What follows belongs to an exercise in optimizing a design on an open flow for small area; a production flow would make more cautious choices. In this exercise RTL edits were held to simulation tests only and were not proved equivalent to the original. The series may have gaps, and a smaller design here may also do less where the tests do not look.

**flow/constraint.sdc**
```tcl
create_clock -name core_clock -period 10.0 [get_ports {clk}]
set_input_delay 2.0000 -clock core_clock [delete_from_list [all_inputs] [get_ports {clk}]]
set_output_delay 2.0000 -clock core_clock [all_outputs]
set_load 0.01 [all_outputs]
```
**flow/run.sh**
```bash
#!/bin/bash
# synth_recipe.tcl (not shown) runs the flow's synth.tcl, then flattens the netlist and writes it again
# the make line also repeats each setting of config.mk as NAME=value (left out here)
make -C /OpenROAD-flow-scripts/flow DESIGN_CONFIG=/design/flow/config.mk WORK_HOME=/design/flow/orfs CLKGATE_MAP_FILE= SYNTH_SCRIPT=/design/flow/synth_recipe.tcl finish
```
**flow/config.mk**
```make
export PLATFORM = sky130hd
export DESIGN_NAME = IG
export DESIGN_NICKNAME = IG
export VERILOG_FILES = /design/flow/design.v
export SDC_FILE = /design/flow/constraint.sdc
export NUM_CORES = 4
export LEC_CHECK = 0
export CAP_MARGIN = 20
export CORE_MARGIN = 2
export CORE_UTILIZATION = 30
export SLEW_MARGIN = 20
```
**flow/design.v**
```verilog
module IG(
	clk,
	rst,
	mode_w,
	datain,
	dataout,
	DCT_out,
	IDCT_out,
	state
);
input clk,rst,mode_w;
input [21:0] datain;
output [21:0] dataout;
output [11:0] DCT_out;
output [7:0] IDCT_out;
output [5:0] state;
wire [5:0] state_trans;      
wire [21:0] dataout_trans;   
wire [22:0] add_dru,sub_dru,MUXC_dru,MUXD_dru;  
wire [21:0] acfout,bdegout;   
wire [21:0] idruout,dataout_temp;  
reg mode;
assign state=state_trans;
assign dataout=dataout_temp;
assign DCT_out=dataout_temp[20:9]+dataout_temp[8];
assign IDCT_out=dataout_temp[13:6]+dataout_temp[5];
dru mydru(
	datain,
	dataout_trans,
	rst,
	clk,
	state_trans[2:0],
	add_dru,
	sub_dru,
	MUXC_dru,
	MUXD_dru
);
acf myacf(
	MUXC_dru,
	add_dru,
	clk,
	rst,
	mode,  
	state_trans[2:0],
	acfout
);
bdeg mybdeg(
	MUXD_dru,
	sub_dru,
	clk,
	rst,
	mode,  
	state_trans[2:0],
	bdegout
);
idru myidru(
	acfout,
	bdegout,
	rst,
	clk,
	mode,  
	state_trans[2:0],
	idruout,
	dataout_temp
);
transpose mytrans(
	clk,
	rst,
	state_trans,
	idruout,
	dataout_trans
);
state_counter mystate_counter(
	clk,
	rst,
	state_trans
);
always@(posedge clk or negedge rst)begin
	if (!rst)begin
		mode<=0;
	end
	else begin
		mode<=mode_w;
	end
end
endmodule
module state_counter(
	clk,
	rst,
	state
);
input clk,rst;
output [5:0] state;
reg [5:0] state;
wire [5:0] state_w;
assign state_w=state+6'b000001;
always@(posedge clk or negedge rst)begin
	if(!rst)begin
		state<=6'b000000;
	end
	else begin
		state<=state_w;
	end
end
endmodule
module transpose(
	clk,
	rst,
	state,
	datain,
	dataout
);
input clk,rst;
input [5:0] state;
input [21:0] datain;
output [21:0]dataout;
reg [21:0] dataout;
reg mode_in_w,mode_in_r,mode_out_w,mode_out_r;
wire [2:0] index_x_in,index_y_in,index_x_out,index_y_out;
wire [5:0] innum,outnum;
reg [21:0] register_w [7:0][7:0];
reg [21:0] register_r [7:0][7:0];
integer i,j;
assign innum=state-6'b001011;
assign outnum=state-6'b000011;
assign index_x_in=mode_in_r?innum[5:3]:innum[2:0];
assign index_y_in=mode_in_r?innum[2:0]:innum[5:3];
assign index_x_out=mode_out_r?outnum[5:3]:outnum[2:0];
assign index_y_out=mode_out_r?outnum[2:0]:outnum[5:3];
always@(*)begin
	mode_in_w=(state==6'b001011)?!mode_in_r:mode_in_r;
	mode_out_w=(state==6'b000011)?!mode_out_r:mode_out_r;
	for(i=0;i<8;i=i+1)begin
		for(j=0;j<8;j=j+1)begin
			register_w[i][j]=register_r[i][j];
		end
	end
	register_w[index_x_in][index_y_in]=datain;
end
always@ (posedge clk or negedge rst)begin
	if(!rst)begin
		for(i=0;i<8;i=i+1)begin
			for(j=0;j<8;j=j+1)begin
				register_r[i][j]<=22'b0000000000000000000000;
			end
		end
		mode_in_r<=1'b1;
		mode_out_r<=1'b1;
		dataout<=22'b0000000000000000000000;
	end
	else begin
		for(i=0;i<8;i=i+1)begin
			for(j=0;j<8;j=j+1)begin
				register_r[i][j]<=register_w[i][j];
			end
		end
		mode_in_r<=mode_in_w;
		mode_out_r<=mode_out_w;
		dataout<=register_r[index_x_out][index_y_out];
	end
end
endmodule
module idru(
	MUXA,
	MUXB,
	rst,
	clk,
	mode,  
	state,
	out_2_trans,
	out_2_port
);
input [21:0] MUXA,MUXB;
input clk,rst,mode;
input [2:0] state;
output [21:0] out_2_trans,out_2_port;
reg [21:0] out_2_trans,out_2_port;
reg [21:0] temp_w [7:0];
reg [21:0] temp_r [7:0];
wire [21:0] add,sub;
wire [2:0] state_fit;
assign state_fit=state-3'b011;
assign add=MUXA+MUXB;
assign sub=MUXA-MUXB;
parameter n0=3'b000;
parameter n1=3'b001;
parameter n2=3'b010;
parameter n3=3'b011;
parameter n4=3'b100;
parameter n5=3'b101;
parameter n6=3'b110;
parameter n7=3'b111;
always@(*)begin
	if(mode)begin
		out_2_trans=(state_fit==3'b000)?temp_w[0]:
						 (state_fit==3'b001)?temp_w[1]:
						 (state_fit==3'b010)?temp_w[2]:
						 (state_fit==3'b011)?temp_w[3]:
						 (state_fit==3'b100)?temp_r[4]:
						 (state_fit==3'b101)?temp_r[5]:
						 (state_fit==3'b110)?temp_r[6]:
						 temp_r[7];
		out_2_port=(state_fit==3'b100)?temp_w[3]:
						(state_fit==3'b101)?temp_w[2]:
						(state_fit==3'b110)?temp_w[1]:
						(state_fit==3'b111)?temp_w[0]:
						(state_fit==3'b000)?temp_r[7]:
						(state_fit==3'b001)?temp_r[6]:
						(state_fit==3'b010)?temp_r[5]:
						temp_r[4];
	end
	else begin
		out_2_trans=(state_fit==3'b000)?temp_w[0]:
						 (state_fit==3'b001)?temp_r[1]:
						 (state_fit==3'b010)?temp_r[2]:
						 (state_fit==3'b011)?temp_r[3]:
						 (state_fit==3'b100)?temp_r[4]:
						 (state_fit==3'b101)?temp_r[5]:
						 (state_fit==3'b110)?temp_r[6]:
						 temp_r[7];
		out_2_port=(state_fit==3'b100)?temp_w[0]:
						(state_fit==3'b101)?temp_r[1]:
						(state_fit==3'b110)?temp_r[2]:
						(state_fit==3'b111)?temp_r[3]:
						(state_fit==3'b000)?temp_r[4]:
						(state_fit==3'b001)?temp_r[5]:
						(state_fit==3'b010)?temp_r[6]:
						temp_r[7];
	end
end
always@(*)begin
	temp_w[0]=temp_r[0];
	temp_w[1]=temp_r[1];
	temp_w[2]=temp_r[2];
	temp_w[3]=temp_r[3];
	temp_w[4]=temp_r[4];
	temp_w[5]=temp_r[5];
	temp_w[6]=temp_r[6];
	temp_w[7]=temp_r[7];
	if(mode)begin
		case(state_fit)
			n0:begin
				temp_w[0]=add;
				temp_w[7]=sub;
			end
			n1:begin
				temp_w[1]=add;
				temp_w[6]=sub;
			end
			n2:begin
				temp_w[2]=add;
				temp_w[5]=sub;
			end
			n3:begin
				temp_w[3]=add;
				temp_w[4]=sub;
			end
			n4:begin
				temp_w[3]=add;
				temp_w[4]=sub;
			end
			n5:begin
				temp_w[2]=add;
				temp_w[5]=sub;
			end
			n6:begin
				temp_w[1]=add;
				temp_w[6]=sub;
			end
			n7:begin
				temp_w[0]=add;
				temp_w[7]=sub;
			end
		endcase
	end
	else begin
		case(state_fit)
			n0:begin
				temp_w[0]=MUXA;
				temp_w[1]=MUXB;
			end
			n1:begin
				temp_w[2]=MUXA;
				temp_w[3]=MUXB;
			end
			n2:begin
				temp_w[4]=MUXA;
				temp_w[5]=MUXB;
			end
			n3:begin
				temp_w[6]=MUXA;
				temp_w[7]=MUXB;
			end
			n4:begin
				temp_w[0]=MUXA;
				temp_w[1]=MUXB;
			end
			n5:begin
				temp_w[2]=MUXA;
				temp_w[3]=MUXB;
			end
			n6:begin
				temp_w[4]=MUXA;
				temp_w[5]=MUXB;
			end
			n7:begin
				temp_w[6]=MUXA;
				temp_w[7]=MUXB;
			end
		endcase
	end
end
always@(posedge clk or negedge rst)begin
	if(!rst)begin
		temp_r[0]<=22'b0000000000000000000000;
		temp_r[1]<=22'b0000000000000000000000;
		temp_r[2]<=22'b0000000000000000000000;
		temp_r[3]<=22'b0000000000000000000000;
		temp_r[4]<=22'b0000000000000000000000;
		temp_r[5]<=22'b0000000000000000000000;
		temp_r[6]<=22'b0000000000000000000000;
		temp_r[7]<=22'b0000000000000000000000;
	end
	else begin
		temp_r[0]<=temp_w[0];
		temp_r[1]<=temp_w[1];
		temp_r[2]<=temp_w[2];
		temp_r[3]<=temp_w[3];
		temp_r[4]<=temp_w[4];
		temp_r[5]<=temp_w[5];
		temp_r[6]<=temp_w[6];
		temp_r[7]<=temp_w[7];
	end
end
endmodule
module dru(
	datain,
	datain_trans,
	rst,
	clk,
	state,
	add,
	sub,
	MUXC,
	MUXD
);
input [21:0] datain,datain_trans;
input clk,rst;
input [2:0] state;
output [22:0] add,sub;
output [22:0] MUXC,MUXD;
reg [21:0] datain_r,datain_trans_r;
reg [22:0] add_w,sub_w,add_r,sub_r;
reg [22:0] MUXC_w,MUXD_w,MUXC_r,MUXD_r;
reg [21:0] lifo_w [3:0];
reg [21:0] lifo_r [3:0];
wire [2:0] state_fit;
wire [21:0] MUXA,MUXB;
wire [22:0] lifo_out_sign_ext, MUXB_ext;
assign state_fit=state-1;
assign MUXA=state_fit[2]?datain_trans_r:datain_r;
assign MUXB=state_fit[2]?datain_r:datain_trans_r;
assign lifo_out_sign_ext={lifo_r[3][21],lifo_r[3]};
assign MUXB_ext={MUXB[21],MUXB};
assign add=add_r;
assign sub=sub_r;
assign MUXC=MUXC_r;
assign MUXD=MUXD_r;
always@(*)begin
	case(state_fit[1:0])
		2'b00: begin
			lifo_w[0]=MUXA;
			lifo_w[1]=lifo_r[0];
			lifo_w[2]=lifo_r[1];
			lifo_w[3]=lifo_r[2];
		end
		2'b01: begin
			lifo_w[0]=lifo_r[0];
			lifo_w[1]=MUXA;
			lifo_w[2]=lifo_r[1];
			lifo_w[3]=lifo_r[2];
		end
		2'b10: begin
			lifo_w[0]=lifo_r[0];
			lifo_w[1]=lifo_r[1];
			lifo_w[2]=MUXA;
			lifo_w[3]=lifo_r[2];
		end
		2'b11: begin
			lifo_w[0]=lifo_r[0];
			lifo_w[1]=lifo_r[1];
			lifo_w[2]=lifo_r[2];
			lifo_w[3]=MUXA;
		end
	endcase
	MUXC_w=state_fit[0]? {{lifo_r[3][21]},lifo_r[3]}:{{MUXB[21]},MUXB};
	MUXD_w=state_fit[0]? {{MUXB[21]},MUXB}:{{lifo_r[3][21]},lifo_r[3]};
	add_w=lifo_out_sign_ext+MUXB_ext;
	sub_w=lifo_out_sign_ext-MUXB_ext;
end
always@(posedge clk or negedge rst)begin
	if(!rst)begin
		lifo_r[0]<=22'b0000000000000000000000;
		lifo_r[1]<=22'b0000000000000000000000;
		lifo_r[2]<=22'b0000000000000000000000;
		lifo_r[3]<=22'b0000000000000000000000;
		add_r<=23'b00000000000000000000000;
		sub_r<=23'b00000000000000000000000;
		MUXC_r<=23'b00000000000000000000000;
		MUXD_r<=23'b00000000000000000000000;
		datain_r<=22'b0000000000000000000000;
		datain_trans_r<=22'b0000000000000000000000;
	end
	else begin
		lifo_r[0]<=lifo_w[0];
		lifo_r[1]<=lifo_w[1];
		lifo_r[2]<=lifo_w[2];
		lifo_r[3]<=lifo_w[3];
		add_r<=add_w;
		sub_r<=sub_w;
		MUXC_r<=MUXC_w;
		MUXD_r<=MUXD_w;
		datain_r<=datain;
		datain_trans_r<=datain_trans;
	end
end
endmodule
module acf(
	MUXC_in,
	add_in,
	clk,
	rst,
	mode,  
	state,
	dataout
);
input [22:0] MUXC_in,add_in;
input clk,rst,mode;
input [2:0] state;
output [21:0] dataout;
wire [23:0] a,c,f;
acf_mult mymult(
	.rst(rst),
	.clk(clk),
	.mode(mode),
	.add_in(add_in),
	.MUXC_in(MUXC_in),
	.multa(a),
	.multc(c),
	.multf(f)
);
acf_acc myacc(
	.axdata(a),
	.cxdata(c),
	.fxdata(f),
	.clk(clk),
	.rst(rst),
	.mode(mode),  
	.state(state),
	.dataout(dataout)
);
endmodule
module acf_acc(
	axdata,
	cxdata,
	fxdata,
	clk,
	rst,
	mode,  
	state,
	dataout
);
input [23:0] axdata,cxdata,fxdata;
input clk,rst,mode;
input[2:0] state;
output [21:0] dataout;
wire [2:0] state_fit;
reg [21:0] datastore_w [3:0];
reg [21:0] datastore_r [3:0];
reg [23:0] acc0_w,acc0_r,acc1_w,acc1_r, acc2_w,acc2_r, acc3_w,acc3_r;
reg [23:0] acc0_out_temp,acc1_out_temp,acc2_out_temp,acc3_out_temp;
assign state_fit=state-3'b011;
assign dataout=datastore_r[state_fit[1:0]];
always@(*)begin
	datastore_w[0]=datastore_r[0];
	datastore_w[1]=datastore_r[1];
	datastore_w[2]=datastore_r[2];
	datastore_w[3]=datastore_r[3];
	acc0_out_temp=mode?(acc0_r+axdata):(acc0_r+axdata);
	acc1_out_temp=mode?(acc1_r+axdata):(acc1_r+cxdata);
	acc2_out_temp=mode?(acc2_r+axdata):(acc2_r+axdata);
	acc3_out_temp=mode?(acc3_r+axdata):(acc3_r+fxdata);
	if (mode) begin
		case(state_fit)
			3'b000:begin
				acc0_w=acc0_r+axdata;
				acc1_w=acc1_r-axdata;
				acc2_w=acc2_r-axdata;
				acc3_w=acc3_r+axdata;
			end
			3'b001:begin
				acc0_w=acc0_r+cxdata;
				acc1_w=acc1_r+fxdata;
				acc2_w=acc2_r-fxdata;
				acc3_w=acc3_r-cxdata;
			end
			3'b010:begin
				acc0_w=acc0_r+fxdata;
				acc1_w=acc1_r-cxdata;
				acc2_w=acc2_r+cxdata;
				acc3_w=acc3_r-fxdata;
			end
			3'b011:begin
				acc0_w=24'h00;
				acc1_w=24'h00;
				acc2_w=24'h00;
				acc3_w=24'h00;
				datastore_w[0]=(acc0_out_temp>>>2)+acc0_out_temp[1];
				datastore_w[1]=(acc1_out_temp>>>2)+acc1_out_temp[1];
				datastore_w[2]=(acc2_out_temp>>>2)+acc2_out_temp[1];
				datastore_w[3]=(acc3_out_temp>>>2)+acc3_out_temp[1];
			end
			3'b100:begin
				acc0_w=acc0_r+axdata;
				acc1_w=acc1_r-axdata;
				acc2_w=acc2_r-axdata;
				acc3_w=acc3_r+axdata;
			end
			3'b101:begin
				acc0_w=acc0_r+cxdata;
				acc1_w=acc1_r+fxdata;
				acc2_w=acc2_r-fxdata;
				acc3_w=acc3_r-cxdata;
			end
			3'b110:begin
				acc0_w=acc0_r+fxdata;
				acc1_w=acc1_r-cxdata;
				acc2_w=acc2_r+cxdata;
				acc3_w=acc3_r-fxdata;
			end
			3'b111:begin
				acc0_w=24'h00;
				acc1_w=24'h00;
				acc2_w=24'h00;
				acc3_w=24'h00;
				datastore_w[0]=(acc0_out_temp>>>2)+acc0_out_temp[1];
				datastore_w[1]=(acc1_out_temp>>>2)+acc1_out_temp[1];
				datastore_w[2]=(acc2_out_temp>>>2)+acc2_out_temp[1];
				datastore_w[3]=(acc3_out_temp>>>2)+acc3_out_temp[1];
			end
		endcase
	end
	else begin
		case(state_fit)
			3'b000:begin
				acc0_w=acc0_r+axdata;
				acc1_w=acc1_r-cxdata;
				acc2_w=acc2_r+axdata;
				acc3_w=acc3_r-fxdata;
			end
			3'b001:begin
				acc0_w=acc0_r+axdata;
				acc1_w=acc1_r-fxdata;
				acc2_w=acc2_r-axdata;
				acc3_w=acc3_r+cxdata;
			end
			3'b010:begin
				acc0_w=acc0_r+axdata;
				acc1_w=acc1_r+fxdata;
				acc2_w=acc2_r-axdata;
				acc3_w=acc3_r-cxdata;
			end
			3'b011:begin
				acc0_w=24'h00;
				acc1_w=24'h00;
				acc2_w=24'h00;
				acc3_w=24'h00;
				datastore_w[0]=(acc0_out_temp>>>2)+acc0_out_temp[1];
				datastore_w[1]=(acc1_out_temp>>>2)+acc1_out_temp[1];
				datastore_w[2]=(acc2_out_temp>>>2)+acc2_out_temp[1];
				datastore_w[3]=(acc3_out_temp>>>2)+acc3_out_temp[1];
			end
			3'b100:begin
				acc0_w=acc0_r+axdata;
				acc1_w=acc1_r-cxdata;
				acc2_w=acc2_r+axdata;
				acc3_w=acc3_r-fxdata;
			end
			3'b101:begin
				acc0_w=acc0_r+axdata;
				acc1_w=acc1_r-fxdata;
				acc2_w=acc2_r-axdata;
				acc3_w=acc3_r+cxdata;
			end
			3'b110:begin
				acc0_w=acc0_r+axdata;
				acc1_w=acc1_r+fxdata;
				acc2_w=acc2_r-axdata;
				acc3_w=acc3_r-cxdata;
			end
			3'b111:begin
				acc0_w=24'h00;
				acc1_w=24'h00;
				acc2_w=24'h00;
				acc3_w=24'h00;
				datastore_w[0]=(acc0_out_temp>>>2)+acc0_out_temp[1];
				datastore_w[1]=(acc1_out_temp>>>2)+acc1_out_temp[1];
				datastore_w[2]=(acc2_out_temp>>>2)+acc2_out_temp[1];
				datastore_w[3]=(acc3_out_temp>>>2)+acc3_out_temp[1];
			end
		endcase
	end
end
always@(posedge clk or negedge rst)begin
	if(!rst)begin
		datastore_r[0]<=22'h00;
		datastore_r[1]<=22'h00;
		datastore_r[2]<=22'h00;
		datastore_r[3]<=22'h00;
		acc0_r<=24'h00;
		acc1_r<=24'h00;
		acc2_r<=24'h00;
		acc3_r<=24'h00;
	end
	else begin
		acc0_r<=acc0_w;
		acc1_r<=acc1_w;
		acc2_r<=acc2_w;
		acc3_r<=acc3_w;
		datastore_r[0]<=datastore_w[0];
		datastore_r[1]<=datastore_w[1];
		datastore_r[2]<=datastore_w[2];
		datastore_r[3]<=datastore_w[3];
	end
end
endmodule
module acf_mult(
	rst,
	clk,
	mode,
	add_in,
	MUXC_in,
	multa,
	multc,
	multf
);
input rst,clk,mode;
input [22:0] add_in,MUXC_in;
output [23:0] multa,multc,multf;
wire [22:0] datain;
wire [23:0] temp1,temp2,temp3,temp4,temp5,temp7,temp8,temp9,temp10,temp14;
wire [23:0] multa_w,multc_w,multf_w;
reg [23:0] multa,multc,multf;
assign datain=mode?MUXC_in:add_in;
assign temp1={{2{datain[22]}},datain[22:1]};
assign temp2={{3{datain[22]}},datain[22:2]};
assign temp3={{4{datain[22]}},datain[22:3]};
assign temp4={{5{datain[22]}},datain[22:4]};
assign temp5={{6{datain[22]}},datain[22:5]};
assign temp7={{8{datain[22]}},datain[22:7]};
assign temp8={{9{datain[22]}},datain[22:8]};
assign temp9={{10{datain[22]}},datain[22:9]};
assign temp10={{11{datain[22]}},datain[22:10]};
assign temp14={{15{datain[22]}},datain[22:14]};
assign multa_w=temp2+temp4+temp5+temp7+temp9;
assign multc_w=temp1-temp5-temp7+temp10;
assign multf_w=temp3+temp4+temp8-temp14;
always@(posedge clk or negedge rst)begin
	if(!rst)begin
		multa<=24'h00;
		multc<=24'h00;
		multf<=24'h00;
	end
	else begin
		multa<=multa_w;
		multc<=multc_w;
		multf<=multf_w;
	end
end
endmodule
module bdeg(
	MUXD_in,
	sub_in,
	clk,
	rst,
	mode,  
	state,
	dataout
);
input [22:0] MUXD_in,sub_in;
input clk,rst,mode;
input [2:0] state;
output [21:0] dataout;
wire [23:0] b,d,e,g;
bdeg_mult mymult(
	.MUXD_in(MUXD_in),
	.sub_in(sub_in),
	.clk(clk),
	.rst(rst),
	.mode(mode),
	.multb(b),
	.multd(d),
	.multe(e),
	.multg(g)
);
bdeg_acc myacc(
	.bxdata(b),
	.dxdata(d),
	.exdata(e),
	.gxdata(g),
	.clk(clk),
	.rst(rst),
	.mode(mode),  
	.state(state),
	.dataout(dataout)
);
endmodule
module bdeg_acc(
	bxdata,
	dxdata,
	exdata,
	gxdata,
	clk,
	rst,
	mode,  
	state,
	dataout
);
input [23:0] bxdata,dxdata,exdata,gxdata;
input clk,rst,mode;
output [21:0] dataout;
input [2:0] state;
wire [2:0] state_fit;
reg [21:0] datastore_w [3:0];
reg [21:0] datastore_r [3:0];
reg [23:0] acc0_w,acc0_r,acc1_w,acc1_r, acc2_w,acc2_r, acc3_w,acc3_r;
reg [23:0] acc0_out_temp,acc1_out_temp,acc2_out_temp,acc3_out_temp;
assign state_fit=state-3'b011;
assign dataout=datastore_r[state_fit[1:0]];
always@(*)begin
	datastore_w[0]=datastore_r[0];
	datastore_w[1]=datastore_r[1];
	datastore_w[2]=datastore_r[2];
	datastore_w[3]=datastore_r[3];
	acc0_out_temp=mode?(acc0_r+gxdata):(acc0_r+bxdata);
	acc1_out_temp=mode?(acc1_r-exdata):(acc1_r+dxdata);
	acc2_out_temp=mode?(acc2_r+dxdata):(acc2_r+exdata);
	acc3_out_temp=mode?(acc3_r-bxdata):(acc3_r+gxdata);
	if (mode) begin
		case(state_fit)
			3'b000:begin
				acc0_w=acc0_r+dxdata;
				acc1_w=acc1_r-gxdata;
				acc2_w=acc2_r-bxdata;
				acc3_w=acc3_r-exdata;
			end
			3'b001:begin
				acc0_w=acc0_r+exdata;
				acc1_w=acc1_r-bxdata;
				acc2_w=acc2_r+gxdata;
				acc3_w=acc3_r+dxdata;
			end
			3'b010:begin
				acc0_w=acc0_r+bxdata;
				acc1_w=acc1_r+dxdata;
				acc2_w=acc2_r+exdata;
				acc3_w=acc3_r+gxdata;
			end
			3'b011:begin
				acc0_w=24'h00;
				acc1_w=24'h00;
				acc2_w=24'h00;
				acc3_w=24'h00;
				datastore_w[0]=(acc0_out_temp>>>2)+acc0_out_temp[1];
				datastore_w[1]=(acc1_out_temp>>>2)+acc1_out_temp[1];
				datastore_w[2]=(acc2_out_temp>>>2)+acc2_out_temp[1];
				datastore_w[3]=(acc3_out_temp>>>2)+acc3_out_temp[1];
			end
			3'b100:begin
				acc0_w=acc0_r+dxdata;
				acc1_w=acc1_r-gxdata;
				acc2_w=acc2_r-bxdata;
				acc3_w=acc3_r-exdata;
			end
			3'b101:begin
				acc0_w=acc0_r+exdata;
				acc1_w=acc1_r-bxdata;
				acc2_w=acc2_r+gxdata;
				acc3_w=acc3_r+dxdata;
			end
			3'b110:begin
				acc0_w=acc0_r+bxdata;
				acc1_w=acc1_r+dxdata;
				acc2_w=acc2_r+exdata;
				acc3_w=acc3_r+gxdata;
			end
			3'b111:begin
				acc0_w=24'h00;
				acc1_w=24'h00;
				acc2_w=24'h00;
				acc3_w=24'h00;
				datastore_w[0]=(acc0_out_temp>>>2)+acc0_out_temp[1];
				datastore_w[1]=(acc1_out_temp>>>2)+acc1_out_temp[1];
				datastore_w[2]=(acc2_out_temp>>>2)+acc2_out_temp[1];
				datastore_w[3]=(acc3_out_temp>>>2)+acc3_out_temp[1];
			end
		endcase
	end
	else begin
		case(state_fit)
			3'b000:begin
				acc0_w=acc0_r+gxdata;
				acc1_w=acc1_r-exdata;
				acc2_w=acc2_r+dxdata;
				acc3_w=acc3_r-bxdata;
			end
			3'b001:begin
				acc0_w=acc0_r+exdata;
				acc1_w=acc1_r-bxdata;
				acc2_w=acc2_r+gxdata;
				acc3_w=acc3_r+dxdata;
			end
			3'b010:begin
				acc0_w=acc0_r+dxdata;
				acc1_w=acc1_r-gxdata;
				acc2_w=acc2_r-bxdata;
				acc3_w=acc3_r-exdata;
			end
			3'b011:begin
				acc0_w=24'h00;
				acc1_w=24'h00;
				acc2_w=24'h00;
				acc3_w=24'h00;
				datastore_w[0]=(acc0_out_temp>>>2)+acc0_out_temp[1];
				datastore_w[1]=(acc1_out_temp>>>2)+acc1_out_temp[1];
				datastore_w[2]=(acc2_out_temp>>>2)+acc2_out_temp[1];
				datastore_w[3]=(acc3_out_temp>>>2)+acc3_out_temp[1];
			end
			3'b100:begin
				acc0_w=acc0_r+gxdata;
				acc1_w=acc1_r-exdata;
				acc2_w=acc2_r+dxdata;
				acc3_w=acc3_r-bxdata;
			end
			3'b101:begin
				acc0_w=acc0_r+exdata;
				acc1_w=acc1_r-bxdata;
				acc2_w=acc2_r+gxdata;
				acc3_w=acc3_r+dxdata;
			end
			3'b110:begin
				acc0_w=acc0_r+dxdata;
				acc1_w=acc1_r-gxdata;
				acc2_w=acc2_r-bxdata;
				acc3_w=acc3_r-exdata;
			end
			3'b111:begin
				acc0_w=24'h00;
				acc1_w=24'h00;
				acc2_w=24'h00;
				acc3_w=24'h00;
				datastore_w[0]=(acc0_out_temp>>>2)+acc0_out_temp[1];
				datastore_w[1]=(acc1_out_temp>>>2)+acc1_out_temp[1];
				datastore_w[2]=(acc2_out_temp>>>2)+acc2_out_temp[1];
				datastore_w[3]=(acc3_out_temp>>>2)+acc3_out_temp[1];
			end
		endcase
	end
end
always@(posedge clk or negedge rst)begin
	if(!rst)begin
		datastore_r[0]<=22'h00;
		datastore_r[1]<=22'h00;
		datastore_r[2]<=22'h00;
		datastore_r[3]<=22'h00;
		acc0_r<=24'h00;
		acc1_r<=24'h00;
		acc2_r<=24'h00;
		acc3_r<=24'h00;
	end
	else begin
		acc0_r<=acc0_w;
		acc1_r<=acc1_w;
		acc2_r<=acc2_w;
		acc3_r<=acc3_w;
		datastore_r[0]<=datastore_w[0];
		datastore_r[1]<=datastore_w[1];
		datastore_r[2]<=datastore_w[2];
		datastore_r[3]<=datastore_w[3];
	end
end
endmodule
module bdeg_mult(
	MUXD_in,
	sub_in,
	clk,
	rst,
	mode,
	multb,
	multd,
	multe,
	multg
);
input clk,rst,mode;
input [22:0] MUXD_in,sub_in;
output [23:0] multb,multd,multe,multg;
wire [22:0] datain;
wire [23:0] temp1,temp2,temp3,temp4,temp5,temp7,temp8,temp9,temp11,temp12,temp13;
wire [23:0] multb_w,multd_w,multe_w,multg_w;
reg [23:0] multb,multd,multe,multg;
assign datain=mode?MUXD_in:sub_in;
assign temp1={{2{datain[22]}},datain[22:1]};
assign temp2={{3{datain[22]}},datain[22:2]};
assign temp3={{4{datain[22]}},datain[22:3]};
assign temp4={{5{datain[22]}},datain[22:4]};
assign temp5={{6{datain[22]}},datain[22:5]};
assign temp7={{8{datain[22]}},datain[22:7]};
assign temp8={{9{datain[22]}},datain[22:8]};
assign temp9={{10{datain[22]}},datain[22:9]};
assign temp11={{12{datain[22]}},datain[22:11]};
assign temp12={{13{datain[22]}},datain[22:12]};
assign temp13={{14{datain[22]}},datain[22:13]};
assign multb_w=temp1-temp7-temp9+temp13;
assign multd_w=temp2+temp3+temp5+temp7+temp9-temp12;
assign multe_w=temp2+temp5-temp8+temp11;
assign multg_w=temp4+temp5+temp8-temp13;
always@(posedge clk or negedge rst)begin
	if(!rst)begin
		multb<=24'h00;
		multd<=24'h00;
		multe<=24'h00;
		multg<=24'h00;
	end
	else begin
		multb<=multb_w;
		multd<=multd_w;
		multe<=multe_w;
		multg<=multg_w;
	end
end
endmodule
```
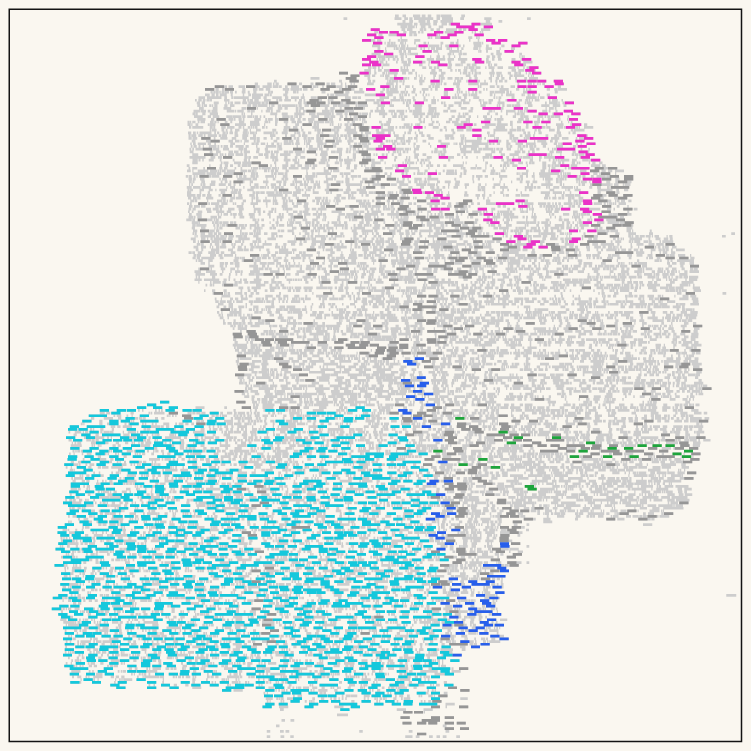
**Above:** run 1 (where the registers sit).
Scale: 1 px per um. Other sequential cells in the stronger grey, the rest of the logic in the fainter grey.
- green: mybdeg.mymult.multb (placed flops 24; where middle right)
- blue: mydru.lifo_r (placed flops 88; where bottom centre)
- cyan: mytrans.register_r (placed flops 1,408)
- magenta: myidru.temp_r (placed flops 176)
- not coloured: 670
final core occ: 0.338

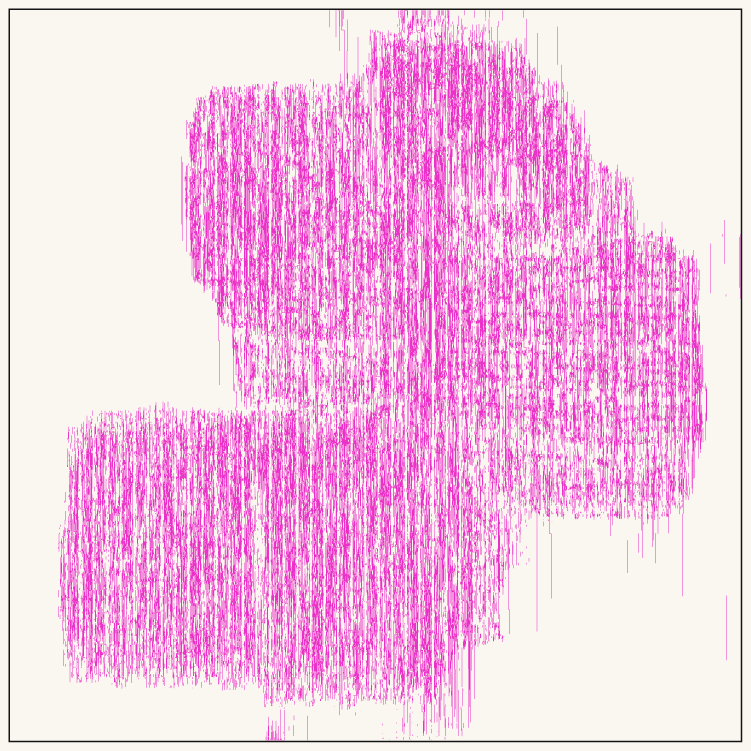
**Above:** run 1 (M2 wires).
Scale: 1 px per um.
- share of all routed wire: 43%
- wire length on this layer: 278 mm
- longest straight run: 165 um

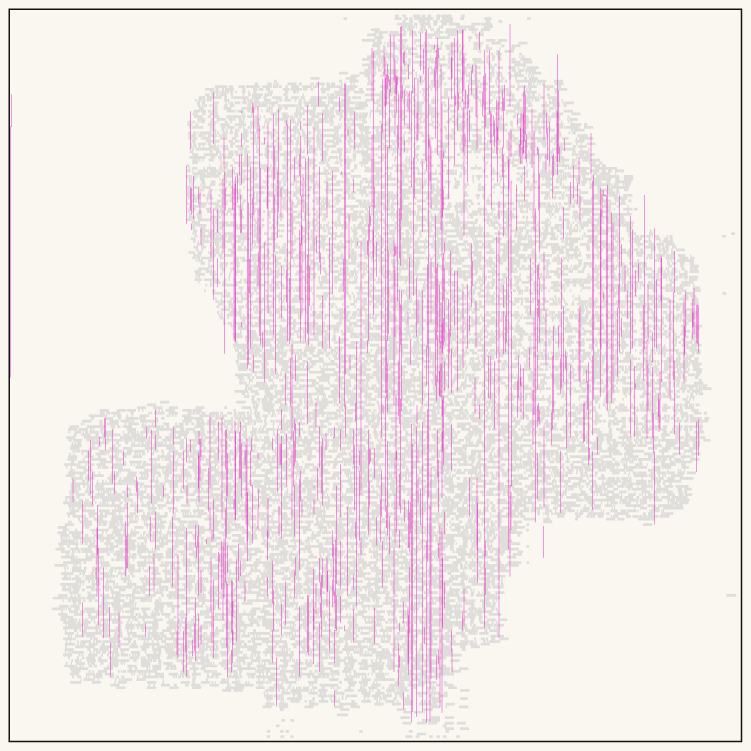
**Above:** run 1 (M4 wires).
Scale: 1 px per um. Cells faint in the background.
- share of all routed wire: 6.4%
- nets with wire on the layer: 426
- longest straight run: 578 um
- wire length on this layer: 40.8 mm

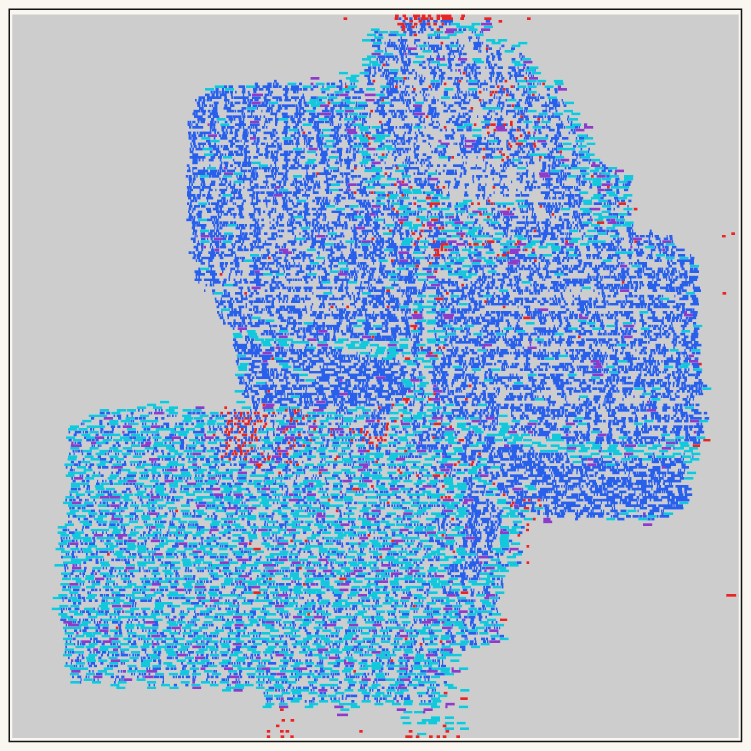
**Above:** run 1 (placement by cell class).
Scale: 1 px per um. Fill, decap, tap and diode cells in grey.
- blue: remaining logic cells (cells 14,476; share of their area 57%)
- red: remaining buffers and delay cells (cells 455; share of their area 2.3%)
- purple: clock drivers and dummy loads (cells 491; share of their area 5.7%)
- cyan: registers (cells 2,366; share of their area 35%)
sequential share of cell area: 0.334
Core ar.: 526,000 um2
Core Rows: 266

==> metrics.md, run 1 <==
| Metric | Value |
|---|---|
| Outcome | `complete, no violations` |
| Largest register FFs | `around 1,400` |
| Regs by FF count | `mytrans.register_r: 1408 flops, myidru.temp_r: 176 flops` |
| Starting density of the core | `0.302` |
| Min-delay src | `mytrans.dataout[8]` |
| Synth Area in Simple Gates | `0.138` |
| Reg-to-reg startpoint | `mode` |
| M3 GR Usage | `0.0450` |
| Share of cells above drive strength 1 | `0.0817` |
| Routed Antenna Nets | `0` |
| Met1 WL | `roughly 270,000 um` |
| Final WS setup | `0.375 ns` |
| Non-clock buffering overhead | `0.0221` |
| Fmax | `~0.10 GHz` |
| Worst-Margin Slew | `1.41 ns` |
| Most frequent cells in the layout | `dfrtp_1, nand2_1, o21ai_0` |
| Placed wire-length estimate | `approximately 440,000 um` |
| Fraction of area in multi-input gates | `0.524` |
| Die Height | `~730 um` |
| CP arrival | `approximately 7.6 ns` |
| Syn Area/Cell | `between 8 and 9 um2` |
| Clock Tree Buf Depth | `4` |
| Initial antenna violation count | `32` |
| Synth Area in XOR/XNOR | `0.0548` |
| Initial DRC count | `16,575` |
| Top FF cell, synth | `dfrtp_1` |
| WP data required | `8.00 ns` |
| Buffers excl. clock | `approximately 460` |
| Critical-path maximum fanout | `87` |
| Multi-input gate area | `between 90,000 and 100,000 um2` |
| Number of multi-input logic gates | `13,692` |
| Count leader, synth | `nand2_1` |
| Max_cap viols | `0` |
--- run 2 (changed files replaced; the others as in run 1) ---
==> flow/design.v <==
module IG(
	clk,
	rst,
	mode_w,
	datain,
	dataout,
	DCT_out,
	IDCT_out,
	state
);
input clk,rst,mode_w;
input [21:0] datain;
output [21:0] dataout;
output [11:0] DCT_out;
output [7:0] IDCT_out;
output [5:0] state;
wire [5:0] state_trans;      
wire [21:0] dataout_trans;   
wire [22:0] even_dru,odd_dru;  
wire [21:0] acfout,bdegout;   
wire [21:0] idruout,dataout_temp;  
reg mode;
assign state=state_trans;
assign dataout=dataout_temp;
assign DCT_out=dataout_temp[20:9]+dataout_temp[8];
assign IDCT_out=dataout_temp[13:6]+dataout_temp[5];
dru mydru(
	.datain(datain[21:10]),
	.datain_trans(dataout_trans),
	.rst(rst),
	.clk(clk),
	.mode(mode),
	.state(state_trans[2:0]),
	.even(even_dru),
	.odd(odd_dru)
);
acf myacf(
	.datain(even_dru),
	.clk(clk),
	.rst(rst),
	.mode(mode),
	.state(state_trans[2:0]),
	.dataout(acfout)
);
bdeg mybdeg(
	.datain(odd_dru),
	.clk(clk),
	.rst(rst),
	.mode(mode),
	.state(state_trans[2:0]),
	.dataout(bdegout)
);
idru myidru(
	.MUXA(acfout),
	.MUXB(bdegout),
	.rst(rst),
	.clk(clk),
	.mode(mode),
	.state(state_trans[2:0]),
	.out_2_trans(idruout),
	.out_2_port(dataout_temp)
);
transpose mytrans(
	clk,
	rst,
	state_trans,
	idruout,
	dataout_trans
);
state_counter mystate_counter(
	clk,
	rst,
	state_trans
);
always@(posedge clk or negedge rst)begin
	if (!rst)begin
		mode<=0;
	end
	else begin
		mode<=mode_w;
	end
end
endmodule
module state_counter(
	clk,
	rst,
	state
);
input clk,rst;
output [5:0] state;
reg [5:0] state;
wire [5:0] state_w;
assign state_w=state+6'b000001;
always@(posedge clk or negedge rst)begin
	if(!rst)begin
		state<=6'b000000;
	end
	else begin
		state<=state_w;
	end
end
endmodule
module transpose(
	clk,
	rst,
	state,
	datain,
	dataout
);
input clk,rst;
input [5:0] state;
input [21:0] datain;
output [21:0] dataout;
reg [21:0] dataout;
reg [21:0] pre [6:0];
reg [21:0] dl1 [6:0];
reg [21:0] dl2 [13:0];
reg [21:0] dl3 [27:0];
reg f64,f128;
wire [5:0] p1,p2,p3,ko,ki;
wire s1,s2,s3;
wire [21:0] x1,y1,y2,y3;
wire [6:0] d;
wire valid;
integer i;
assign p1=state-6'd18;
assign p2=state-6'd25;
assign p3=state-6'd39;
assign s1=!p1[0]&p1[3];
assign s2=!p2[1]&p2[4];
assign s3=!p3[2]&p3[5];
assign x1=pre[6];
assign y1=s1?x1:dl1[6];
assign y2=s2?y1:dl2[13];
assign y3=s3?y2:dl3[27];
assign ko=state-6'd3;
assign ki={ko[2:0],ko[5:3]};
assign d=7'd56+{1'b0,ko}-{1'b0,ki};
assign valid=f128|(f64?({1'b1,state}>=d):({1'b0,state}>=d));
always@(posedge clk)begin
	pre[0]<=datain;
	for(i=1;i<7;i=i+1) pre[i]<=pre[i-1];
	dl1[0]<=s1?dl1[6]:x1;
	for(i=1;i<7;i=i+1) dl1[i]<=dl1[i-1];
	dl2[0]<=s2?dl2[13]:y1;
	for(i=1;i<14;i=i+1) dl2[i]<=dl2[i-1];
	dl3[0]<=s3?dl3[27]:y2;
	for(i=1;i<28;i=i+1) dl3[i]<=dl3[i-1];
end
always@(posedge clk or negedge rst)begin
	if(!rst)begin
		f64<=1'b0;
		f128<=1'b0;
		dataout<=22'b0;
	end
	else begin
		f64<=f64|(state==6'd63);
		f128<=f128|(f64&(state==6'd63));
		dataout<=valid?y3:22'b0;
	end
end
endmodule
module dru(
	datain,
	datain_trans,
	rst,
	clk,
	mode,
	state,
	even,
	odd
);
input [11:0] datain;
input [21:0] datain_trans;
input clk,rst,mode;
input [2:0] state;
output [22:0] even,odd;
reg [11:0] datain_r;
reg [21:0] datain_trans_r;
reg [22:0] even,odd;
reg [21:0] lifo0,lifo1,lifo2,lifo3;
wire [2:0] state_fit;
wire [21:0] din,MUXA,MUXB;
wire [22:0] l3,mb,add,sub;
assign state_fit=state-3'b001;
assign din={datain_r,10'b0};
assign MUXA=state_fit[2]?datain_trans_r:din;
assign MUXB=state_fit[2]?din:datain_trans_r;
assign l3={lifo3[21],lifo3};
assign mb={MUXB[21],MUXB};
assign add=l3+mb;
assign sub=l3-mb;
always@(posedge clk or negedge rst)begin
	if(!rst)begin
		lifo0<=22'b0;
		lifo1<=22'b0;
		lifo2<=22'b0;
		lifo3<=22'b0;
		even<=23'b0;
		odd<=23'b0;
		datain_r<=12'b0;
		datain_trans_r<=22'b0;
	end
	else begin
		if(state_fit[1:0]==2'b00) lifo0<=MUXA;
		case(state_fit[1:0])
			2'b00: lifo1<=lifo0;
			2'b01: lifo1<=MUXA;
			default: ;
		endcase
		case(state_fit[1:0])
			2'b10: lifo2<=MUXA;
			2'b11: ;
			default: lifo2<=lifo1;
		endcase
		lifo3<=(state_fit[1:0]==2'b11)?MUXA:lifo2;
		if(mode)begin
			even<=state_fit[0]?l3:mb;
			odd<=state_fit[0]?mb:l3;
		end
		else begin
			even<=add;
			odd<=sub;
		end
		datain_r<=datain;
		datain_trans_r<=datain_trans;
	end
end
endmodule
module acf(
	datain,
	clk,
	rst,
	mode,  
	state,
	dataout
);
input [22:0] datain;
input clk,rst,mode;
input [2:0] state;
output [21:0] dataout;
wire [23:0] temp1,temp2,temp3,temp4,temp5,temp7,temp8,temp9,temp10,temp14;
reg [23:0] multa,multc,multf;
wire [2:0] state_fit;
wire [1:0] g;
reg [23:0] acc0_r,acc1_r,acc2_r,acc3_r;
reg [22:0] ds0,ds1,ds2,ds3;
reg [1:0] s0,s1,s2,s3;
reg n0,n1,n2,n3;
reg [23:0] o0,o1,o2,o3;
wire [23:0] sum0,sum1,sum2,sum3;
assign temp1={{2{datain[22]}},datain[22:1]};
assign temp2={{3{datain[22]}},datain[22:2]};
assign temp3={{4{datain[22]}},datain[22:3]};
assign temp4={{5{datain[22]}},datain[22:4]};
assign temp5={{6{datain[22]}},datain[22:5]};
assign temp7={{8{datain[22]}},datain[22:7]};
assign temp8={{9{datain[22]}},datain[22:8]};
assign temp9={{10{datain[22]}},datain[22:9]};
assign temp10={{11{datain[22]}},datain[22:10]};
assign temp14={{15{datain[22]}},datain[22:14]};
assign state_fit=state-3'b011;
assign g=state_fit[1:0];
always@(*)begin
	if(mode)begin
		case(g)
			2'd0: begin s0=0;n0=0; s1=0;n1=1; s2=0;n2=1; s3=0;n3=0; end
			2'd1: begin s0=1;n0=0; s1=2;n1=0; s2=2;n2=1; s3=1;n3=1; end
			2'd2: begin s0=2;n0=0; s1=1;n1=1; s2=1;n2=0; s3=2;n3=1; end
			default: begin s0=0;n0=0; s1=0;n1=0; s2=0;n2=0; s3=0;n3=0; end
		endcase
	end
	else begin
		case(g)
			2'd0: begin s0=0;n0=0; s1=1;n1=1; s2=0;n2=0; s3=2;n3=1; end
			2'd1: begin s0=0;n0=0; s1=2;n1=1; s2=0;n2=1; s3=1;n3=0; end
			2'd2: begin s0=0;n0=0; s1=2;n1=0; s2=0;n2=1; s3=1;n3=1; end
			default: begin s0=0;n0=0; s1=1;n1=0; s2=0;n2=0; s3=2;n3=0; end
		endcase
	end
	o0=(s0==2'd0)?multa:(s0==2'd1)?multc:multf;
	o1=(s1==2'd0)?multa:(s1==2'd1)?multc:multf;
	o2=(s2==2'd0)?multa:(s2==2'd1)?multc:multf;
	o3=(s3==2'd0)?multa:(s3==2'd1)?multc:multf;
end
assign sum0=acc0_r+(o0^{24{n0}})+n0;
assign sum1=acc1_r+(o1^{24{n1}})+n1;
assign sum2=acc2_r+(o2^{24{n2}})+n2;
assign sum3=acc3_r+(o3^{24{n3}})+n3;
assign dataout=ds0[22:1]+ds0[0];
always@(posedge clk or negedge rst)begin
	if(!rst)begin
		multa<=24'h0;
		multc<=24'h0;
		multf<=24'h0;
		acc0_r<=24'h0;
		acc1_r<=24'h0;
		acc2_r<=24'h0;
		acc3_r<=24'h0;
		ds0<=23'h0;
		ds1<=23'h0;
		ds2<=23'h0;
	end
	else begin
		multa<=temp2+temp4+temp5+temp7+temp9;
		multc<=temp1-temp5-temp7+temp10;
		multf<=temp3+temp4+temp8-temp14;
		if(g==2'd3)begin
			acc0_r<=24'h0;
			acc1_r<=24'h0;
			acc2_r<=24'h0;
			acc3_r<=24'h0;
			ds0<=sum0[23:1];
			ds1<=sum1[23:1];
			ds2<=sum2[23:1];
		end
		else begin
			acc0_r<=sum0;
			acc1_r<=sum1;
			acc2_r<=sum2;
			acc3_r<=sum3;
			ds0<=ds1;
			ds1<=ds2;
			ds2<=ds3;
		end
	end
end
always@(posedge clk)begin
	ds3<=sum3[23:1];
end
endmodule
module bdeg(
	datain,
	clk,
	rst,
	mode,  
	state,
	dataout
);
input [22:0] datain;
input clk,rst,mode;
input [2:0] state;
output [21:0] dataout;
wire [23:0] temp1,temp2,temp3,temp4,temp5,temp7,temp8,temp9,temp11,temp12,temp13;
reg [23:0] multb,multd,multe,multg;
wire [2:0] state_fit;
wire [1:0] g;
reg [23:0] acc0_r,acc1_r,acc2_r,acc3_r;
reg [22:0] ds0,ds1,ds2,ds3;
reg [1:0] s0,s1,s2,s3;
reg n0,n1,n2,n3;
reg [23:0] o0,o1,o2,o3;
wire [23:0] sum0,sum1,sum2,sum3;
assign temp1={{2{datain[22]}},datain[22:1]};
assign temp2={{3{datain[22]}},datain[22:2]};
assign temp3={{4{datain[22]}},datain[22:3]};
assign temp4={{5{datain[22]}},datain[22:4]};
assign temp5={{6{datain[22]}},datain[22:5]};
assign temp7={{8{datain[22]}},datain[22:7]};
assign temp8={{9{datain[22]}},datain[22:8]};
assign temp9={{10{datain[22]}},datain[22:9]};
assign temp11={{12{datain[22]}},datain[22:11]};
assign temp12={{13{datain[22]}},datain[22:12]};
assign temp13={{14{datain[22]}},datain[22:13]};
assign state_fit=state-3'b011;
assign g=state_fit[1:0];
always@(*)begin
	if(mode)begin
		case(g)
			2'd0: begin s0=1;n0=0; s1=3;n1=1; s2=0;n2=1; s3=2;n3=1; end
			2'd1: begin s0=2;n0=0; s1=0;n1=1; s2=3;n2=0; s3=1;n3=0; end
			2'd2: begin s0=0;n0=0; s1=1;n1=0; s2=2;n2=0; s3=3;n3=0; end
			default: begin s0=3;n0=0; s1=2;n1=1; s2=1;n2=0; s3=0;n3=1; end
		endcase
	end
	else begin
		case(g)
			2'd0: begin s0=3;n0=0; s1=2;n1=1; s2=1;n2=0; s3=0;n3=1; end
			2'd1: begin s0=2;n0=0; s1=0;n1=1; s2=3;n2=0; s3=1;n3=0; end
			2'd2: begin s0=1;n0=0; s1=3;n1=1; s2=0;n2=1; s3=2;n3=1; end
			default: begin s0=0;n0=0; s1=1;n1=0; s2=2;n2=0; s3=3;n3=0; end
		endcase
	end
	o0=(s0==2'd0)?multb:(s0==2'd1)?multd:(s0==2'd2)?multe:multg;
	o1=(s1==2'd0)?multb:(s1==2'd1)?multd:(s1==2'd2)?multe:multg;
	o2=(s2==2'd0)?multb:(s2==2'd1)?multd:(s2==2'd2)?multe:multg;
	o3=(s3==2'd0)?multb:(s3==2'd1)?multd:(s3==2'd2)?multe:multg;
end
assign sum0=acc0_r+(o0^{24{n0}})+n0;
assign sum1=acc1_r+(o1^{24{n1}})+n1;
assign sum2=acc2_r+(o2^{24{n2}})+n2;
assign sum3=acc3_r+(o3^{24{n3}})+n3;
assign dataout=ds0[22:1]+ds0[0];
always@(posedge clk or negedge rst)begin
	if(!rst)begin
		multb<=24'h0;
		multd<=24'h0;
		multe<=24'h0;
		multg<=24'h0;
		acc0_r<=24'h0;
		acc1_r<=24'h0;
		acc2_r<=24'h0;
		acc3_r<=24'h0;
		ds0<=23'h0;
		ds1<=23'h0;
		ds2<=23'h0;
	end
	else begin
		multb<=temp1-temp7-temp9+temp13;
		multd<=temp2+temp3+temp5+temp7+temp9-temp12;
		multe<=temp2+temp5-temp8+temp11;
		multg<=temp4+temp5+temp8-temp13;
		if(g==2'd3)begin
			acc0_r<=24'h0;
			acc1_r<=24'h0;
			acc2_r<=24'h0;
			acc3_r<=24'h0;
			ds0<=sum0[23:1];
			ds1<=sum1[23:1];
			ds2<=sum2[23:1];
		end
		else begin
			acc0_r<=sum0;
			acc1_r<=sum1;
			acc2_r<=sum2;
			acc3_r<=sum3;
			ds0<=ds1;
			ds1<=ds2;
			ds2<=ds3;
		end
	end
end
always@(posedge clk)begin
	ds3<=sum3[23:1];
end
endmodule
module idru(
	MUXA,
	MUXB,
	rst,
	clk,
	mode,  
	state,
	out_2_trans,
	out_2_port
);
input [21:0] MUXA,MUXB;
input clk,rst,mode;
input [2:0] state;
output [21:0] out_2_trans,out_2_port;
reg [21:0] q0,q1,q2,q3;
wire [21:0] add,sub,v,w,outnew;
wire [2:0] state_fit;
wire [1:0] g;
assign state_fit=state-3'b011;
assign g=state_fit[1:0];
assign add=MUXA+MUXB;
assign sub=MUXA-MUXB;
assign v=mode?sub:MUXA;
assign w=mode?sub:MUXB;
assign outnew=mode?add:(g==2'd0)?MUXA:(g==2'd2)?q1:q0;
assign out_2_trans=state_fit[2]?q3:outnew;
assign out_2_port=state_fit[2]?outnew:q3;
always@(posedge clk or negedge rst)begin
	if(!rst)begin
		q0<=22'b0;
		q1<=22'b0;
		q2<=22'b0;
		q3<=22'b0;
	end
	else begin
		q3<=(mode&&g==2'd3)?v:q2;
		if(g==2'd2) q2<=v;
		else if(!(mode&&g==2'd3)) q2<=q1;
		if(mode)begin
			if(g==2'd0) q1<=q0;
			else if(g==2'd1) q1<=v;
		end
		else begin
			case(g)
				2'd0: q1<=q0;
				2'd2: q1<=w;
				default: q1<=v;
			endcase
		end
		if(mode?(g==2'd0):(g!=2'd2)) q0<=w;
	end
end
endmodule
==> metrics.md, run 2 <==
| Metric | Value |
|---|---|
| Worst r2r path cells | `24` |
| Reg-to-reg startpoint | `mystate_counter.state[1]` |
| M3 GR Usage | `0.0174 (-0.0276)` |
| Met1 WL | `99,300 um (-63%)` |
| Regs by FF count | `mytrans.dl3: 616 flops, mytrans.dl2: 308 flops` |
| Placed wire-length estimate | `151,000 um (-66%)` |
| Core ar. | `294,000 um2 (-44%)` |
| Fraction of area in multi-input gates | `0.400 (-0.124)` |
| Syn Area/Cell | `10.7 um2 (+21%)` |
| Critical-path maximum fanout | `4 (-95%)` |
| Final hold vios | `0` |
| WP data required | `8.00 ns (about the same)` |
| Synth top area cells | `dfxtp_1, dfrtp_1, ha_1` |
| Count leader, synth | `dfxtp_1` |
| Worst-Margin Slew | `1.11 ns (-0.303 ns)` |
| Buffers excl. clock | `135 (-70%)` |
| Post-synthesis mux area share | `0.0400` |
| Wire length on met3 | `about 9000 um` |
| Biggest Area Class | `registers` |
| Worst path max stage delay | `about 0.64 ns` |
| Multi-input gate area | `40,300 um2 (-57%)` |
| Share of cells above drive strength 1 | `0.0812 (-0.000520)` |
| Starting density of the core | `0.301 (about the same)` |
| Max Clock Skew | `about 0.1 ns` |
| Clock sinks | `2,058` |
| CTS resizes | `0` |
| Max_cap viols | `0 (unchanged)` |
| Outcome | `complete, no violations` |
| Final core occ | `0.343 (+0.00541)` |
| Area fraction in compound gates after synthesis | `0.120` |
| Clock Tree Buf Depth | `4 (unchanged)` |
| Core Rows | `199 (-25%)` |
| CP arrival | `6.36 ns (-1.26 ns)` |
| Sequential share of the synthesized area | `0.510` |
| Fmax | `0.120 GHz (+15%)` |
| Startpoint Class | `flip-flop` |
| Routed Antenna Nets | `0 (unchanged)` |
| Largest register FFs | `616 (-56%)` |
| Synth Area in XOR/XNOR | `0.0522 (-0.00260)` |
| Non-clock buffering overhead | `0.0123 (-0.00980)` |
| Critical path class | `reg -> out` |
| Initial DRC count | `4,446 (-73%)` |
| Total CTS buffers | `slightly above 200` |
| Top FF cell, synth | `dfxtp_1` |
| Initial antenna violation count | `7 (-78%)` |
| Final WS setup | `1.64 ns (+1.27 ns)` |
| Most frequent cells in the layout | `dfxtp_1, dfrtp_1, nand2_1` |
| Number of multi-input logic gates | `5,380 (-61%)` |
| Final #Nets | `9,127` |
| # port buffers | `62` |
| Synth Area in Simple Gates | `0.107 (-0.0309)` |
| Min-delay src | `mytrans.pre[3][5]` |
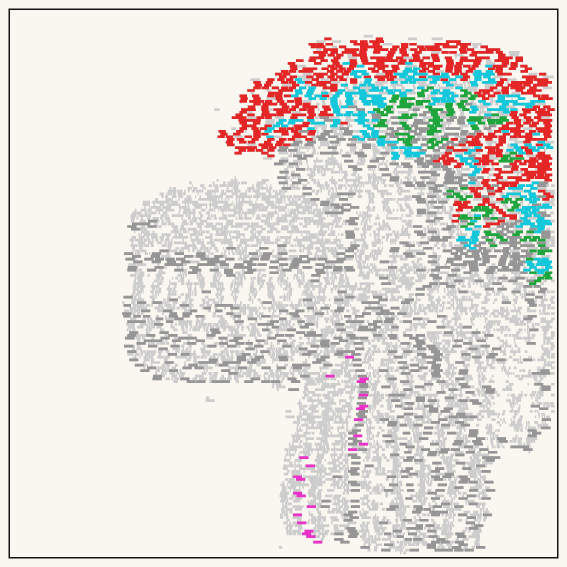
**Above:** run 2 (where the registers sit).
Scale: 1 px per um. Other sequential cells in the stronger grey, the rest of the logic in the fainter grey.
- cyan: mytrans.dl2 (placed flops 308; where upper right)
- green: mytrans.dl1 (placed flops 154; where upper right)
- magenta: myacf.multa (placed flops 24; where bottom centre)
- red: mytrans.dl3 (placed flops 616)
sequential share of cell area: 0.448
Reg area: 45,100 um2

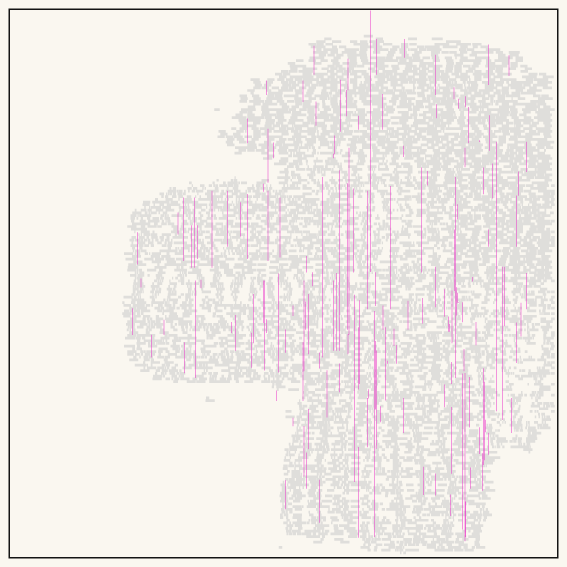
**Above:** run 2 (M4 wires).
Scale: 1 px per um. Cells faint in the background.
- nets with wire on the layer: 89
- wire length on this layer: 7,420 um
- main direction: vertical

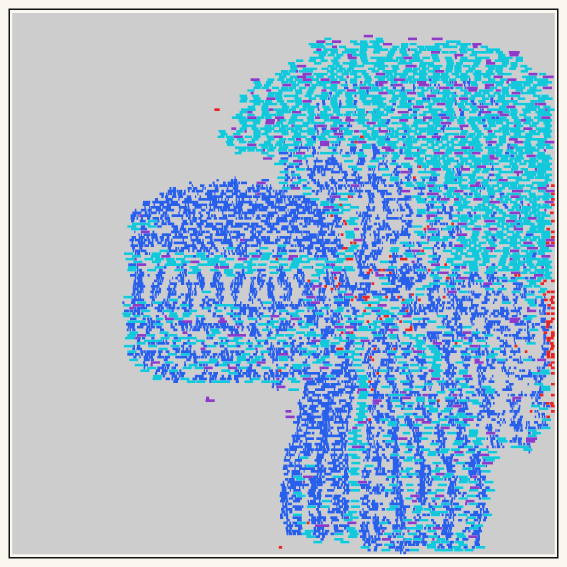
**Above:** run 2 (placement by cell class).
Scale: 1 px per um. Fill, decap, tap and diode cells in grey.
- blue: remaining logic cells (cells 5,928; share of their area 44%)
- cyan: registers (cells 2,058; share of their area 47%)
- purple: clock drivers and dummy loads (cells 368; share of their area 7.4%)
- red: remaining buffers and delay cells (cells 135; share of their area 1.3%)

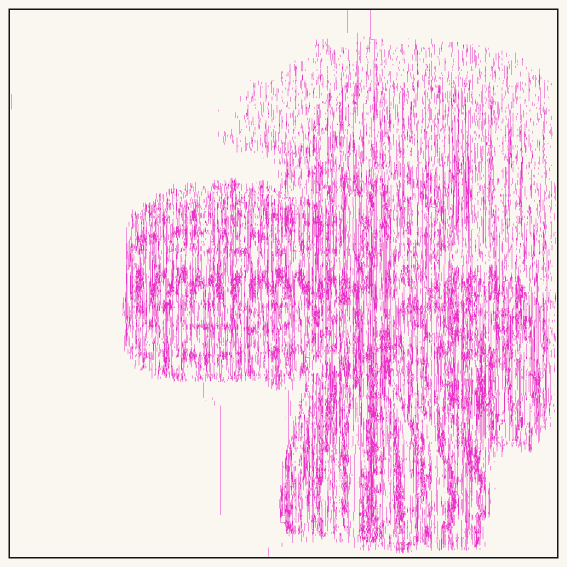
**Above:** run 2 (M2 wires).
Scale: 1 px per um.
- wire length on this layer: 97.4 mm
- main direction: vertical
- nets with wire on the layer: 7,700
- longest straight run: 167 um

--- run 3 (diff from run 2) ---
--- a/flow/design.v
+++ b/flow/design.v
@@ -190,4 +190,4 @@
 assign mb={MUXB[21],MUXB};
-assign add=l3+mb;
-assign sub=l3-mb;
+cia #(.W(23),.B(8)) uadd(.a(l3),.b(mb),.ci(1'b0),.s(add));
+cia #(.W(23),.B(8)) usub(.a(l3),.b(~mb),.ci(1'b1),.s(sub));
 always@(posedge clk or negedge rst)begin
@@ -246,3 +246,3 @@
 reg [23:0] acc0_r,acc1_r,acc2_r,acc3_r;
-reg [22:0] ds0,ds1,ds2,ds3;
+reg [21:0] ds0,ds1,ds2,ds3;
 reg [1:0] s0,s1,s2,s3;
@@ -261,2 +261,13 @@
 assign temp14={{15{datain[22]}},datain[22:14]};
+wire [23:0] ma,mc,mf,as1,ac1,as2,ac2,as3,ac3,cs1,cc1,cs2,cc2,fs1,fc1,fs2,fc2;
+csa ua1(.x(temp2),.y(temp4),.z(temp5),.cin(1'b0),.s(as1),.c(ac1));
+csa ua2(.x(as1),.y(ac1),.z(temp7),.cin(1'b0),.s(as2),.c(ac2));
+csa ua3(.x(as2),.y(ac2),.z(temp9),.cin(1'b0),.s(as3),.c(ac3));
+cia #(.W(24),.B(8)) uma(.a(as3),.b(ac3),.ci(1'b0),.s(ma));
+csa uc1(.x(temp1),.y(~temp5),.z(~temp7),.cin(1'b1),.s(cs1),.c(cc1));
+csa uc2(.x(cs1),.y(cc1),.z(temp10),.cin(1'b0),.s(cs2),.c(cc2));
+cia #(.W(24),.B(8)) umc(.a(cs2),.b(cc2),.ci(1'b1),.s(mc));
+csa uf1(.x(temp3),.y(temp4),.z(temp8),.cin(1'b0),.s(fs1),.c(fc1));
+csa uf2(.x(fs1),.y(fc1),.z(~temp14),.cin(1'b0),.s(fs2),.c(fc2));
+cia #(.W(24),.B(8)) umf(.a(fs2),.b(fc2),.ci(1'b1),.s(mf));
 assign state_fit=state-3'b011;
@@ -285,7 +296,7 @@
 end
-assign sum0=acc0_r+(o0^{24{n0}})+n0;
-assign sum1=acc1_r+(o1^{24{n1}})+n1;
-assign sum2=acc2_r+(o2^{24{n2}})+n2;
-assign sum3=acc3_r+(o3^{24{n3}})+n3;
-assign dataout=ds0[22:1]+ds0[0];
+cia #(.W(24),.B(6)) uacc0(.a(acc0_r),.b(o0^{24{n0}}),.ci(n0),.s(sum0));
+cia #(.W(24),.B(6)) uacc1(.a(acc1_r),.b(o1^{24{n1}}),.ci(n1),.s(sum1));
+cia #(.W(24),.B(6)) uacc2(.a(acc2_r),.b(o2^{24{n2}}),.ci(n2),.s(sum2));
+cia #(.W(24),.B(6)) uacc3(.a(acc3_r),.b(o3^{24{n3}}),.ci(n3),.s(sum3));
+assign dataout=ds0;
 always@(posedge clk or negedge rst)begin
@@ -295,22 +306,22 @@
 		multf<=24'h0;
-		acc0_r<=24'h0;
-		acc1_r<=24'h0;
-		acc2_r<=24'h0;
-		acc3_r<=24'h0;
-		ds0<=23'h0;
-		ds1<=23'h0;
-		ds2<=23'h0;
+		acc0_r<=24'h2;
+		acc1_r<=24'h2;
+		acc2_r<=24'h2;
+		acc3_r<=24'h2;
+		ds0<=22'h0;
+		ds1<=22'h0;
+		ds2<=22'h0;
 	end
 	else begin
-		multa<=temp2+temp4+temp5+temp7+temp9;
-		multc<=temp1-temp5-temp7+temp10;
-		multf<=temp3+temp4+temp8-temp14;
+		multa<=ma;
+		multc<=mc;
+		multf<=mf;
 		if(g==2'd3)begin
-			acc0_r<=24'h0;
-			acc1_r<=24'h0;
-			acc2_r<=24'h0;
-			acc3_r<=24'h0;
-			ds0<=sum0[23:1];
-			ds1<=sum1[23:1];
-			ds2<=sum2[23:1];
+			acc0_r<=24'h2;
+			acc1_r<=24'h2;
+			acc2_r<=24'h2;
+			acc3_r<=24'h2;
+			ds0<=sum0[23:2];
+			ds1<=sum1[23:2];
+			ds2<=sum2[23:2];
 		end
@@ -328,3 +339,3 @@
 always@(posedge clk)begin
-	ds3<=sum3[23:1];
+	ds3<=sum3[23:2];
 end
@@ -348,3 +359,3 @@
 reg [23:0] acc0_r,acc1_r,acc2_r,acc3_r;
-reg [22:0] ds0,ds1,ds2,ds3;
+reg [21:0] ds0,ds1,ds2,ds3;
 reg [1:0] s0,s1,s2,s3;
@@ -364,2 +375,17 @@
 assign temp13={{14{datain[22]}},datain[22:13]};
+wire [23:0] mb,md,me,mg,bs1,bc1,bs2,bc2,ds1_,dc1_,ds2_,dc2_,ds3_,dc3_,ds4_,dc4_,es1,ec1,es2,ec2,gs1,gc1,gs2,gc2;
+csa ub1(.x(temp1),.y(~temp7),.z(~temp9),.cin(1'b1),.s(bs1),.c(bc1));
+csa ub2(.x(bs1),.y(bc1),.z(temp13),.cin(1'b0),.s(bs2),.c(bc2));
+cia #(.W(24),.B(8)) umb(.a(bs2),.b(bc2),.ci(1'b1),.s(mb));
+csa ud1(.x(temp2),.y(temp3),.z(temp5),.cin(1'b0),.s(ds1_),.c(dc1_));
+csa ud2(.x(temp7),.y(temp9),.z(~temp12),.cin(1'b0),.s(ds2_),.c(dc2_));
+csa ud3(.x(ds1_),.y(dc1_),.z(ds2_),.cin(1'b0),.s(ds3_),.c(dc3_));
+csa ud4(.x(ds3_),.y(dc3_),.z(dc2_),.cin(1'b0),.s(ds4_),.c(dc4_));
+cia #(.W(24),.B(8)) umd(.a(ds4_),.b(dc4_),.ci(1'b1),.s(md));
+csa ue1(.x(temp2),.y(temp5),.z(~temp8),.cin(1'b0),.s(es1),.c(ec1));
+csa ue2(.x(es1),.y(ec1),.z(temp11),.cin(1'b0),.s(es2),.c(ec2));
+cia #(.W(24),.B(8)) ume(.a(es2),.b(ec2),.ci(1'b1),.s(me));
+csa ug1(.x(temp4),.y(temp5),.z(temp8),.cin(1'b0),.s(gs1),.c(gc1));
+csa ug2(.x(gs1),.y(gc1),.z(~temp13),.cin(1'b0),.s(gs2),.c(gc2));
+cia #(.W(24),.B(8)) umg(.a(gs2),.b(gc2),.ci(1'b1),.s(mg));
 assign state_fit=state-3'b011;
@@ -388,7 +414,7 @@
 end
-assign sum0=acc0_r+(o0^{24{n0}})+n0;
-assign sum1=acc1_r+(o1^{24{n1}})+n1;
-assign sum2=acc2_r+(o2^{24{n2}})+n2;
-assign sum3=acc3_r+(o3^{24{n3}})+n3;
-assign dataout=ds0[22:1]+ds0[0];
+cia #(.W(24),.B(6)) uacc0(.a(acc0_r),.b(o0^{24{n0}}),.ci(n0),.s(sum0));
+cia #(.W(24),.B(6)) uacc1(.a(acc1_r),.b(o1^{24{n1}}),.ci(n1),.s(sum1));
+cia #(.W(24),.B(6)) uacc2(.a(acc2_r),.b(o2^{24{n2}}),.ci(n2),.s(sum2));
+cia #(.W(24),.B(6)) uacc3(.a(acc3_r),.b(o3^{24{n3}}),.ci(n3),.s(sum3));
+assign dataout=ds0;
 always@(posedge clk or negedge rst)begin
@@ -399,23 +425,23 @@
 		multg<=24'h0;
-		acc0_r<=24'h0;
-		acc1_r<=24'h0;
-		acc2_r<=24'h0;
-		acc3_r<=24'h0;
-		ds0<=23'h0;
-		ds1<=23'h0;
-		ds2<=23'h0;
+		acc0_r<=24'h2;
+		acc1_r<=24'h2;
+		acc2_r<=24'h2;
+		acc3_r<=24'h2;
+		ds0<=22'h0;
+		ds1<=22'h0;
+		ds2<=22'h0;
 	end
 	else begin
-		multb<=temp1-temp7-temp9+temp13;
-		multd<=temp2+temp3+temp5+temp7+temp9-temp12;
-		multe<=temp2+temp5-temp8+temp11;
-		multg<=temp4+temp5+temp8-temp13;
+		multb<=mb;
+		multd<=md;
+		multe<=me;
+		multg<=mg;
 		if(g==2'd3)begin
-			acc0_r<=24'h0;
-			acc1_r<=24'h0;
-			acc2_r<=24'h0;
-			acc3_r<=24'h0;
-			ds0<=sum0[23:1];
-			ds1<=sum1[23:1];
-			ds2<=sum2[23:1];
+			acc0_r<=24'h2;
+			acc1_r<=24'h2;
+			acc2_r<=24'h2;
+			acc3_r<=24'h2;
+			ds0<=sum0[23:2];
+			ds1<=sum1[23:2];
+			ds2<=sum2[23:2];
 		end
@@ -433,3 +459,3 @@
 always@(posedge clk)begin
-	ds3<=sum3[23:1];
+	ds3<=sum3[23:2];
 end
@@ -489 +515,58 @@
 endmodule
+module cia #(parameter W=24, parameter B=6) (
+	input [W-1:0] a,
+	input [W-1:0] b,
+	input ci,
+	output [W-1:0] s
+);
+localparam N=(W+B-1)/B;
+wire [W-1:0] t;
+wire [W-1:0] cin;    
+wire [W-1:0] cout;
+wire [W-1:0] iin;    
+wire [N:0] cb;       
+genvar i,k;
+generate
+	for(i=0;i<W;i=i+1)begin: bits
+		if(i==0) begin: b0
+			assign cin[i]=ci;
+			assign iin[i]=1'b0;
+		end
+		else if(i%B==0) begin: first
+			assign cin[i]=1'b0;
+			assign iin[i]=cb[i/B];
+		end
+		else begin: rest
+			assign cin[i]=cout[i-1];
+			assign iin[i]=iin[i-1]&t[i-1];
+		end
+		assign t[i]=a[i]^b[i]^cin[i];
+		assign cout[i]=(a[i]&b[i])|(cin[i]&(a[i]^b[i]));
+		assign s[i]=t[i]^iin[i];
+	end
+	assign cb[0]=ci;
+	for(k=0;k<N;k=k+1)begin: blocks
+		localparam LO=k*B;
+		localparam HI=(k*B+B>W)?W:k*B+B;
+		if(k==0) begin: bk0
+			assign cb[1]=cout[HI-1];
+		end
+		else begin: bk
+			assign cb[k+1]=cout[HI-1]|(cb[k]&(&t[HI-1:LO]));
+		end
+	end
+endgenerate
+endmodule
+module csa #(parameter W=24) (
+	input [W-1:0] x,
+	input [W-1:0] y,
+	input [W-1:0] z,
+	input cin,
+	output [W-1:0] s,
+	output [W-1:0] c
+);
+wire [W-1:0] m;
+assign s=x^y^z;
+assign m=(x&y)|(x&z)|(y&z);
+assign c={m[W-2:0],cin};
+endmodule
--- a/flow/config.mk
+++ b/flow/config.mk
@@ -9,3 +9,5 @@
 export CORE_MARGIN = 2
-export CORE_UTILIZATION = 30
+export CORE_UTILIZATION = 45
+export CTS_BUF_LIST = sky130_fd_sc_hd__clkbuf_8
+export CTS_CLUSTER_SIZE = 30
 export SLEW_MARGIN = 20
==> metrics.md, run 3 <==
| Metric | Value |
|---|---|
| Max Clock Skew | `0.112 ns (+0.0136 ns)` |
| Count leader, synth | `dfxtp_1` |
| Met1 WL | `91,300 um (-8.1%)` |
| Final hold vios | `0 (unchanged)` |
| Reg-to-reg startpoint | `mystate_counter.state[0]` |
| Multi-input gate area | `36,300 um2 (-10%)` |
| Largest register FFs | `616 (unchanged)` |
| Sequential share of the synthesized area | `0.532 (+0.0218)` |
| Final WS setup | `1.20 ns (-0.446 ns)` |
| Worst-Margin Slew | `1.18 ns (+0.0715 ns)` |
| Slowest-stage cell, CP | `nor3b_1` |
| Fillcell total | `16,280` |
| Outcome | `complete, no violations` |
| Biggest Area Class | `registers` |
| Critical path class | `reg -> out` |
| CP arrival | `6.80 ns (+0.44 ns)` |
| Fmax | `0.114 GHz (-5.1%)` |
| Area fraction in compound gates after synthesis | `0.0737 (-0.0460)` |
| Worst path max stage delay | `0.67 ns (+0.03 ns)` |
| Placed wire-length estimate | `138,000 um (-8.7%)` |
| Share of cells above drive strength 1 | `0.114 (+0.0324)` |
| Drt first pass iters | `6` |
| First-pass GRT wire length | `305,000 um` |
| # port buffers | `62 (unchanged)` |
| Initial antenna violation count | `12 (+5)` |
| Total CTS buffers | `333 (+63%)` |
| Wire length on met3 | `9710 um (+10%)` |
| Routed Antenna Nets | `0 (unchanged)` |
| Unrepaired setup endpoints after global routing | `false` |
| Synth Area in XOR/XNOR | `0.0307 (-0.0215)` |
| Layout clock buffer count | `418` |
| Synth Area in Simple Gates | `0.0731 (-0.0341)` |
| Number of multi-input logic gates | `4,104 (-24%)` |
| Initial DRC count | `3,763 (-15%)` |
| Clock Tree Buf Depth | `4 (unchanged)` |
| Startpoint Class | `flip-flop` |
| Regs by FF count | `mytrans.dl3: 616 flops, mytrans.dl2: 308 flops` |
| Post-synthesis mux area share | `0.0521 (+0.0121)` |
| Starting density of the core | `0.451 (+0.150)` |
| R2r setup slk | `1.27 ns` |
| CTS resizes | `0 (unchanged)` |
| WP data required | `8.00 ns (about the same)` |
| Final #Nets | `8,238 (-9.7%)` |
| Min-delay src | `mytrans.dl1[5][10]` |
| Max_cap viols | `0 (unchanged)` |
| Die Height | `approximately 440 um` |
| Buffers excl. clock | `153 (+13%)` |
| Critical-path maximum fanout | `64 (+60)` |
| Synth top area cells | `dfxtp_1, dfrtp_1, fa_1` |
| M3 GR Usage | `0.0359 (+0.0185)` |
| Clock sinks | `2,050 (-0.39%)` |
| Top FF cell, synth | `dfxtp_1` |
| Worst r2r path cells | `28 (+17%)` |
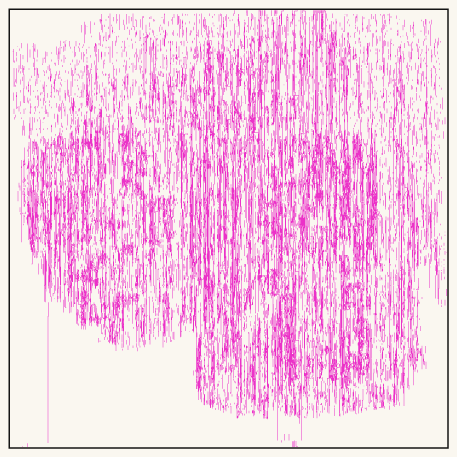
**Above:** run 3 (M2 wires).
Scale: 1 px per um.
- share of all routed wire: 46%
- wire length on this layer: 89.4 mm
- longest straight run: 198 um
- nets with wire on the layer: 6,776
DR vias: 50,047
routing usage on met2: 0.320
Routed WL: 195,000 um

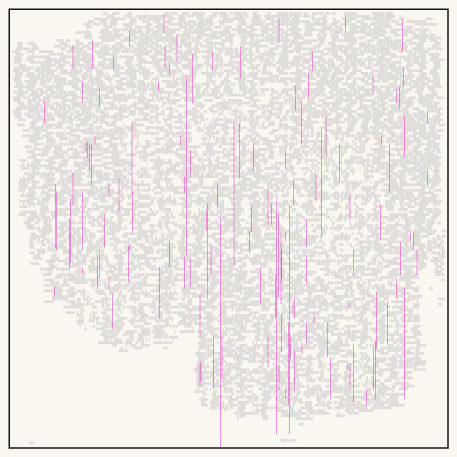
**Above:** run 3 (M4 wires).
Scale: 1 px per um. Cells faint in the background.
- longest straight run: 233 um
- main direction: vertical
- share of all routed wire: 2.5%
- nets with wire on the layer: 88

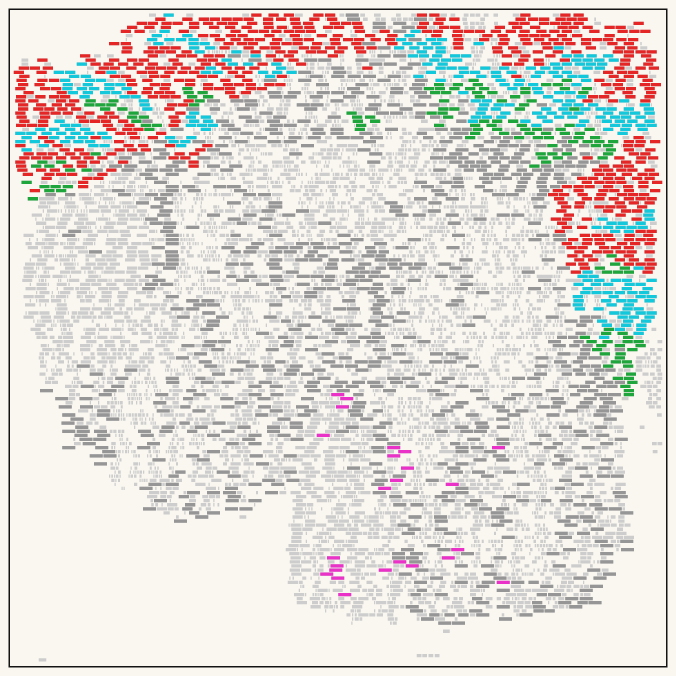
**Above:** run 3 (where the registers sit).
Scale: 1.5 px per um. Other sequential cells in the stronger grey, the rest of the logic in the fainter grey.
- green: mytrans.dl1 (placed flops 154)
- cyan: mytrans.dl2 (placed flops 308)
- magenta: myacf.multa (placed flops 24; where bottom centre)
- red: mytrans.dl3 (placed flops 616)
- not coloured: 948
final core occ: 0.506
Reg area: 44,900 um2

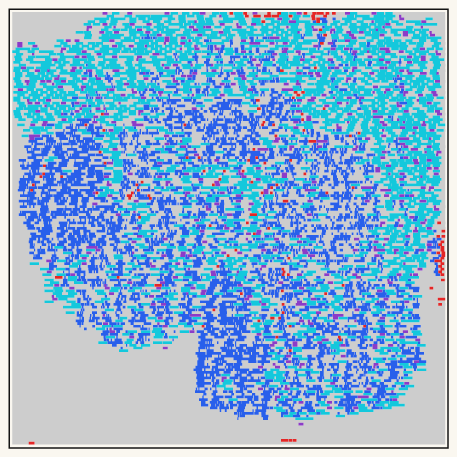
**Above:** run 3 (placement by cell class).
Scale: 1 px per um. Fill, decap, tap and diode cells in grey.
- blue: remaining logic cells (cells 4,686; share of their area 42%)
- red: remaining buffers and delay cells (cells 153; share of their area 1.5%)
- purple: clock drivers and dummy loads (cells 581; share of their area 7.5%)
- cyan: registers (cells 2,050; share of their area 49%)
Core Rows: 159
sequential share of cell area: 0.474
Core ar.: 187,000 um2
fin area: 94,800 um2

--- run 4 (diff from run 3) ---
--- a/flow/config.mk
+++ b/flow/config.mk
@@ -9,5 +9,3 @@
 export CORE_MARGIN = 2
-export CORE_UTILIZATION = 45
-export CTS_BUF_LIST = sky130_fd_sc_hd__clkbuf_8
-export CTS_CLUSTER_SIZE = 30
+export CORE_UTILIZATION = 30
 export SLEW_MARGIN = 20
==> metrics.md, run 4 <==
| Metric | Value |
|---|---|
| Worst-Margin Slew | `1.03 ns (-0.150 ns)` |
| Area fraction in compound gates after synthesis | `0.0737 (unchanged)` |
| Fin area | `96,600 um2 (+1.9%)` |
| Critical path class | `reg -> reg` |
| Number of multi-input logic gates | `4,104 (unchanged)` |
| Multi-input gate area | `36,300 um2 (about the same)` |
| Core ar. | `280,000 um2 (+49%)` |
| Met1 WL | `87,700 um (-4.0%)` |
| Max Clock Skew | `0.105 ns (-0.00741 ns)` |
| Outcome | `complete, no violations` |
| Reg-to-reg startpoint | `mydru.odd[11]` |
| Min-delay src | `mytrans.dl3[15][2]` |
| Final #Nets | `8,107 (-1.6%)` |
| Drt first pass iters | `8 (+2)` |
| Regs by FF count | `mytrans.dl3: 616 flops, mytrans.dl2: 308 flops` |
| Worst r2r path cells | `27 (-3.6%)` |
| Worst path max stage delay | `0.67 ns (about the same)` |
| Die Height | `535 um (+22%)` |
| Placed wire-length estimate | `135,000 um (-2.6%)` |
| Synth Area in XOR/XNOR | `0.0307 (unchanged)` |
| Buffers excl. clock | `160 (+4.6%)` |
| Clock Tree Buf Depth | `3 (-1)` |
| Layout clock buffer count | `278 (-33%)` |
| First-pass GRT wire length | `304,000 um (-0.43%)` |
| Slowest-stage cell, CP | `dfrtp_1` |
| Final WS setup | `1.70 ns (+0.509 ns)` |
| Total CTS buffers | `195 (-41%)` |
| Fillcell total | `27,222 (+67%)` |
| Max_cap viols | `0 (unchanged)` |
| R2r setup slk | `1.70 ns (+0.43 ns)` |
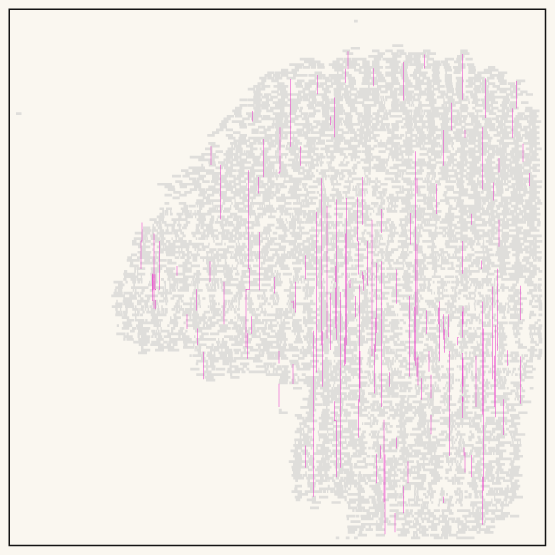
**Above:** run 4 (M4 wires).
Scale: 1 px per um. Cells faint in the background.
- share of all routed wire: 3.3%
- wire length on this layer: 6,300 um
- nets with wire on the layer: 73

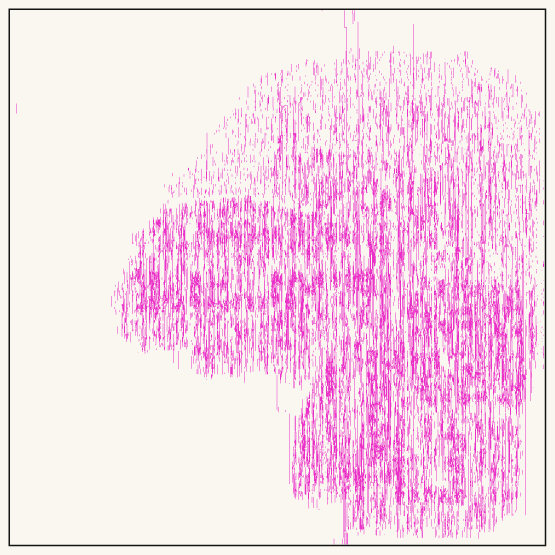
**Above:** run 4 (M2 wires).
Scale: 1 px per um.
- main direction: vertical
- share of all routed wire: 46%
- wire length on this layer: 88.2 mm
- longest straight run: 196 um
- nets with wire on the layer: 6,855
DR vias: 49,706
Routed WL: 191,000 um
routing usage on met2: 0.215

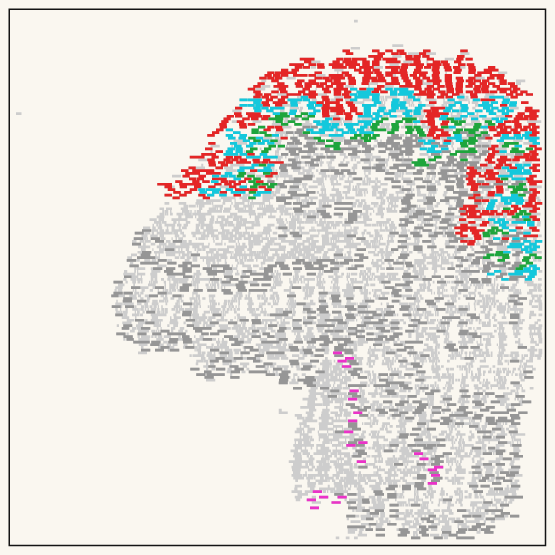
**Above:** run 4 (where the registers sit).
Scale: 1 px per um. Other sequential cells in the stronger grey, the rest of the logic in the fainter grey.
- magenta: myacf.multa (placed flops 24)
- red: mytrans.dl3 (placed flops 616)
- cyan: mytrans.dl2 (placed flops 308)
- green: mytrans.dl1 (placed flops 154)
- not coloured: 948

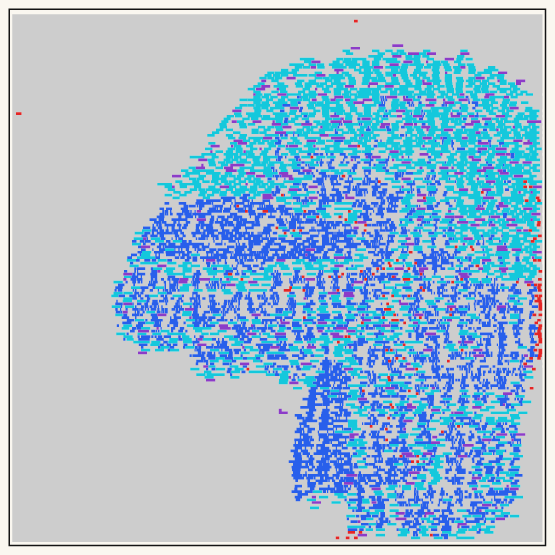
**Above:** run 4 (placement by cell class).
Scale: 1 px per um. Fill, decap, tap and diode cells in grey.
- red: remaining buffers and delay cells (cells 160; share of their area 1.5%)
- cyan: registers (cells 2,050; share of their area 49%)
- purple: clock drivers and dummy loads (cells 369; share of their area 7.7%)
- blue: remaining logic cells (cells 4,686; share of their area 42%)

--- run 5 (diff from run 4) ---
--- a/flow/design.v
+++ b/flow/design.v
@@ -21,2 +21,3 @@
 wire [21:0] idruout,dataout_temp;  
+wire [21:0] addsum,subsum;   
 reg mode;
@@ -27,2 +28,6 @@
 dru mydru(
+	.opa(acfout),
+	.opb(bdegout),
+	.addsum(addsum),
+	.subsum(subsum),
 	.datain(datain[21:10]),
@@ -55,2 +60,4 @@
 	.MUXB(bdegout),
+	.add(addsum),
+	.sub(subsum),
 	.rst(rst),
@@ -163,2 +170,6 @@
 module dru(
+	opa,
+	opb,
+	addsum,
+	subsum,
 	datain,
@@ -172,2 +183,4 @@
 );
+input [21:0] opa,opb;
+output [21:0] addsum,subsum;
 input [11:0] datain;
@@ -183,3 +196,3 @@
 wire [21:0] din,MUXA,MUXB;
-wire [22:0] l3,mb,add,sub;
+wire [22:0] l3,mb,add,sub,x,y;
 assign state_fit=state-3'b001;
@@ -190,4 +203,8 @@
 assign mb={MUXB[21],MUXB};
-cia #(.W(23),.B(8)) uadd(.a(l3),.b(mb),.ci(1'b0),.s(add));
-cia #(.W(23),.B(8)) usub(.a(l3),.b(~mb),.ci(1'b1),.s(sub));
+assign x=mode?{opa[21],opa}:l3;
+assign y=mode?{opb[21],opb}:mb;
+cia #(.W(23),.B(6)) uadd(.a(x),.b(y),.ci(1'b0),.s(add));
+cia #(.W(23),.B(6)) usub(.a(x),.b(~y),.ci(1'b1),.s(sub));
+assign addsum=add[21:0];
+assign subsum=sub[21:0];
 always@(posedge clk or negedge rst)begin
@@ -201,3 +218,2 @@
 		datain_r<=12'b0;
-		datain_trans_r<=22'b0;
 	end
@@ -225,5 +241,7 @@
 		datain_r<=datain;
-		datain_trans_r<=datain_trans;
 	end
 end
+always@(posedge clk)begin
+	datain_trans_r<=datain_trans;
+end
 endmodule
@@ -247,5 +265,3 @@
 reg [21:0] ds0,ds1,ds2,ds3;
-reg [1:0] s0,s1,s2,s3;
-reg n0,n1,n2,n3;
-reg [23:0] o0,o1,o2,o3;
+wire [23:0] o0,o1,o2,o3;
 wire [23:0] sum0,sum1,sum2,sum3;
@@ -274,2 +290,14 @@
 assign g=state_fit[1:0];
+reg n0,n1,n2,n3;
+wire swap,sa0,sa1;
+wire [23:0] x,y;
+assign swap=mode?(g==2'd2):(g==2'd0||g==2'd3);
+assign x=swap?multf:multc;
+assign y=swap?multc:multf;
+assign sa0=!(mode&&(g==2'd1||g==2'd2));
+assign sa1=mode&&(g==2'd0||g==2'd3);
+assign o0=sa0?multa:x;
+assign o1=sa1?multa:y;
+assign o2=sa0?multa:y;
+assign o3=sa1?multa:x;
 always@(*)begin
@@ -277,6 +305,6 @@
 		case(g)
-			2'd0: begin s0=0;n0=0; s1=0;n1=1; s2=0;n2=1; s3=0;n3=0; end
-			2'd1: begin s0=1;n0=0; s1=2;n1=0; s2=2;n2=1; s3=1;n3=1; end
-			2'd2: begin s0=2;n0=0; s1=1;n1=1; s2=1;n2=0; s3=2;n3=1; end
-			default: begin s0=0;n0=0; s1=0;n1=0; s2=0;n2=0; s3=0;n3=0; end
+			2'd0: begin n0=0; n1=1; n2=1; n3=0; end
+			2'd1: begin n0=0; n1=0; n2=1; n3=1; end
+			2'd2: begin n0=0; n1=1; n2=0; n3=1; end
+			default: begin n0=0; n1=0; n2=0; n3=0; end
 		endcase
@@ -285,12 +313,8 @@
 		case(g)
-			2'd0: begin s0=0;n0=0; s1=1;n1=1; s2=0;n2=0; s3=2;n3=1; end
-			2'd1: begin s0=0;n0=0; s1=2;n1=1; s2=0;n2=1; s3=1;n3=0; end
-			2'd2: begin s0=0;n0=0; s1=2;n1=0; s2=0;n2=1; s3=1;n3=1; end
-			default: begin s0=0;n0=0; s1=1;n1=0; s2=0;n2=0; s3=2;n3=0; end
+			2'd0: begin n0=0; n1=1; n2=0; n3=1; end
+			2'd1: begin n0=0; n1=1; n2=1; n3=0; end
+			2'd2: begin n0=0; n1=0; n2=1; n3=1; end
+			default: begin n0=0; n1=0; n2=0; n3=0; end
 		endcase
 	end
-	o0=(s0==2'd0)?multa:(s0==2'd1)?multc:multf;
-	o1=(s1==2'd0)?multa:(s1==2'd1)?multc:multf;
-	o2=(s2==2'd0)?multa:(s2==2'd1)?multc:multf;
-	o3=(s3==2'd0)?multa:(s3==2'd1)?multc:multf;
 end
@@ -303,5 +327,2 @@
 	if(!rst)begin
-		multa<=24'h0;
-		multc<=24'h0;
-		multf<=24'h0;
 		acc0_r<=24'h2;
@@ -315,5 +336,2 @@
 	else begin
-		multa<=ma;
-		multc<=mc;
-		multf<=mf;
 		if(g==2'd3)begin
@@ -340,2 +358,5 @@
 	ds3<=sum3[23:2];
+	multa<=ma;
+	multc<=mc;
+	multf<=mf;
 end
@@ -360,5 +381,3 @@
 reg [21:0] ds0,ds1,ds2,ds3;
-reg [1:0] s0,s1,s2,s3;
-reg n0,n1,n2,n3;
-reg [23:0] o0,o1,o2,o3;
+wire [23:0] o0,o1,o2,o3;
 wire [23:0] sum0,sum1,sum2,sum3;
@@ -392,2 +411,17 @@
 assign g=state_fit[1:0];
+reg n0,n1,n2,n3;
+reg [1:0] k;
+wire [23:0] u0,u1,u2,u3,r0,r1,r2,r3;
+assign u0=k[1]?multg:multb;
+assign u1=k[1]?multd:multe;
+assign u2=k[1]?multb:multg;
+assign u3=k[1]?multe:multd;
+assign r0=k[0]?u1:u0;
+assign r1=k[0]?u2:u1;
+assign r2=k[0]?u3:u2;
+assign r3=k[0]?u0:u3;
+assign o0=r0;
+assign o1=r3;
+assign o2=r1;
+assign o3=r2;
 always@(*)begin
@@ -395,6 +429,6 @@
 		case(g)
-			2'd0: begin s0=1;n0=0; s1=3;n1=1; s2=0;n2=1; s3=2;n3=1; end
-			2'd1: begin s0=2;n0=0; s1=0;n1=1; s2=3;n2=0; s3=1;n3=0; end
-			2'd2: begin s0=0;n0=0; s1=1;n1=0; s2=2;n2=0; s3=3;n3=0; end
-			default: begin s0=3;n0=0; s1=2;n1=1; s2=1;n2=0; s3=0;n3=1; end
+			2'd0: begin k=2'd3; n0=0; n1=1; n2=1; n3=1; end
+			2'd1: begin k=2'd1; n0=0; n1=1; n2=0; n3=0; end
+			2'd2: begin k=2'd0; n0=0; n1=0; n2=0; n3=0; end
+			default: begin k=2'd2; n0=0; n1=1; n2=0; n3=1; end
 		endcase
@@ -403,12 +437,8 @@
 		case(g)
-			2'd0: begin s0=3;n0=0; s1=2;n1=1; s2=1;n2=0; s3=0;n3=1; end
-			2'd1: begin s0=2;n0=0; s1=0;n1=1; s2=3;n2=0; s3=1;n3=0; end
-			2'd2: begin s0=1;n0=0; s1=3;n1=1; s2=0;n2=1; s3=2;n3=1; end
-			default: begin s0=0;n0=0; s1=1;n1=0; s2=2;n2=0; s3=3;n3=0; end
+			2'd0: begin k=2'd2; n0=0; n1=1; n2=0; n3=1; end
+			2'd1: begin k=2'd1; n0=0; n1=1; n2=0; n3=0; end
+			2'd2: begin k=2'd3; n0=0; n1=1; n2=1; n3=1; end
+			default: begin k=2'd0; n0=0; n1=0; n2=0; n3=0; end
 		endcase
 	end
-	o0=(s0==2'd0)?multb:(s0==2'd1)?multd:(s0==2'd2)?multe:multg;
-	o1=(s1==2'd0)?multb:(s1==2'd1)?multd:(s1==2'd2)?multe:multg;
-	o2=(s2==2'd0)?multb:(s2==2'd1)?multd:(s2==2'd2)?multe:multg;
-	o3=(s3==2'd0)?multb:(s3==2'd1)?multd:(s3==2'd2)?multe:multg;
 end
@@ -421,6 +451,2 @@
 	if(!rst)begin
-		multb<=24'h0;
-		multd<=24'h0;
-		multe<=24'h0;
-		multg<=24'h0;
 		acc0_r<=24'h2;
@@ -434,6 +460,2 @@
 	else begin
-		multb<=mb;
-		multd<=md;
-		multe<=me;
-		multg<=mg;
 		if(g==2'd3)begin
@@ -460,2 +482,6 @@
 	ds3<=sum3[23:2];
+	multb<=mb;
+	multd<=md;
+	multe<=me;
+	multg<=mg;
 end
@@ -465,2 +491,4 @@
 	MUXB,
+	add,
+	sub,
 	rst,
@@ -472,3 +500,3 @@
 );
-input [21:0] MUXA,MUXB;
+input [21:0] MUXA,MUXB,add,sub;
 input clk,rst,mode;
@@ -477,3 +505,3 @@
 reg [21:0] q0,q1,q2,q3;
-wire [21:0] add,sub,v,w,outnew;
+wire [21:0] v,w,outnew;
 wire [2:0] state_fit;
@@ -482,4 +510,2 @@
 assign g=state_fit[1:0];
-assign add=MUXA+MUXB;
-assign sub=MUXA-MUXB;
 assign v=mode?sub:MUXA;
--- a/flow/config.mk
+++ b/flow/config.mk
@@ -9,3 +9,6 @@
 export CORE_MARGIN = 2
-export CORE_UTILIZATION = 30
+export CORE_UTILIZATION = 45
+export CTS_BUF_LIST = sky130_fd_sc_hd__clkbuf_16
+export CTS_CLUSTER_DIAMETER = 100
+export CTS_CLUSTER_SIZE = 25
 export SLEW_MARGIN = 20
==> metrics.md, run 5 <==
| Metric | Value |
|---|---|
| Final #Nets | `7,222 (-11%)` |
| Fillcell total | `15,446 (-43%)` |
| Buffers excl. clock | `160 (unchanged)` |
| Final WS setup | `0.452 ns (-1.25 ns)` |
| Clock Tree Buf Depth | `3 (unchanged)` |
| Synth Area in XOR/XNOR | `0.0288 (-0.00189)` |
| Total CTS buffers | `95 (-51%)` |
| R2r setup slk | `1.80 ns (+0.10 ns)` |
| Regs by FF count | `mytrans.dl3: 616 flops, mytrans.dl2: 308 flops` |
| Die Height | `426 um (-20%)` |
| Fin area | `86,500 um2 (-10%)` |
| Drt first pass iters | `8 (unchanged)` |
| First-pass GRT wire length | `265,000 um (-13%)` |
| Number of multi-input logic gates | `3,435 (-16%)` |
| Area fraction in compound gates after synthesis | `0.0565 (-0.0172)` |
| Reg-to-reg startpoint | `mydru.odd[11]` |
| Critical path class | `reg -> out` |
| Worst-Margin Slew | `1.16 ns (+0.131 ns)` |
| Placed wire-length estimate | `123,000 um (-8.8%)` |
| Min-delay src | `mytrans.dl1[4][12]` |
| Outcome | `complete, no violations` |
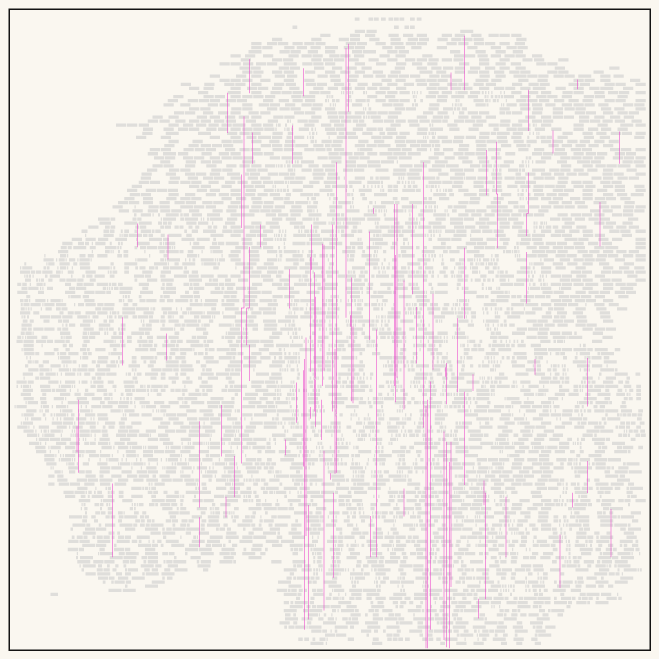
**Above:** run 5 (M4 wires).
Scale: 1.5 px per um. Cells faint in the background.
- share of all routed wire: 3.3%
- longest straight run: 180 um
- main direction: vertical
Routed WL: 169,000 um
DR vias: 42,462

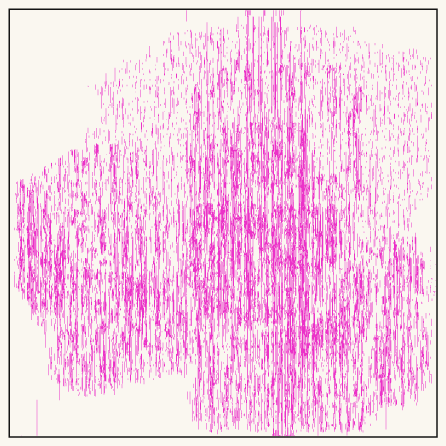
**Above:** run 5 (M2 wires).
Scale: 1 px per um.
- main direction: vertical
- wire length on this layer: 78.3 mm
- nets with wire on the layer: 6,017
- longest straight run: 137 um
routing usage on met2: 0.305

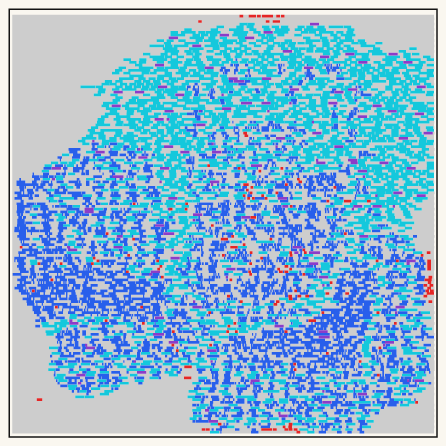
**Above:** run 5 (placement by cell class).
Scale: 1 px per um. Fill, decap, tap and diode cells in grey.
- purple: clock drivers and dummy loads (cells 148; share of their area 3.4%)
- cyan: registers (cells 2,050; share of their area 53%)
- blue: remaining logic cells (cells 3,942; share of their area 42%)
- red: remaining buffers and delay cells (cells 160; share of their area 1.7%)

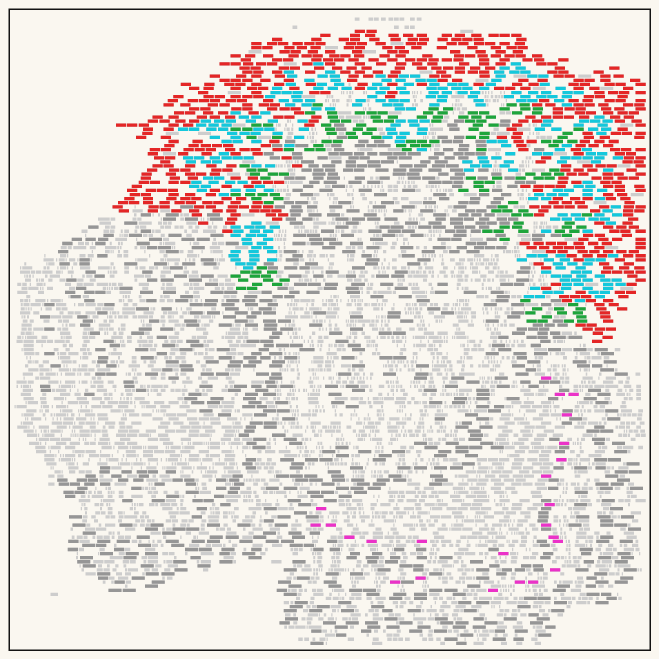
**Above:** run 5 (where the registers sit).
Scale: 1.5 px per um. Other sequential cells in the stronger grey, the rest of the logic in the fainter grey.
- red: mytrans.dl3 (placed flops 616)
- green: mytrans.dl1 (placed flops 154)
- cyan: mytrans.dl2 (placed flops 308)
- magenta: myacf.multa (placed flops 24; where lower right)
- not coloured: 948

--- run 6 (diff from run 5) ---
--- a/flow/design.v
+++ b/flow/design.v
@@ -260,3 +260,3 @@
 wire [23:0] temp1,temp2,temp3,temp4,temp5,temp7,temp8,temp9,temp10,temp14;
-reg [23:0] multa,multc,multf;
+reg [21:0] multa,multc,multf;
 wire [2:0] state_fit;
@@ -266,2 +266,3 @@
 wire [23:0] o0,o1,o2,o3;
+wire [21:0] p0,p1,p2,p3;
 wire [23:0] sum0,sum1,sum2,sum3;
@@ -277,13 +278,13 @@
 assign temp14={{15{datain[22]}},datain[22:14]};
-wire [23:0] ma,mc,mf,as1,ac1,as2,ac2,as3,ac3,cs1,cc1,cs2,cc2,fs1,fc1,fs2,fc2;
-csa ua1(.x(temp2),.y(temp4),.z(temp5),.cin(1'b0),.s(as1),.c(ac1));
-csa ua2(.x(as1),.y(ac1),.z(temp7),.cin(1'b0),.s(as2),.c(ac2));
-csa ua3(.x(as2),.y(ac2),.z(temp9),.cin(1'b0),.s(as3),.c(ac3));
-cia #(.W(24),.B(8)) uma(.a(as3),.b(ac3),.ci(1'b0),.s(ma));
-csa uc1(.x(temp1),.y(~temp5),.z(~temp7),.cin(1'b1),.s(cs1),.c(cc1));
-csa uc2(.x(cs1),.y(cc1),.z(temp10),.cin(1'b0),.s(cs2),.c(cc2));
-cia #(.W(24),.B(8)) umc(.a(cs2),.b(cc2),.ci(1'b1),.s(mc));
-csa uf1(.x(temp3),.y(temp4),.z(temp8),.cin(1'b0),.s(fs1),.c(fc1));
-csa uf2(.x(fs1),.y(fc1),.z(~temp14),.cin(1'b0),.s(fs2),.c(fc2));
-cia #(.W(24),.B(8)) umf(.a(fs2),.b(fc2),.ci(1'b1),.s(mf));
+wire [21:0] ma,mc,mf,as1,ac1,as2,ac2,as3,ac3,cs1,cc1,cs2,cc2,fs1,fc1,fs2,fc2;
+csa #(.W(22)) ua1(.x(temp2[21:0]),.y(temp4[21:0]),.z(temp5[21:0]),.cin(1'b0),.s(as1),.c(ac1));
+csa #(.W(22)) ua2(.x(as1),.y(ac1),.z(temp7[21:0]),.cin(1'b0),.s(as2),.c(ac2));
+csa #(.W(22)) ua3(.x(as2),.y(ac2),.z(temp9[21:0]),.cin(1'b0),.s(as3),.c(ac3));
+cia #(.W(22),.B(8)) uma(.a(as3),.b(ac3),.ci(1'b0),.s(ma));
+csa #(.W(22)) uc1(.x(temp1[21:0]),.y(~temp5[21:0]),.z(~temp7[21:0]),.cin(1'b1),.s(cs1),.c(cc1));
+csa #(.W(22)) uc2(.x(cs1),.y(cc1),.z(temp10[21:0]),.cin(1'b0),.s(cs2),.c(cc2));
+cia #(.W(22),.B(8)) umc(.a(cs2),.b(cc2),.ci(1'b1),.s(mc));
+csa #(.W(22)) uf1(.x(temp3[21:0]),.y(temp4[21:0]),.z(temp8[21:0]),.cin(1'b0),.s(fs1),.c(fc1));
+csa #(.W(22)) uf2(.x(fs1),.y(fc1),.z(~temp14[21:0]),.cin(1'b0),.s(fs2),.c(fc2));
+cia #(.W(22),.B(8)) umf(.a(fs2),.b(fc2),.ci(1'b1),.s(mf));
 assign state_fit=state-3'b011;
@@ -292,3 +293,3 @@
 wire swap,sa0,sa1;
-wire [23:0] x,y;
+wire [21:0] x,y;
 assign swap=mode?(g==2'd2):(g==2'd0||g==2'd3);
@@ -298,6 +299,10 @@
 assign sa1=mode&&(g==2'd0||g==2'd3);
-assign o0=sa0?multa:x;
-assign o1=sa1?multa:y;
-assign o2=sa0?multa:y;
-assign o3=sa1?multa:x;
+assign o0={{2{p0[21]}},p0};
+assign p0=sa0?multa:x;
+assign o1={{2{p1[21]}},p1};
+assign p1=sa1?multa:y;
+assign o2={{2{p2[21]}},p2};
+assign p2=sa0?multa:y;
+assign o3={{2{p3[21]}},p3};
+assign p3=sa1?multa:x;
 always@(*)begin
@@ -376,3 +381,3 @@
 wire [23:0] temp1,temp2,temp3,temp4,temp5,temp7,temp8,temp9,temp11,temp12,temp13;
-reg [23:0] multb,multd,multe,multg;
+reg [21:0] multb,multd,multe,multg;
 wire [2:0] state_fit;
@@ -394,17 +399,17 @@
 assign temp13={{14{datain[22]}},datain[22:13]};
-wire [23:0] mb,md,me,mg,bs1,bc1,bs2,bc2,ds1_,dc1_,ds2_,dc2_,ds3_,dc3_,ds4_,dc4_,es1,ec1,es2,ec2,gs1,gc1,gs2,gc2;
-csa ub1(.x(temp1),.y(~temp7),.z(~temp9),.cin(1'b1),.s(bs1),.c(bc1));
-csa ub2(.x(bs1),.y(bc1),.z(temp13),.cin(1'b0),.s(bs2),.c(bc2));
-cia #(.W(24),.B(8)) umb(.a(bs2),.b(bc2),.ci(1'b1),.s(mb));
-csa ud1(.x(temp2),.y(temp3),.z(temp5),.cin(1'b0),.s(ds1_),.c(dc1_));
-csa ud2(.x(temp7),.y(temp9),.z(~temp12),.cin(1'b0),.s(ds2_),.c(dc2_));
-csa ud3(.x(ds1_),.y(dc1_),.z(ds2_),.cin(1'b0),.s(ds3_),.c(dc3_));
-csa ud4(.x(ds3_),.y(dc3_),.z(dc2_),.cin(1'b0),.s(ds4_),.c(dc4_));
-cia #(.W(24),.B(8)) umd(.a(ds4_),.b(dc4_),.ci(1'b1),.s(md));
-csa ue1(.x(temp2),.y(temp5),.z(~temp8),.cin(1'b0),.s(es1),.c(ec1));
-csa ue2(.x(es1),.y(ec1),.z(temp11),.cin(1'b0),.s(es2),.c(ec2));
-cia #(.W(24),.B(8)) ume(.a(es2),.b(ec2),.ci(1'b1),.s(me));
-csa ug1(.x(temp4),.y(temp5),.z(temp8),.cin(1'b0),.s(gs1),.c(gc1));
-csa ug2(.x(gs1),.y(gc1),.z(~temp13),.cin(1'b0),.s(gs2),.c(gc2));
-cia #(.W(24),.B(8)) umg(.a(gs2),.b(gc2),.ci(1'b1),.s(mg));
+wire [21:0] mb,md,me,mg,bs1,bc1,bs2,bc2,ds1_,dc1_,ds2_,dc2_,ds3_,dc3_,ds4_,dc4_,es1,ec1,es2,ec2,gs1,gc1,gs2,gc2;
+csa #(.W(22)) ub1(.x(temp1[21:0]),.y(~temp7[21:0]),.z(~temp9[21:0]),.cin(1'b1),.s(bs1),.c(bc1));
+csa #(.W(22)) ub2(.x(bs1),.y(bc1),.z(temp13[21:0]),.cin(1'b0),.s(bs2),.c(bc2));
+cia #(.W(22),.B(8)) umb(.a(bs2),.b(bc2),.ci(1'b1),.s(mb));
+csa #(.W(22)) ud1(.x(temp2[21:0]),.y(temp3[21:0]),.z(temp5[21:0]),.cin(1'b0),.s(ds1_),.c(dc1_));
+csa #(.W(22)) ud2(.x(temp7[21:0]),.y(temp9[21:0]),.z(~temp12[21:0]),.cin(1'b0),.s(ds2_),.c(dc2_));
+csa #(.W(22)) ud3(.x(ds1_),.y(dc1_),.z(ds2_),.cin(1'b0),.s(ds3_),.c(dc3_));
+csa #(.W(22)) ud4(.x(ds3_),.y(dc3_),.z(dc2_),.cin(1'b0),.s(ds4_),.c(dc4_));
+cia #(.W(22),.B(8)) umd(.a(ds4_),.b(dc4_),.ci(1'b1),.s(md));
+csa #(.W(22)) ue1(.x(temp2[21:0]),.y(temp5[21:0]),.z(~temp8[21:0]),.cin(1'b0),.s(es1),.c(ec1));
+csa #(.W(22)) ue2(.x(es1),.y(ec1),.z(temp11[21:0]),.cin(1'b0),.s(es2),.c(ec2));
+cia #(.W(22),.B(8)) ume(.a(es2),.b(ec2),.ci(1'b1),.s(me));
+csa #(.W(22)) ug1(.x(temp4[21:0]),.y(temp5[21:0]),.z(temp8[21:0]),.cin(1'b0),.s(gs1),.c(gc1));
+csa #(.W(22)) ug2(.x(gs1),.y(gc1),.z(~temp13[21:0]),.cin(1'b0),.s(gs2),.c(gc2));
+cia #(.W(22),.B(8)) umg(.a(gs2),.b(gc2),.ci(1'b1),.s(mg));
 assign state_fit=state-3'b011;
@@ -413,3 +418,3 @@
 reg [1:0] k;
-wire [23:0] u0,u1,u2,u3,r0,r1,r2,r3;
+wire [21:0] u0,u1,u2,u3,r0,r1,r2,r3;
 assign u0=k[1]?multg:multb;
@@ -422,6 +427,6 @@
 assign r3=k[0]?u0:u3;
-assign o0=r0;
-assign o1=r3;
-assign o2=r1;
-assign o3=r2;
+assign o0={{2{r0[21]}},r0};
+assign o1={{2{r3[21]}},r3};
+assign o2={{2{r1[21]}},r1};
+assign o3={{2{r2[21]}},r2};
 always@(*)begin
==> metrics.md, run 6 <==
| Metric | Value |
|---|---|
| Number of multi-input logic gates | `3,388 (-1.4%)` |
| Post-synthesis mux area share | `0.0701` |
| Overall Global Routing Usage | `0.187` |
| Min-delay src | `mytrans.pre[1][13]` |
| Slowest-stage cell, CP | `clkdlybuf4s50_1` |
| Placed wire-length estimate | `120,000 um (-2.7%)` |
| Buffers excl. clock | `148 (-7.5%)` |
| Worst flop-to-flop path endpoint | `mybdeg.multd[21]` |
| Clock sinks | `about 2,000` |
| Final WS setup | `0.409 ns (-0.0434 ns)` |
| Synth Area in XOR/XNOR | `0.0291 (+0.000263)` |
| Regs by FF count | `mytrans.dl3: 616 flops, mytrans.dl2: 308 flops` |
| Clock Tree Buf Depth | `3 (unchanged)` |
| DR WL met2 | `roughly 76,000 um` |
| Post-CTS setup buffers | `6` |
| Fillcell total | `15,318 (-0.83%)` |
| Total CTS buffers | `94 (-1.1%)` |
| Die Height | `423 um (-0.74%)` |
| Final #Nets | `7,132 (-1.2%)` |
| R2r setup slk | `1.81 ns (about the same)` |
| Worst-Margin Slew | `1.13 ns (-0.0378 ns)` |
| First-pass GRT wire length | `258,000 um (-2.7%)` |
| Unrepaired setup endpoints after global routing | `false` |
| Area fraction in compound gates after synthesis | `0.0518 (-0.00471)` |
| Outcome | `complete, no violations` |
| Drt first pass iters | `6 (-2)` |
| Crit share post-route | `0.959` |
| CP arrival | `7.59 ns` |
| Biggest Area Class | `registers` |
| Htree depth | `3` |
| Syn Area/Cell | `around 13 um2` |
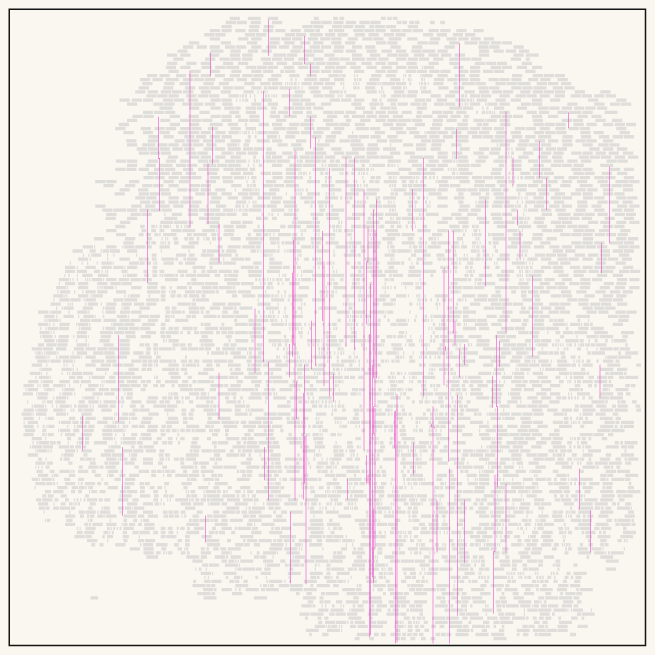
**Above:** run 6 (M4 wires).
Scale: 1.5 px per um. Cells faint in the background.
- nets with wire on the layer: 55
- share of all routed wire: 3.6%
- longest straight run: 234 um
- main direction: vertical
- wire length on this layer: 5,990 um

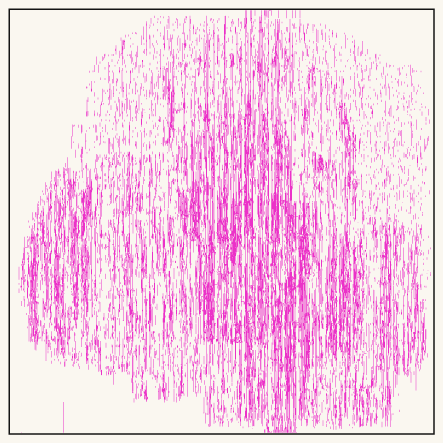
**Above:** run 6 (M2 wires).
Scale: 1 px per um.
- nets with wire on the layer: 5,952
- share of all routed wire: 46%
Routed WL: 165,000 um
routing usage on met2: 0.294
DR vias: 41,701

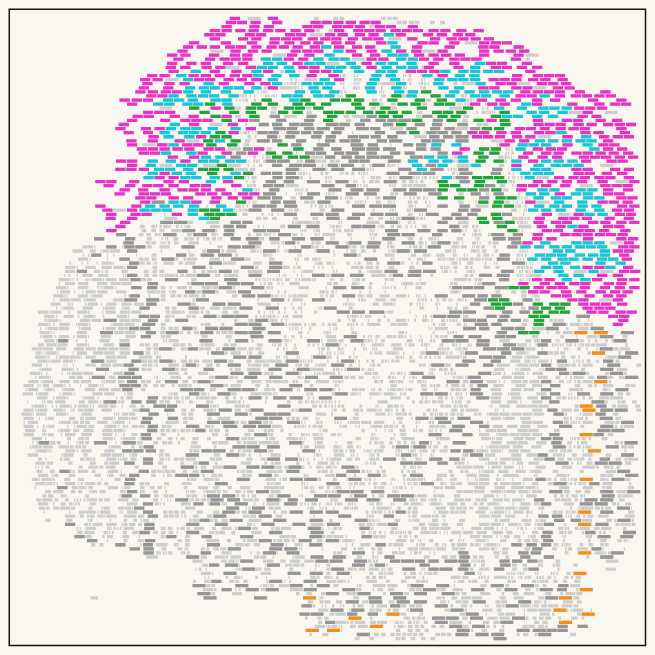
**Above:** run 6 (where the registers sit).
Scale: 1.5 px per um. Other sequential cells in the stronger grey, the rest of the logic in the fainter grey.
- cyan: mytrans.dl2 (placed flops 308)
- orange: myacf.acc3_r (placed flops 24)
- magenta: mytrans.dl3 (placed flops 616)
- green: mytrans.dl1 (placed flops 154)
final core occ: 0.490
Reg area: 43,800 um2
sequential share of cell area: 0.513

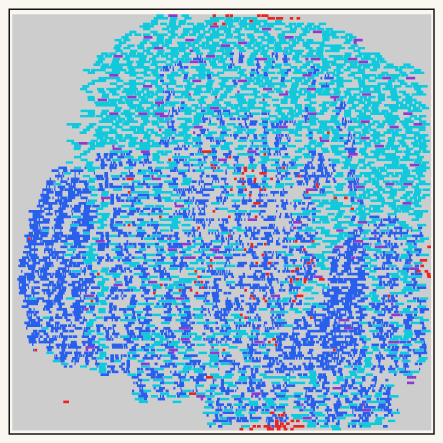
**Above:** run 6 (placement by cell class).
Scale: 1 px per um. Fill, decap, tap and diode cells in grey.
- cyan: registers (cells 2,039; share of their area 53%)
- blue: remaining logic cells (cells 3,898; share of their area 42%)
- purple: clock drivers and dummy loads (cells 149; share of their area 3.4%)
- red: remaining buffers and delay cells (cells 148; share of their area 1.7%)
fin area: 85,300 um2
Core Rows: 153
Core ar.: 174,000 um2

==> run 7: too many edits to list; what changed since run 6 <==
flow/design.v: 603 -> 609 lines; modules unchanged: 7
  acf: edited, 121 -> 124 lines
  bdeg: edited, 125 -> 128 lines
--- a/flow/config.mk
+++ b/flow/config.mk
@@ -10,5 +10,5 @@
 export CORE_UTILIZATION = 45
 export CTS_BUF_LIST = sky130_fd_sc_hd__clkbuf_16
-export CTS_CLUSTER_DIAMETER = 100
-export CTS_CLUSTER_SIZE = 25
+export CTS_CLUSTER_DIAMETER = 60
+export CTS_CLUSTER_SIZE = 30
 export SLEW_MARGIN = 20
==> metrics.md, run 7 <==
| Metric | Value |
|---|---|
| Htree depth | `4 (+1)` |
| Setup TNS | `0 ns` |
| Placer congestion estimate | `about 0.90` |
| Crit share post-route | `0.960 (+0.00110)` |
| Fillcell total | `15,160 (-1.0%)` |
| CP arrival | `7.60 ns (about the same)` |
| Hold Path End | `mytrans.dl3[12][21]` |
| Total CTS buffers | `132 (+40%)` |
| Clock Tree Buf Depth | `3 (unchanged)` |
| Min-delay src | `mytrans.dl3[11][21]` |
| Core Rows | `153 (unchanged)` |
| Overall Global Routing Usage | `0.184 (-0.00345)` |
| CP Depth | `32` |
| First-pass GRT wire length | `251,000 um (-2.5%)` |
| Final WS setup | `0.398 ns (-0.0110 ns)` |
| Post-CTS setup buffers | `0 (-6)` |
| Most frequent cells in the layout | `dfxtp_1, fa_1, dfrtp_1` |
| Worst flop-to-flop path endpoint | `mybdeg.ds0[21]` |
| Final #Nets | `6,867 (-3.7%)` |
| Slew headroom | `0.234` |
| Synth Area in XOR/XNOR | `0.0285 (-0.000513)` |
| Multi-input gate area | `approximately 32,000 um2` |
| Minimum clock period | `a little under 10 ns` |
| Post-synthesis mux area share | `0.0874 (+0.0174)` |
| M3 GR Usage | `0.0232` |
| DR WL met2 | `74,800 um (-1.2%)` |
| Placed wire-length estimate | `115,000 um (-4.0%)` |
| # hold bufs at CTS | `0` |
| Slowest-stage cell, CP | `clkdlybuf4s50_1` |
| Core ar. | `173,000 um2 (-0.44%)` |
| Fmax | `approximately 0.10 GHz` |
| Worst-Margin Slew | `1.14 ns (+0.0103 ns)` |
| Commonest non-fill, non-tap cell in the layout | `dfxtp_1` |
| Layout clock buffer count | `140` |
| Synth cell types | `61` |
| Area fraction in compound gates after synthesis | `0.0450 (-0.00675)` |
| Biggest Area Class | `registers` |
| Drt first pass iters | `5 (-1)` |
| Number of multi-input logic gates | `3,168 (-6.5%)` |
| R2r setup slk | `1.21 ns (-0.60 ns)` |
| Post-synth EDFFs | `0` |
| Routed Antenna Nets | `0` |
| Regs by FF count | `mytrans.dl3: 616 flops, mytrans.dl2: 308 flops` |
| Met1 usage | `0.262` |
| Die Height | `421 um (-0.48%)` |
| Syn Area/Cell | `13.3 um2 (+3.9%)` |
| Inverters excl. clock | `450` |
| Reg area | `43,700 um2 (-0.14%)` |
| Clock sinks | `2,036 (-0.15%)` |
| Wire length on met3 | `5290 um` |
| Largest net degree at the start of global routing | `160` |
| Outcome | `complete, no violations` |
| Buffers excl. clock | `155 (+4.7%)` |
| Fin area | `86,500 um2 (+1.4%)` |
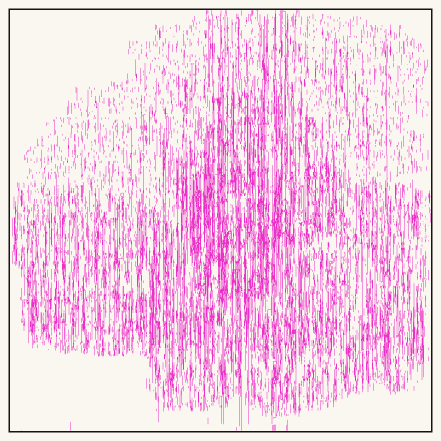
**Above:** run 7 (M2 wires).
Scale: 1 px per um.
- nets with wire on the layer: 5,814
- share of all routed wire: 47%
- main direction: vertical
- wire length on this layer: 74.8 mm
DR vias: 40,356
routing usage on met2: 0.295
Routed WL: 159,000 um

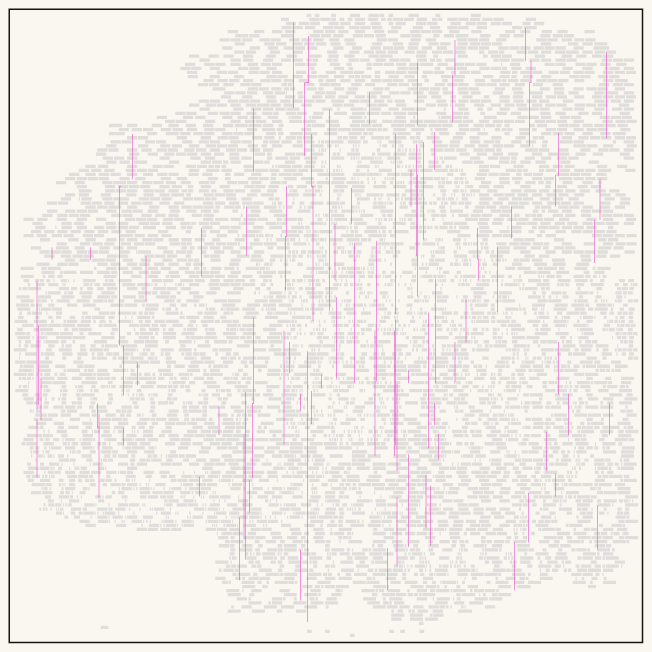
**Above:** run 7 (M4 wires).
Scale: 1.5 px per um. Cells faint in the background.
- longest straight run: 180 um
- wire length on this layer: 3,970 um
- nets with wire on the layer: 48
- main direction: vertical
- share of all routed wire: 2.5%

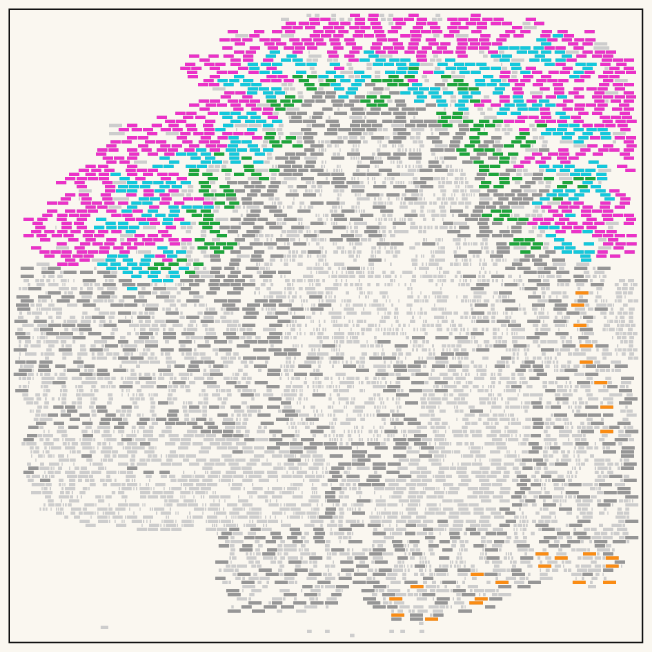
**Above:** run 7 (where the registers sit).
Scale: 1.5 px per um. Other sequential cells in the stronger grey, the rest of the logic in the fainter grey.
- magenta: mytrans.dl3 (placed flops 616)
- orange: myacf.acc3_r (placed flops 24)
- cyan: mytrans.dl2 (placed flops 308)
- green: mytrans.dl1 (placed flops 154)
- not coloured: 934
sequential share of cell area: 0.506
final core occ: 0.499

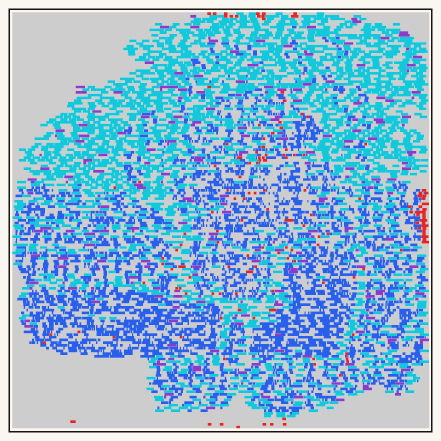
**Above:** run 7 (placement by cell class).
Scale: 1 px per um. Fill, decap, tap and diode cells in grey.
- cyan: registers (cells 2,036; share of their area 52%)
- red: remaining buffers and delay cells (cells 155; share of their area 1.6%)
- blue: remaining logic cells (cells 3,618; share of their area 40%)
- purple: clock drivers and dummy loads (cells 236; share of their area 5.5%)

-- static timing again, ports no longer ideal --
No port has a modelled driver above. Below, the same layouts with a new extraction and two added sets of constraints. Step 1 sets driving cells, clkbuf_16 on the clock port and buf_2 on the other inputs (assumed; they add their load-dependent delay and slew). Step 2 also shifts input and output timing later by t, the mid clock arrival at the registers, as if the neighbouring blocks saw the same clock. a / b / c = no drivers / after step 1 / after step 2; a / b = the first two.
run	t (ns)	setup WS [ns]	slew at the worst register clock pin (ns)	cell pins on the clock port's net
run 1	1.040	0.375 / 0.274 / 1.315	0.07 / 0.07	1
run 2	0.917	1.642 / 1.551 / 2.468	0.07 / 0.07	1
run 3	1.049	1.196 / 1.118 / 1.271	0.07 / 0.07	1
run 4	0.914	1.704 / 1.704 / 1.704	0.07 / 0.07	1
run 5	0.836	0.452 / 0.365 / 1.201	0.11 / 0.11	1
run 6	0.832	0.409 / 0.326 / 1.158	0.11 / 0.11	1
run 7	0.867	0.398 / 0.314 / 1.181	0.10 / 0.10	1
After both steps setup and hold are still met in every run listed.
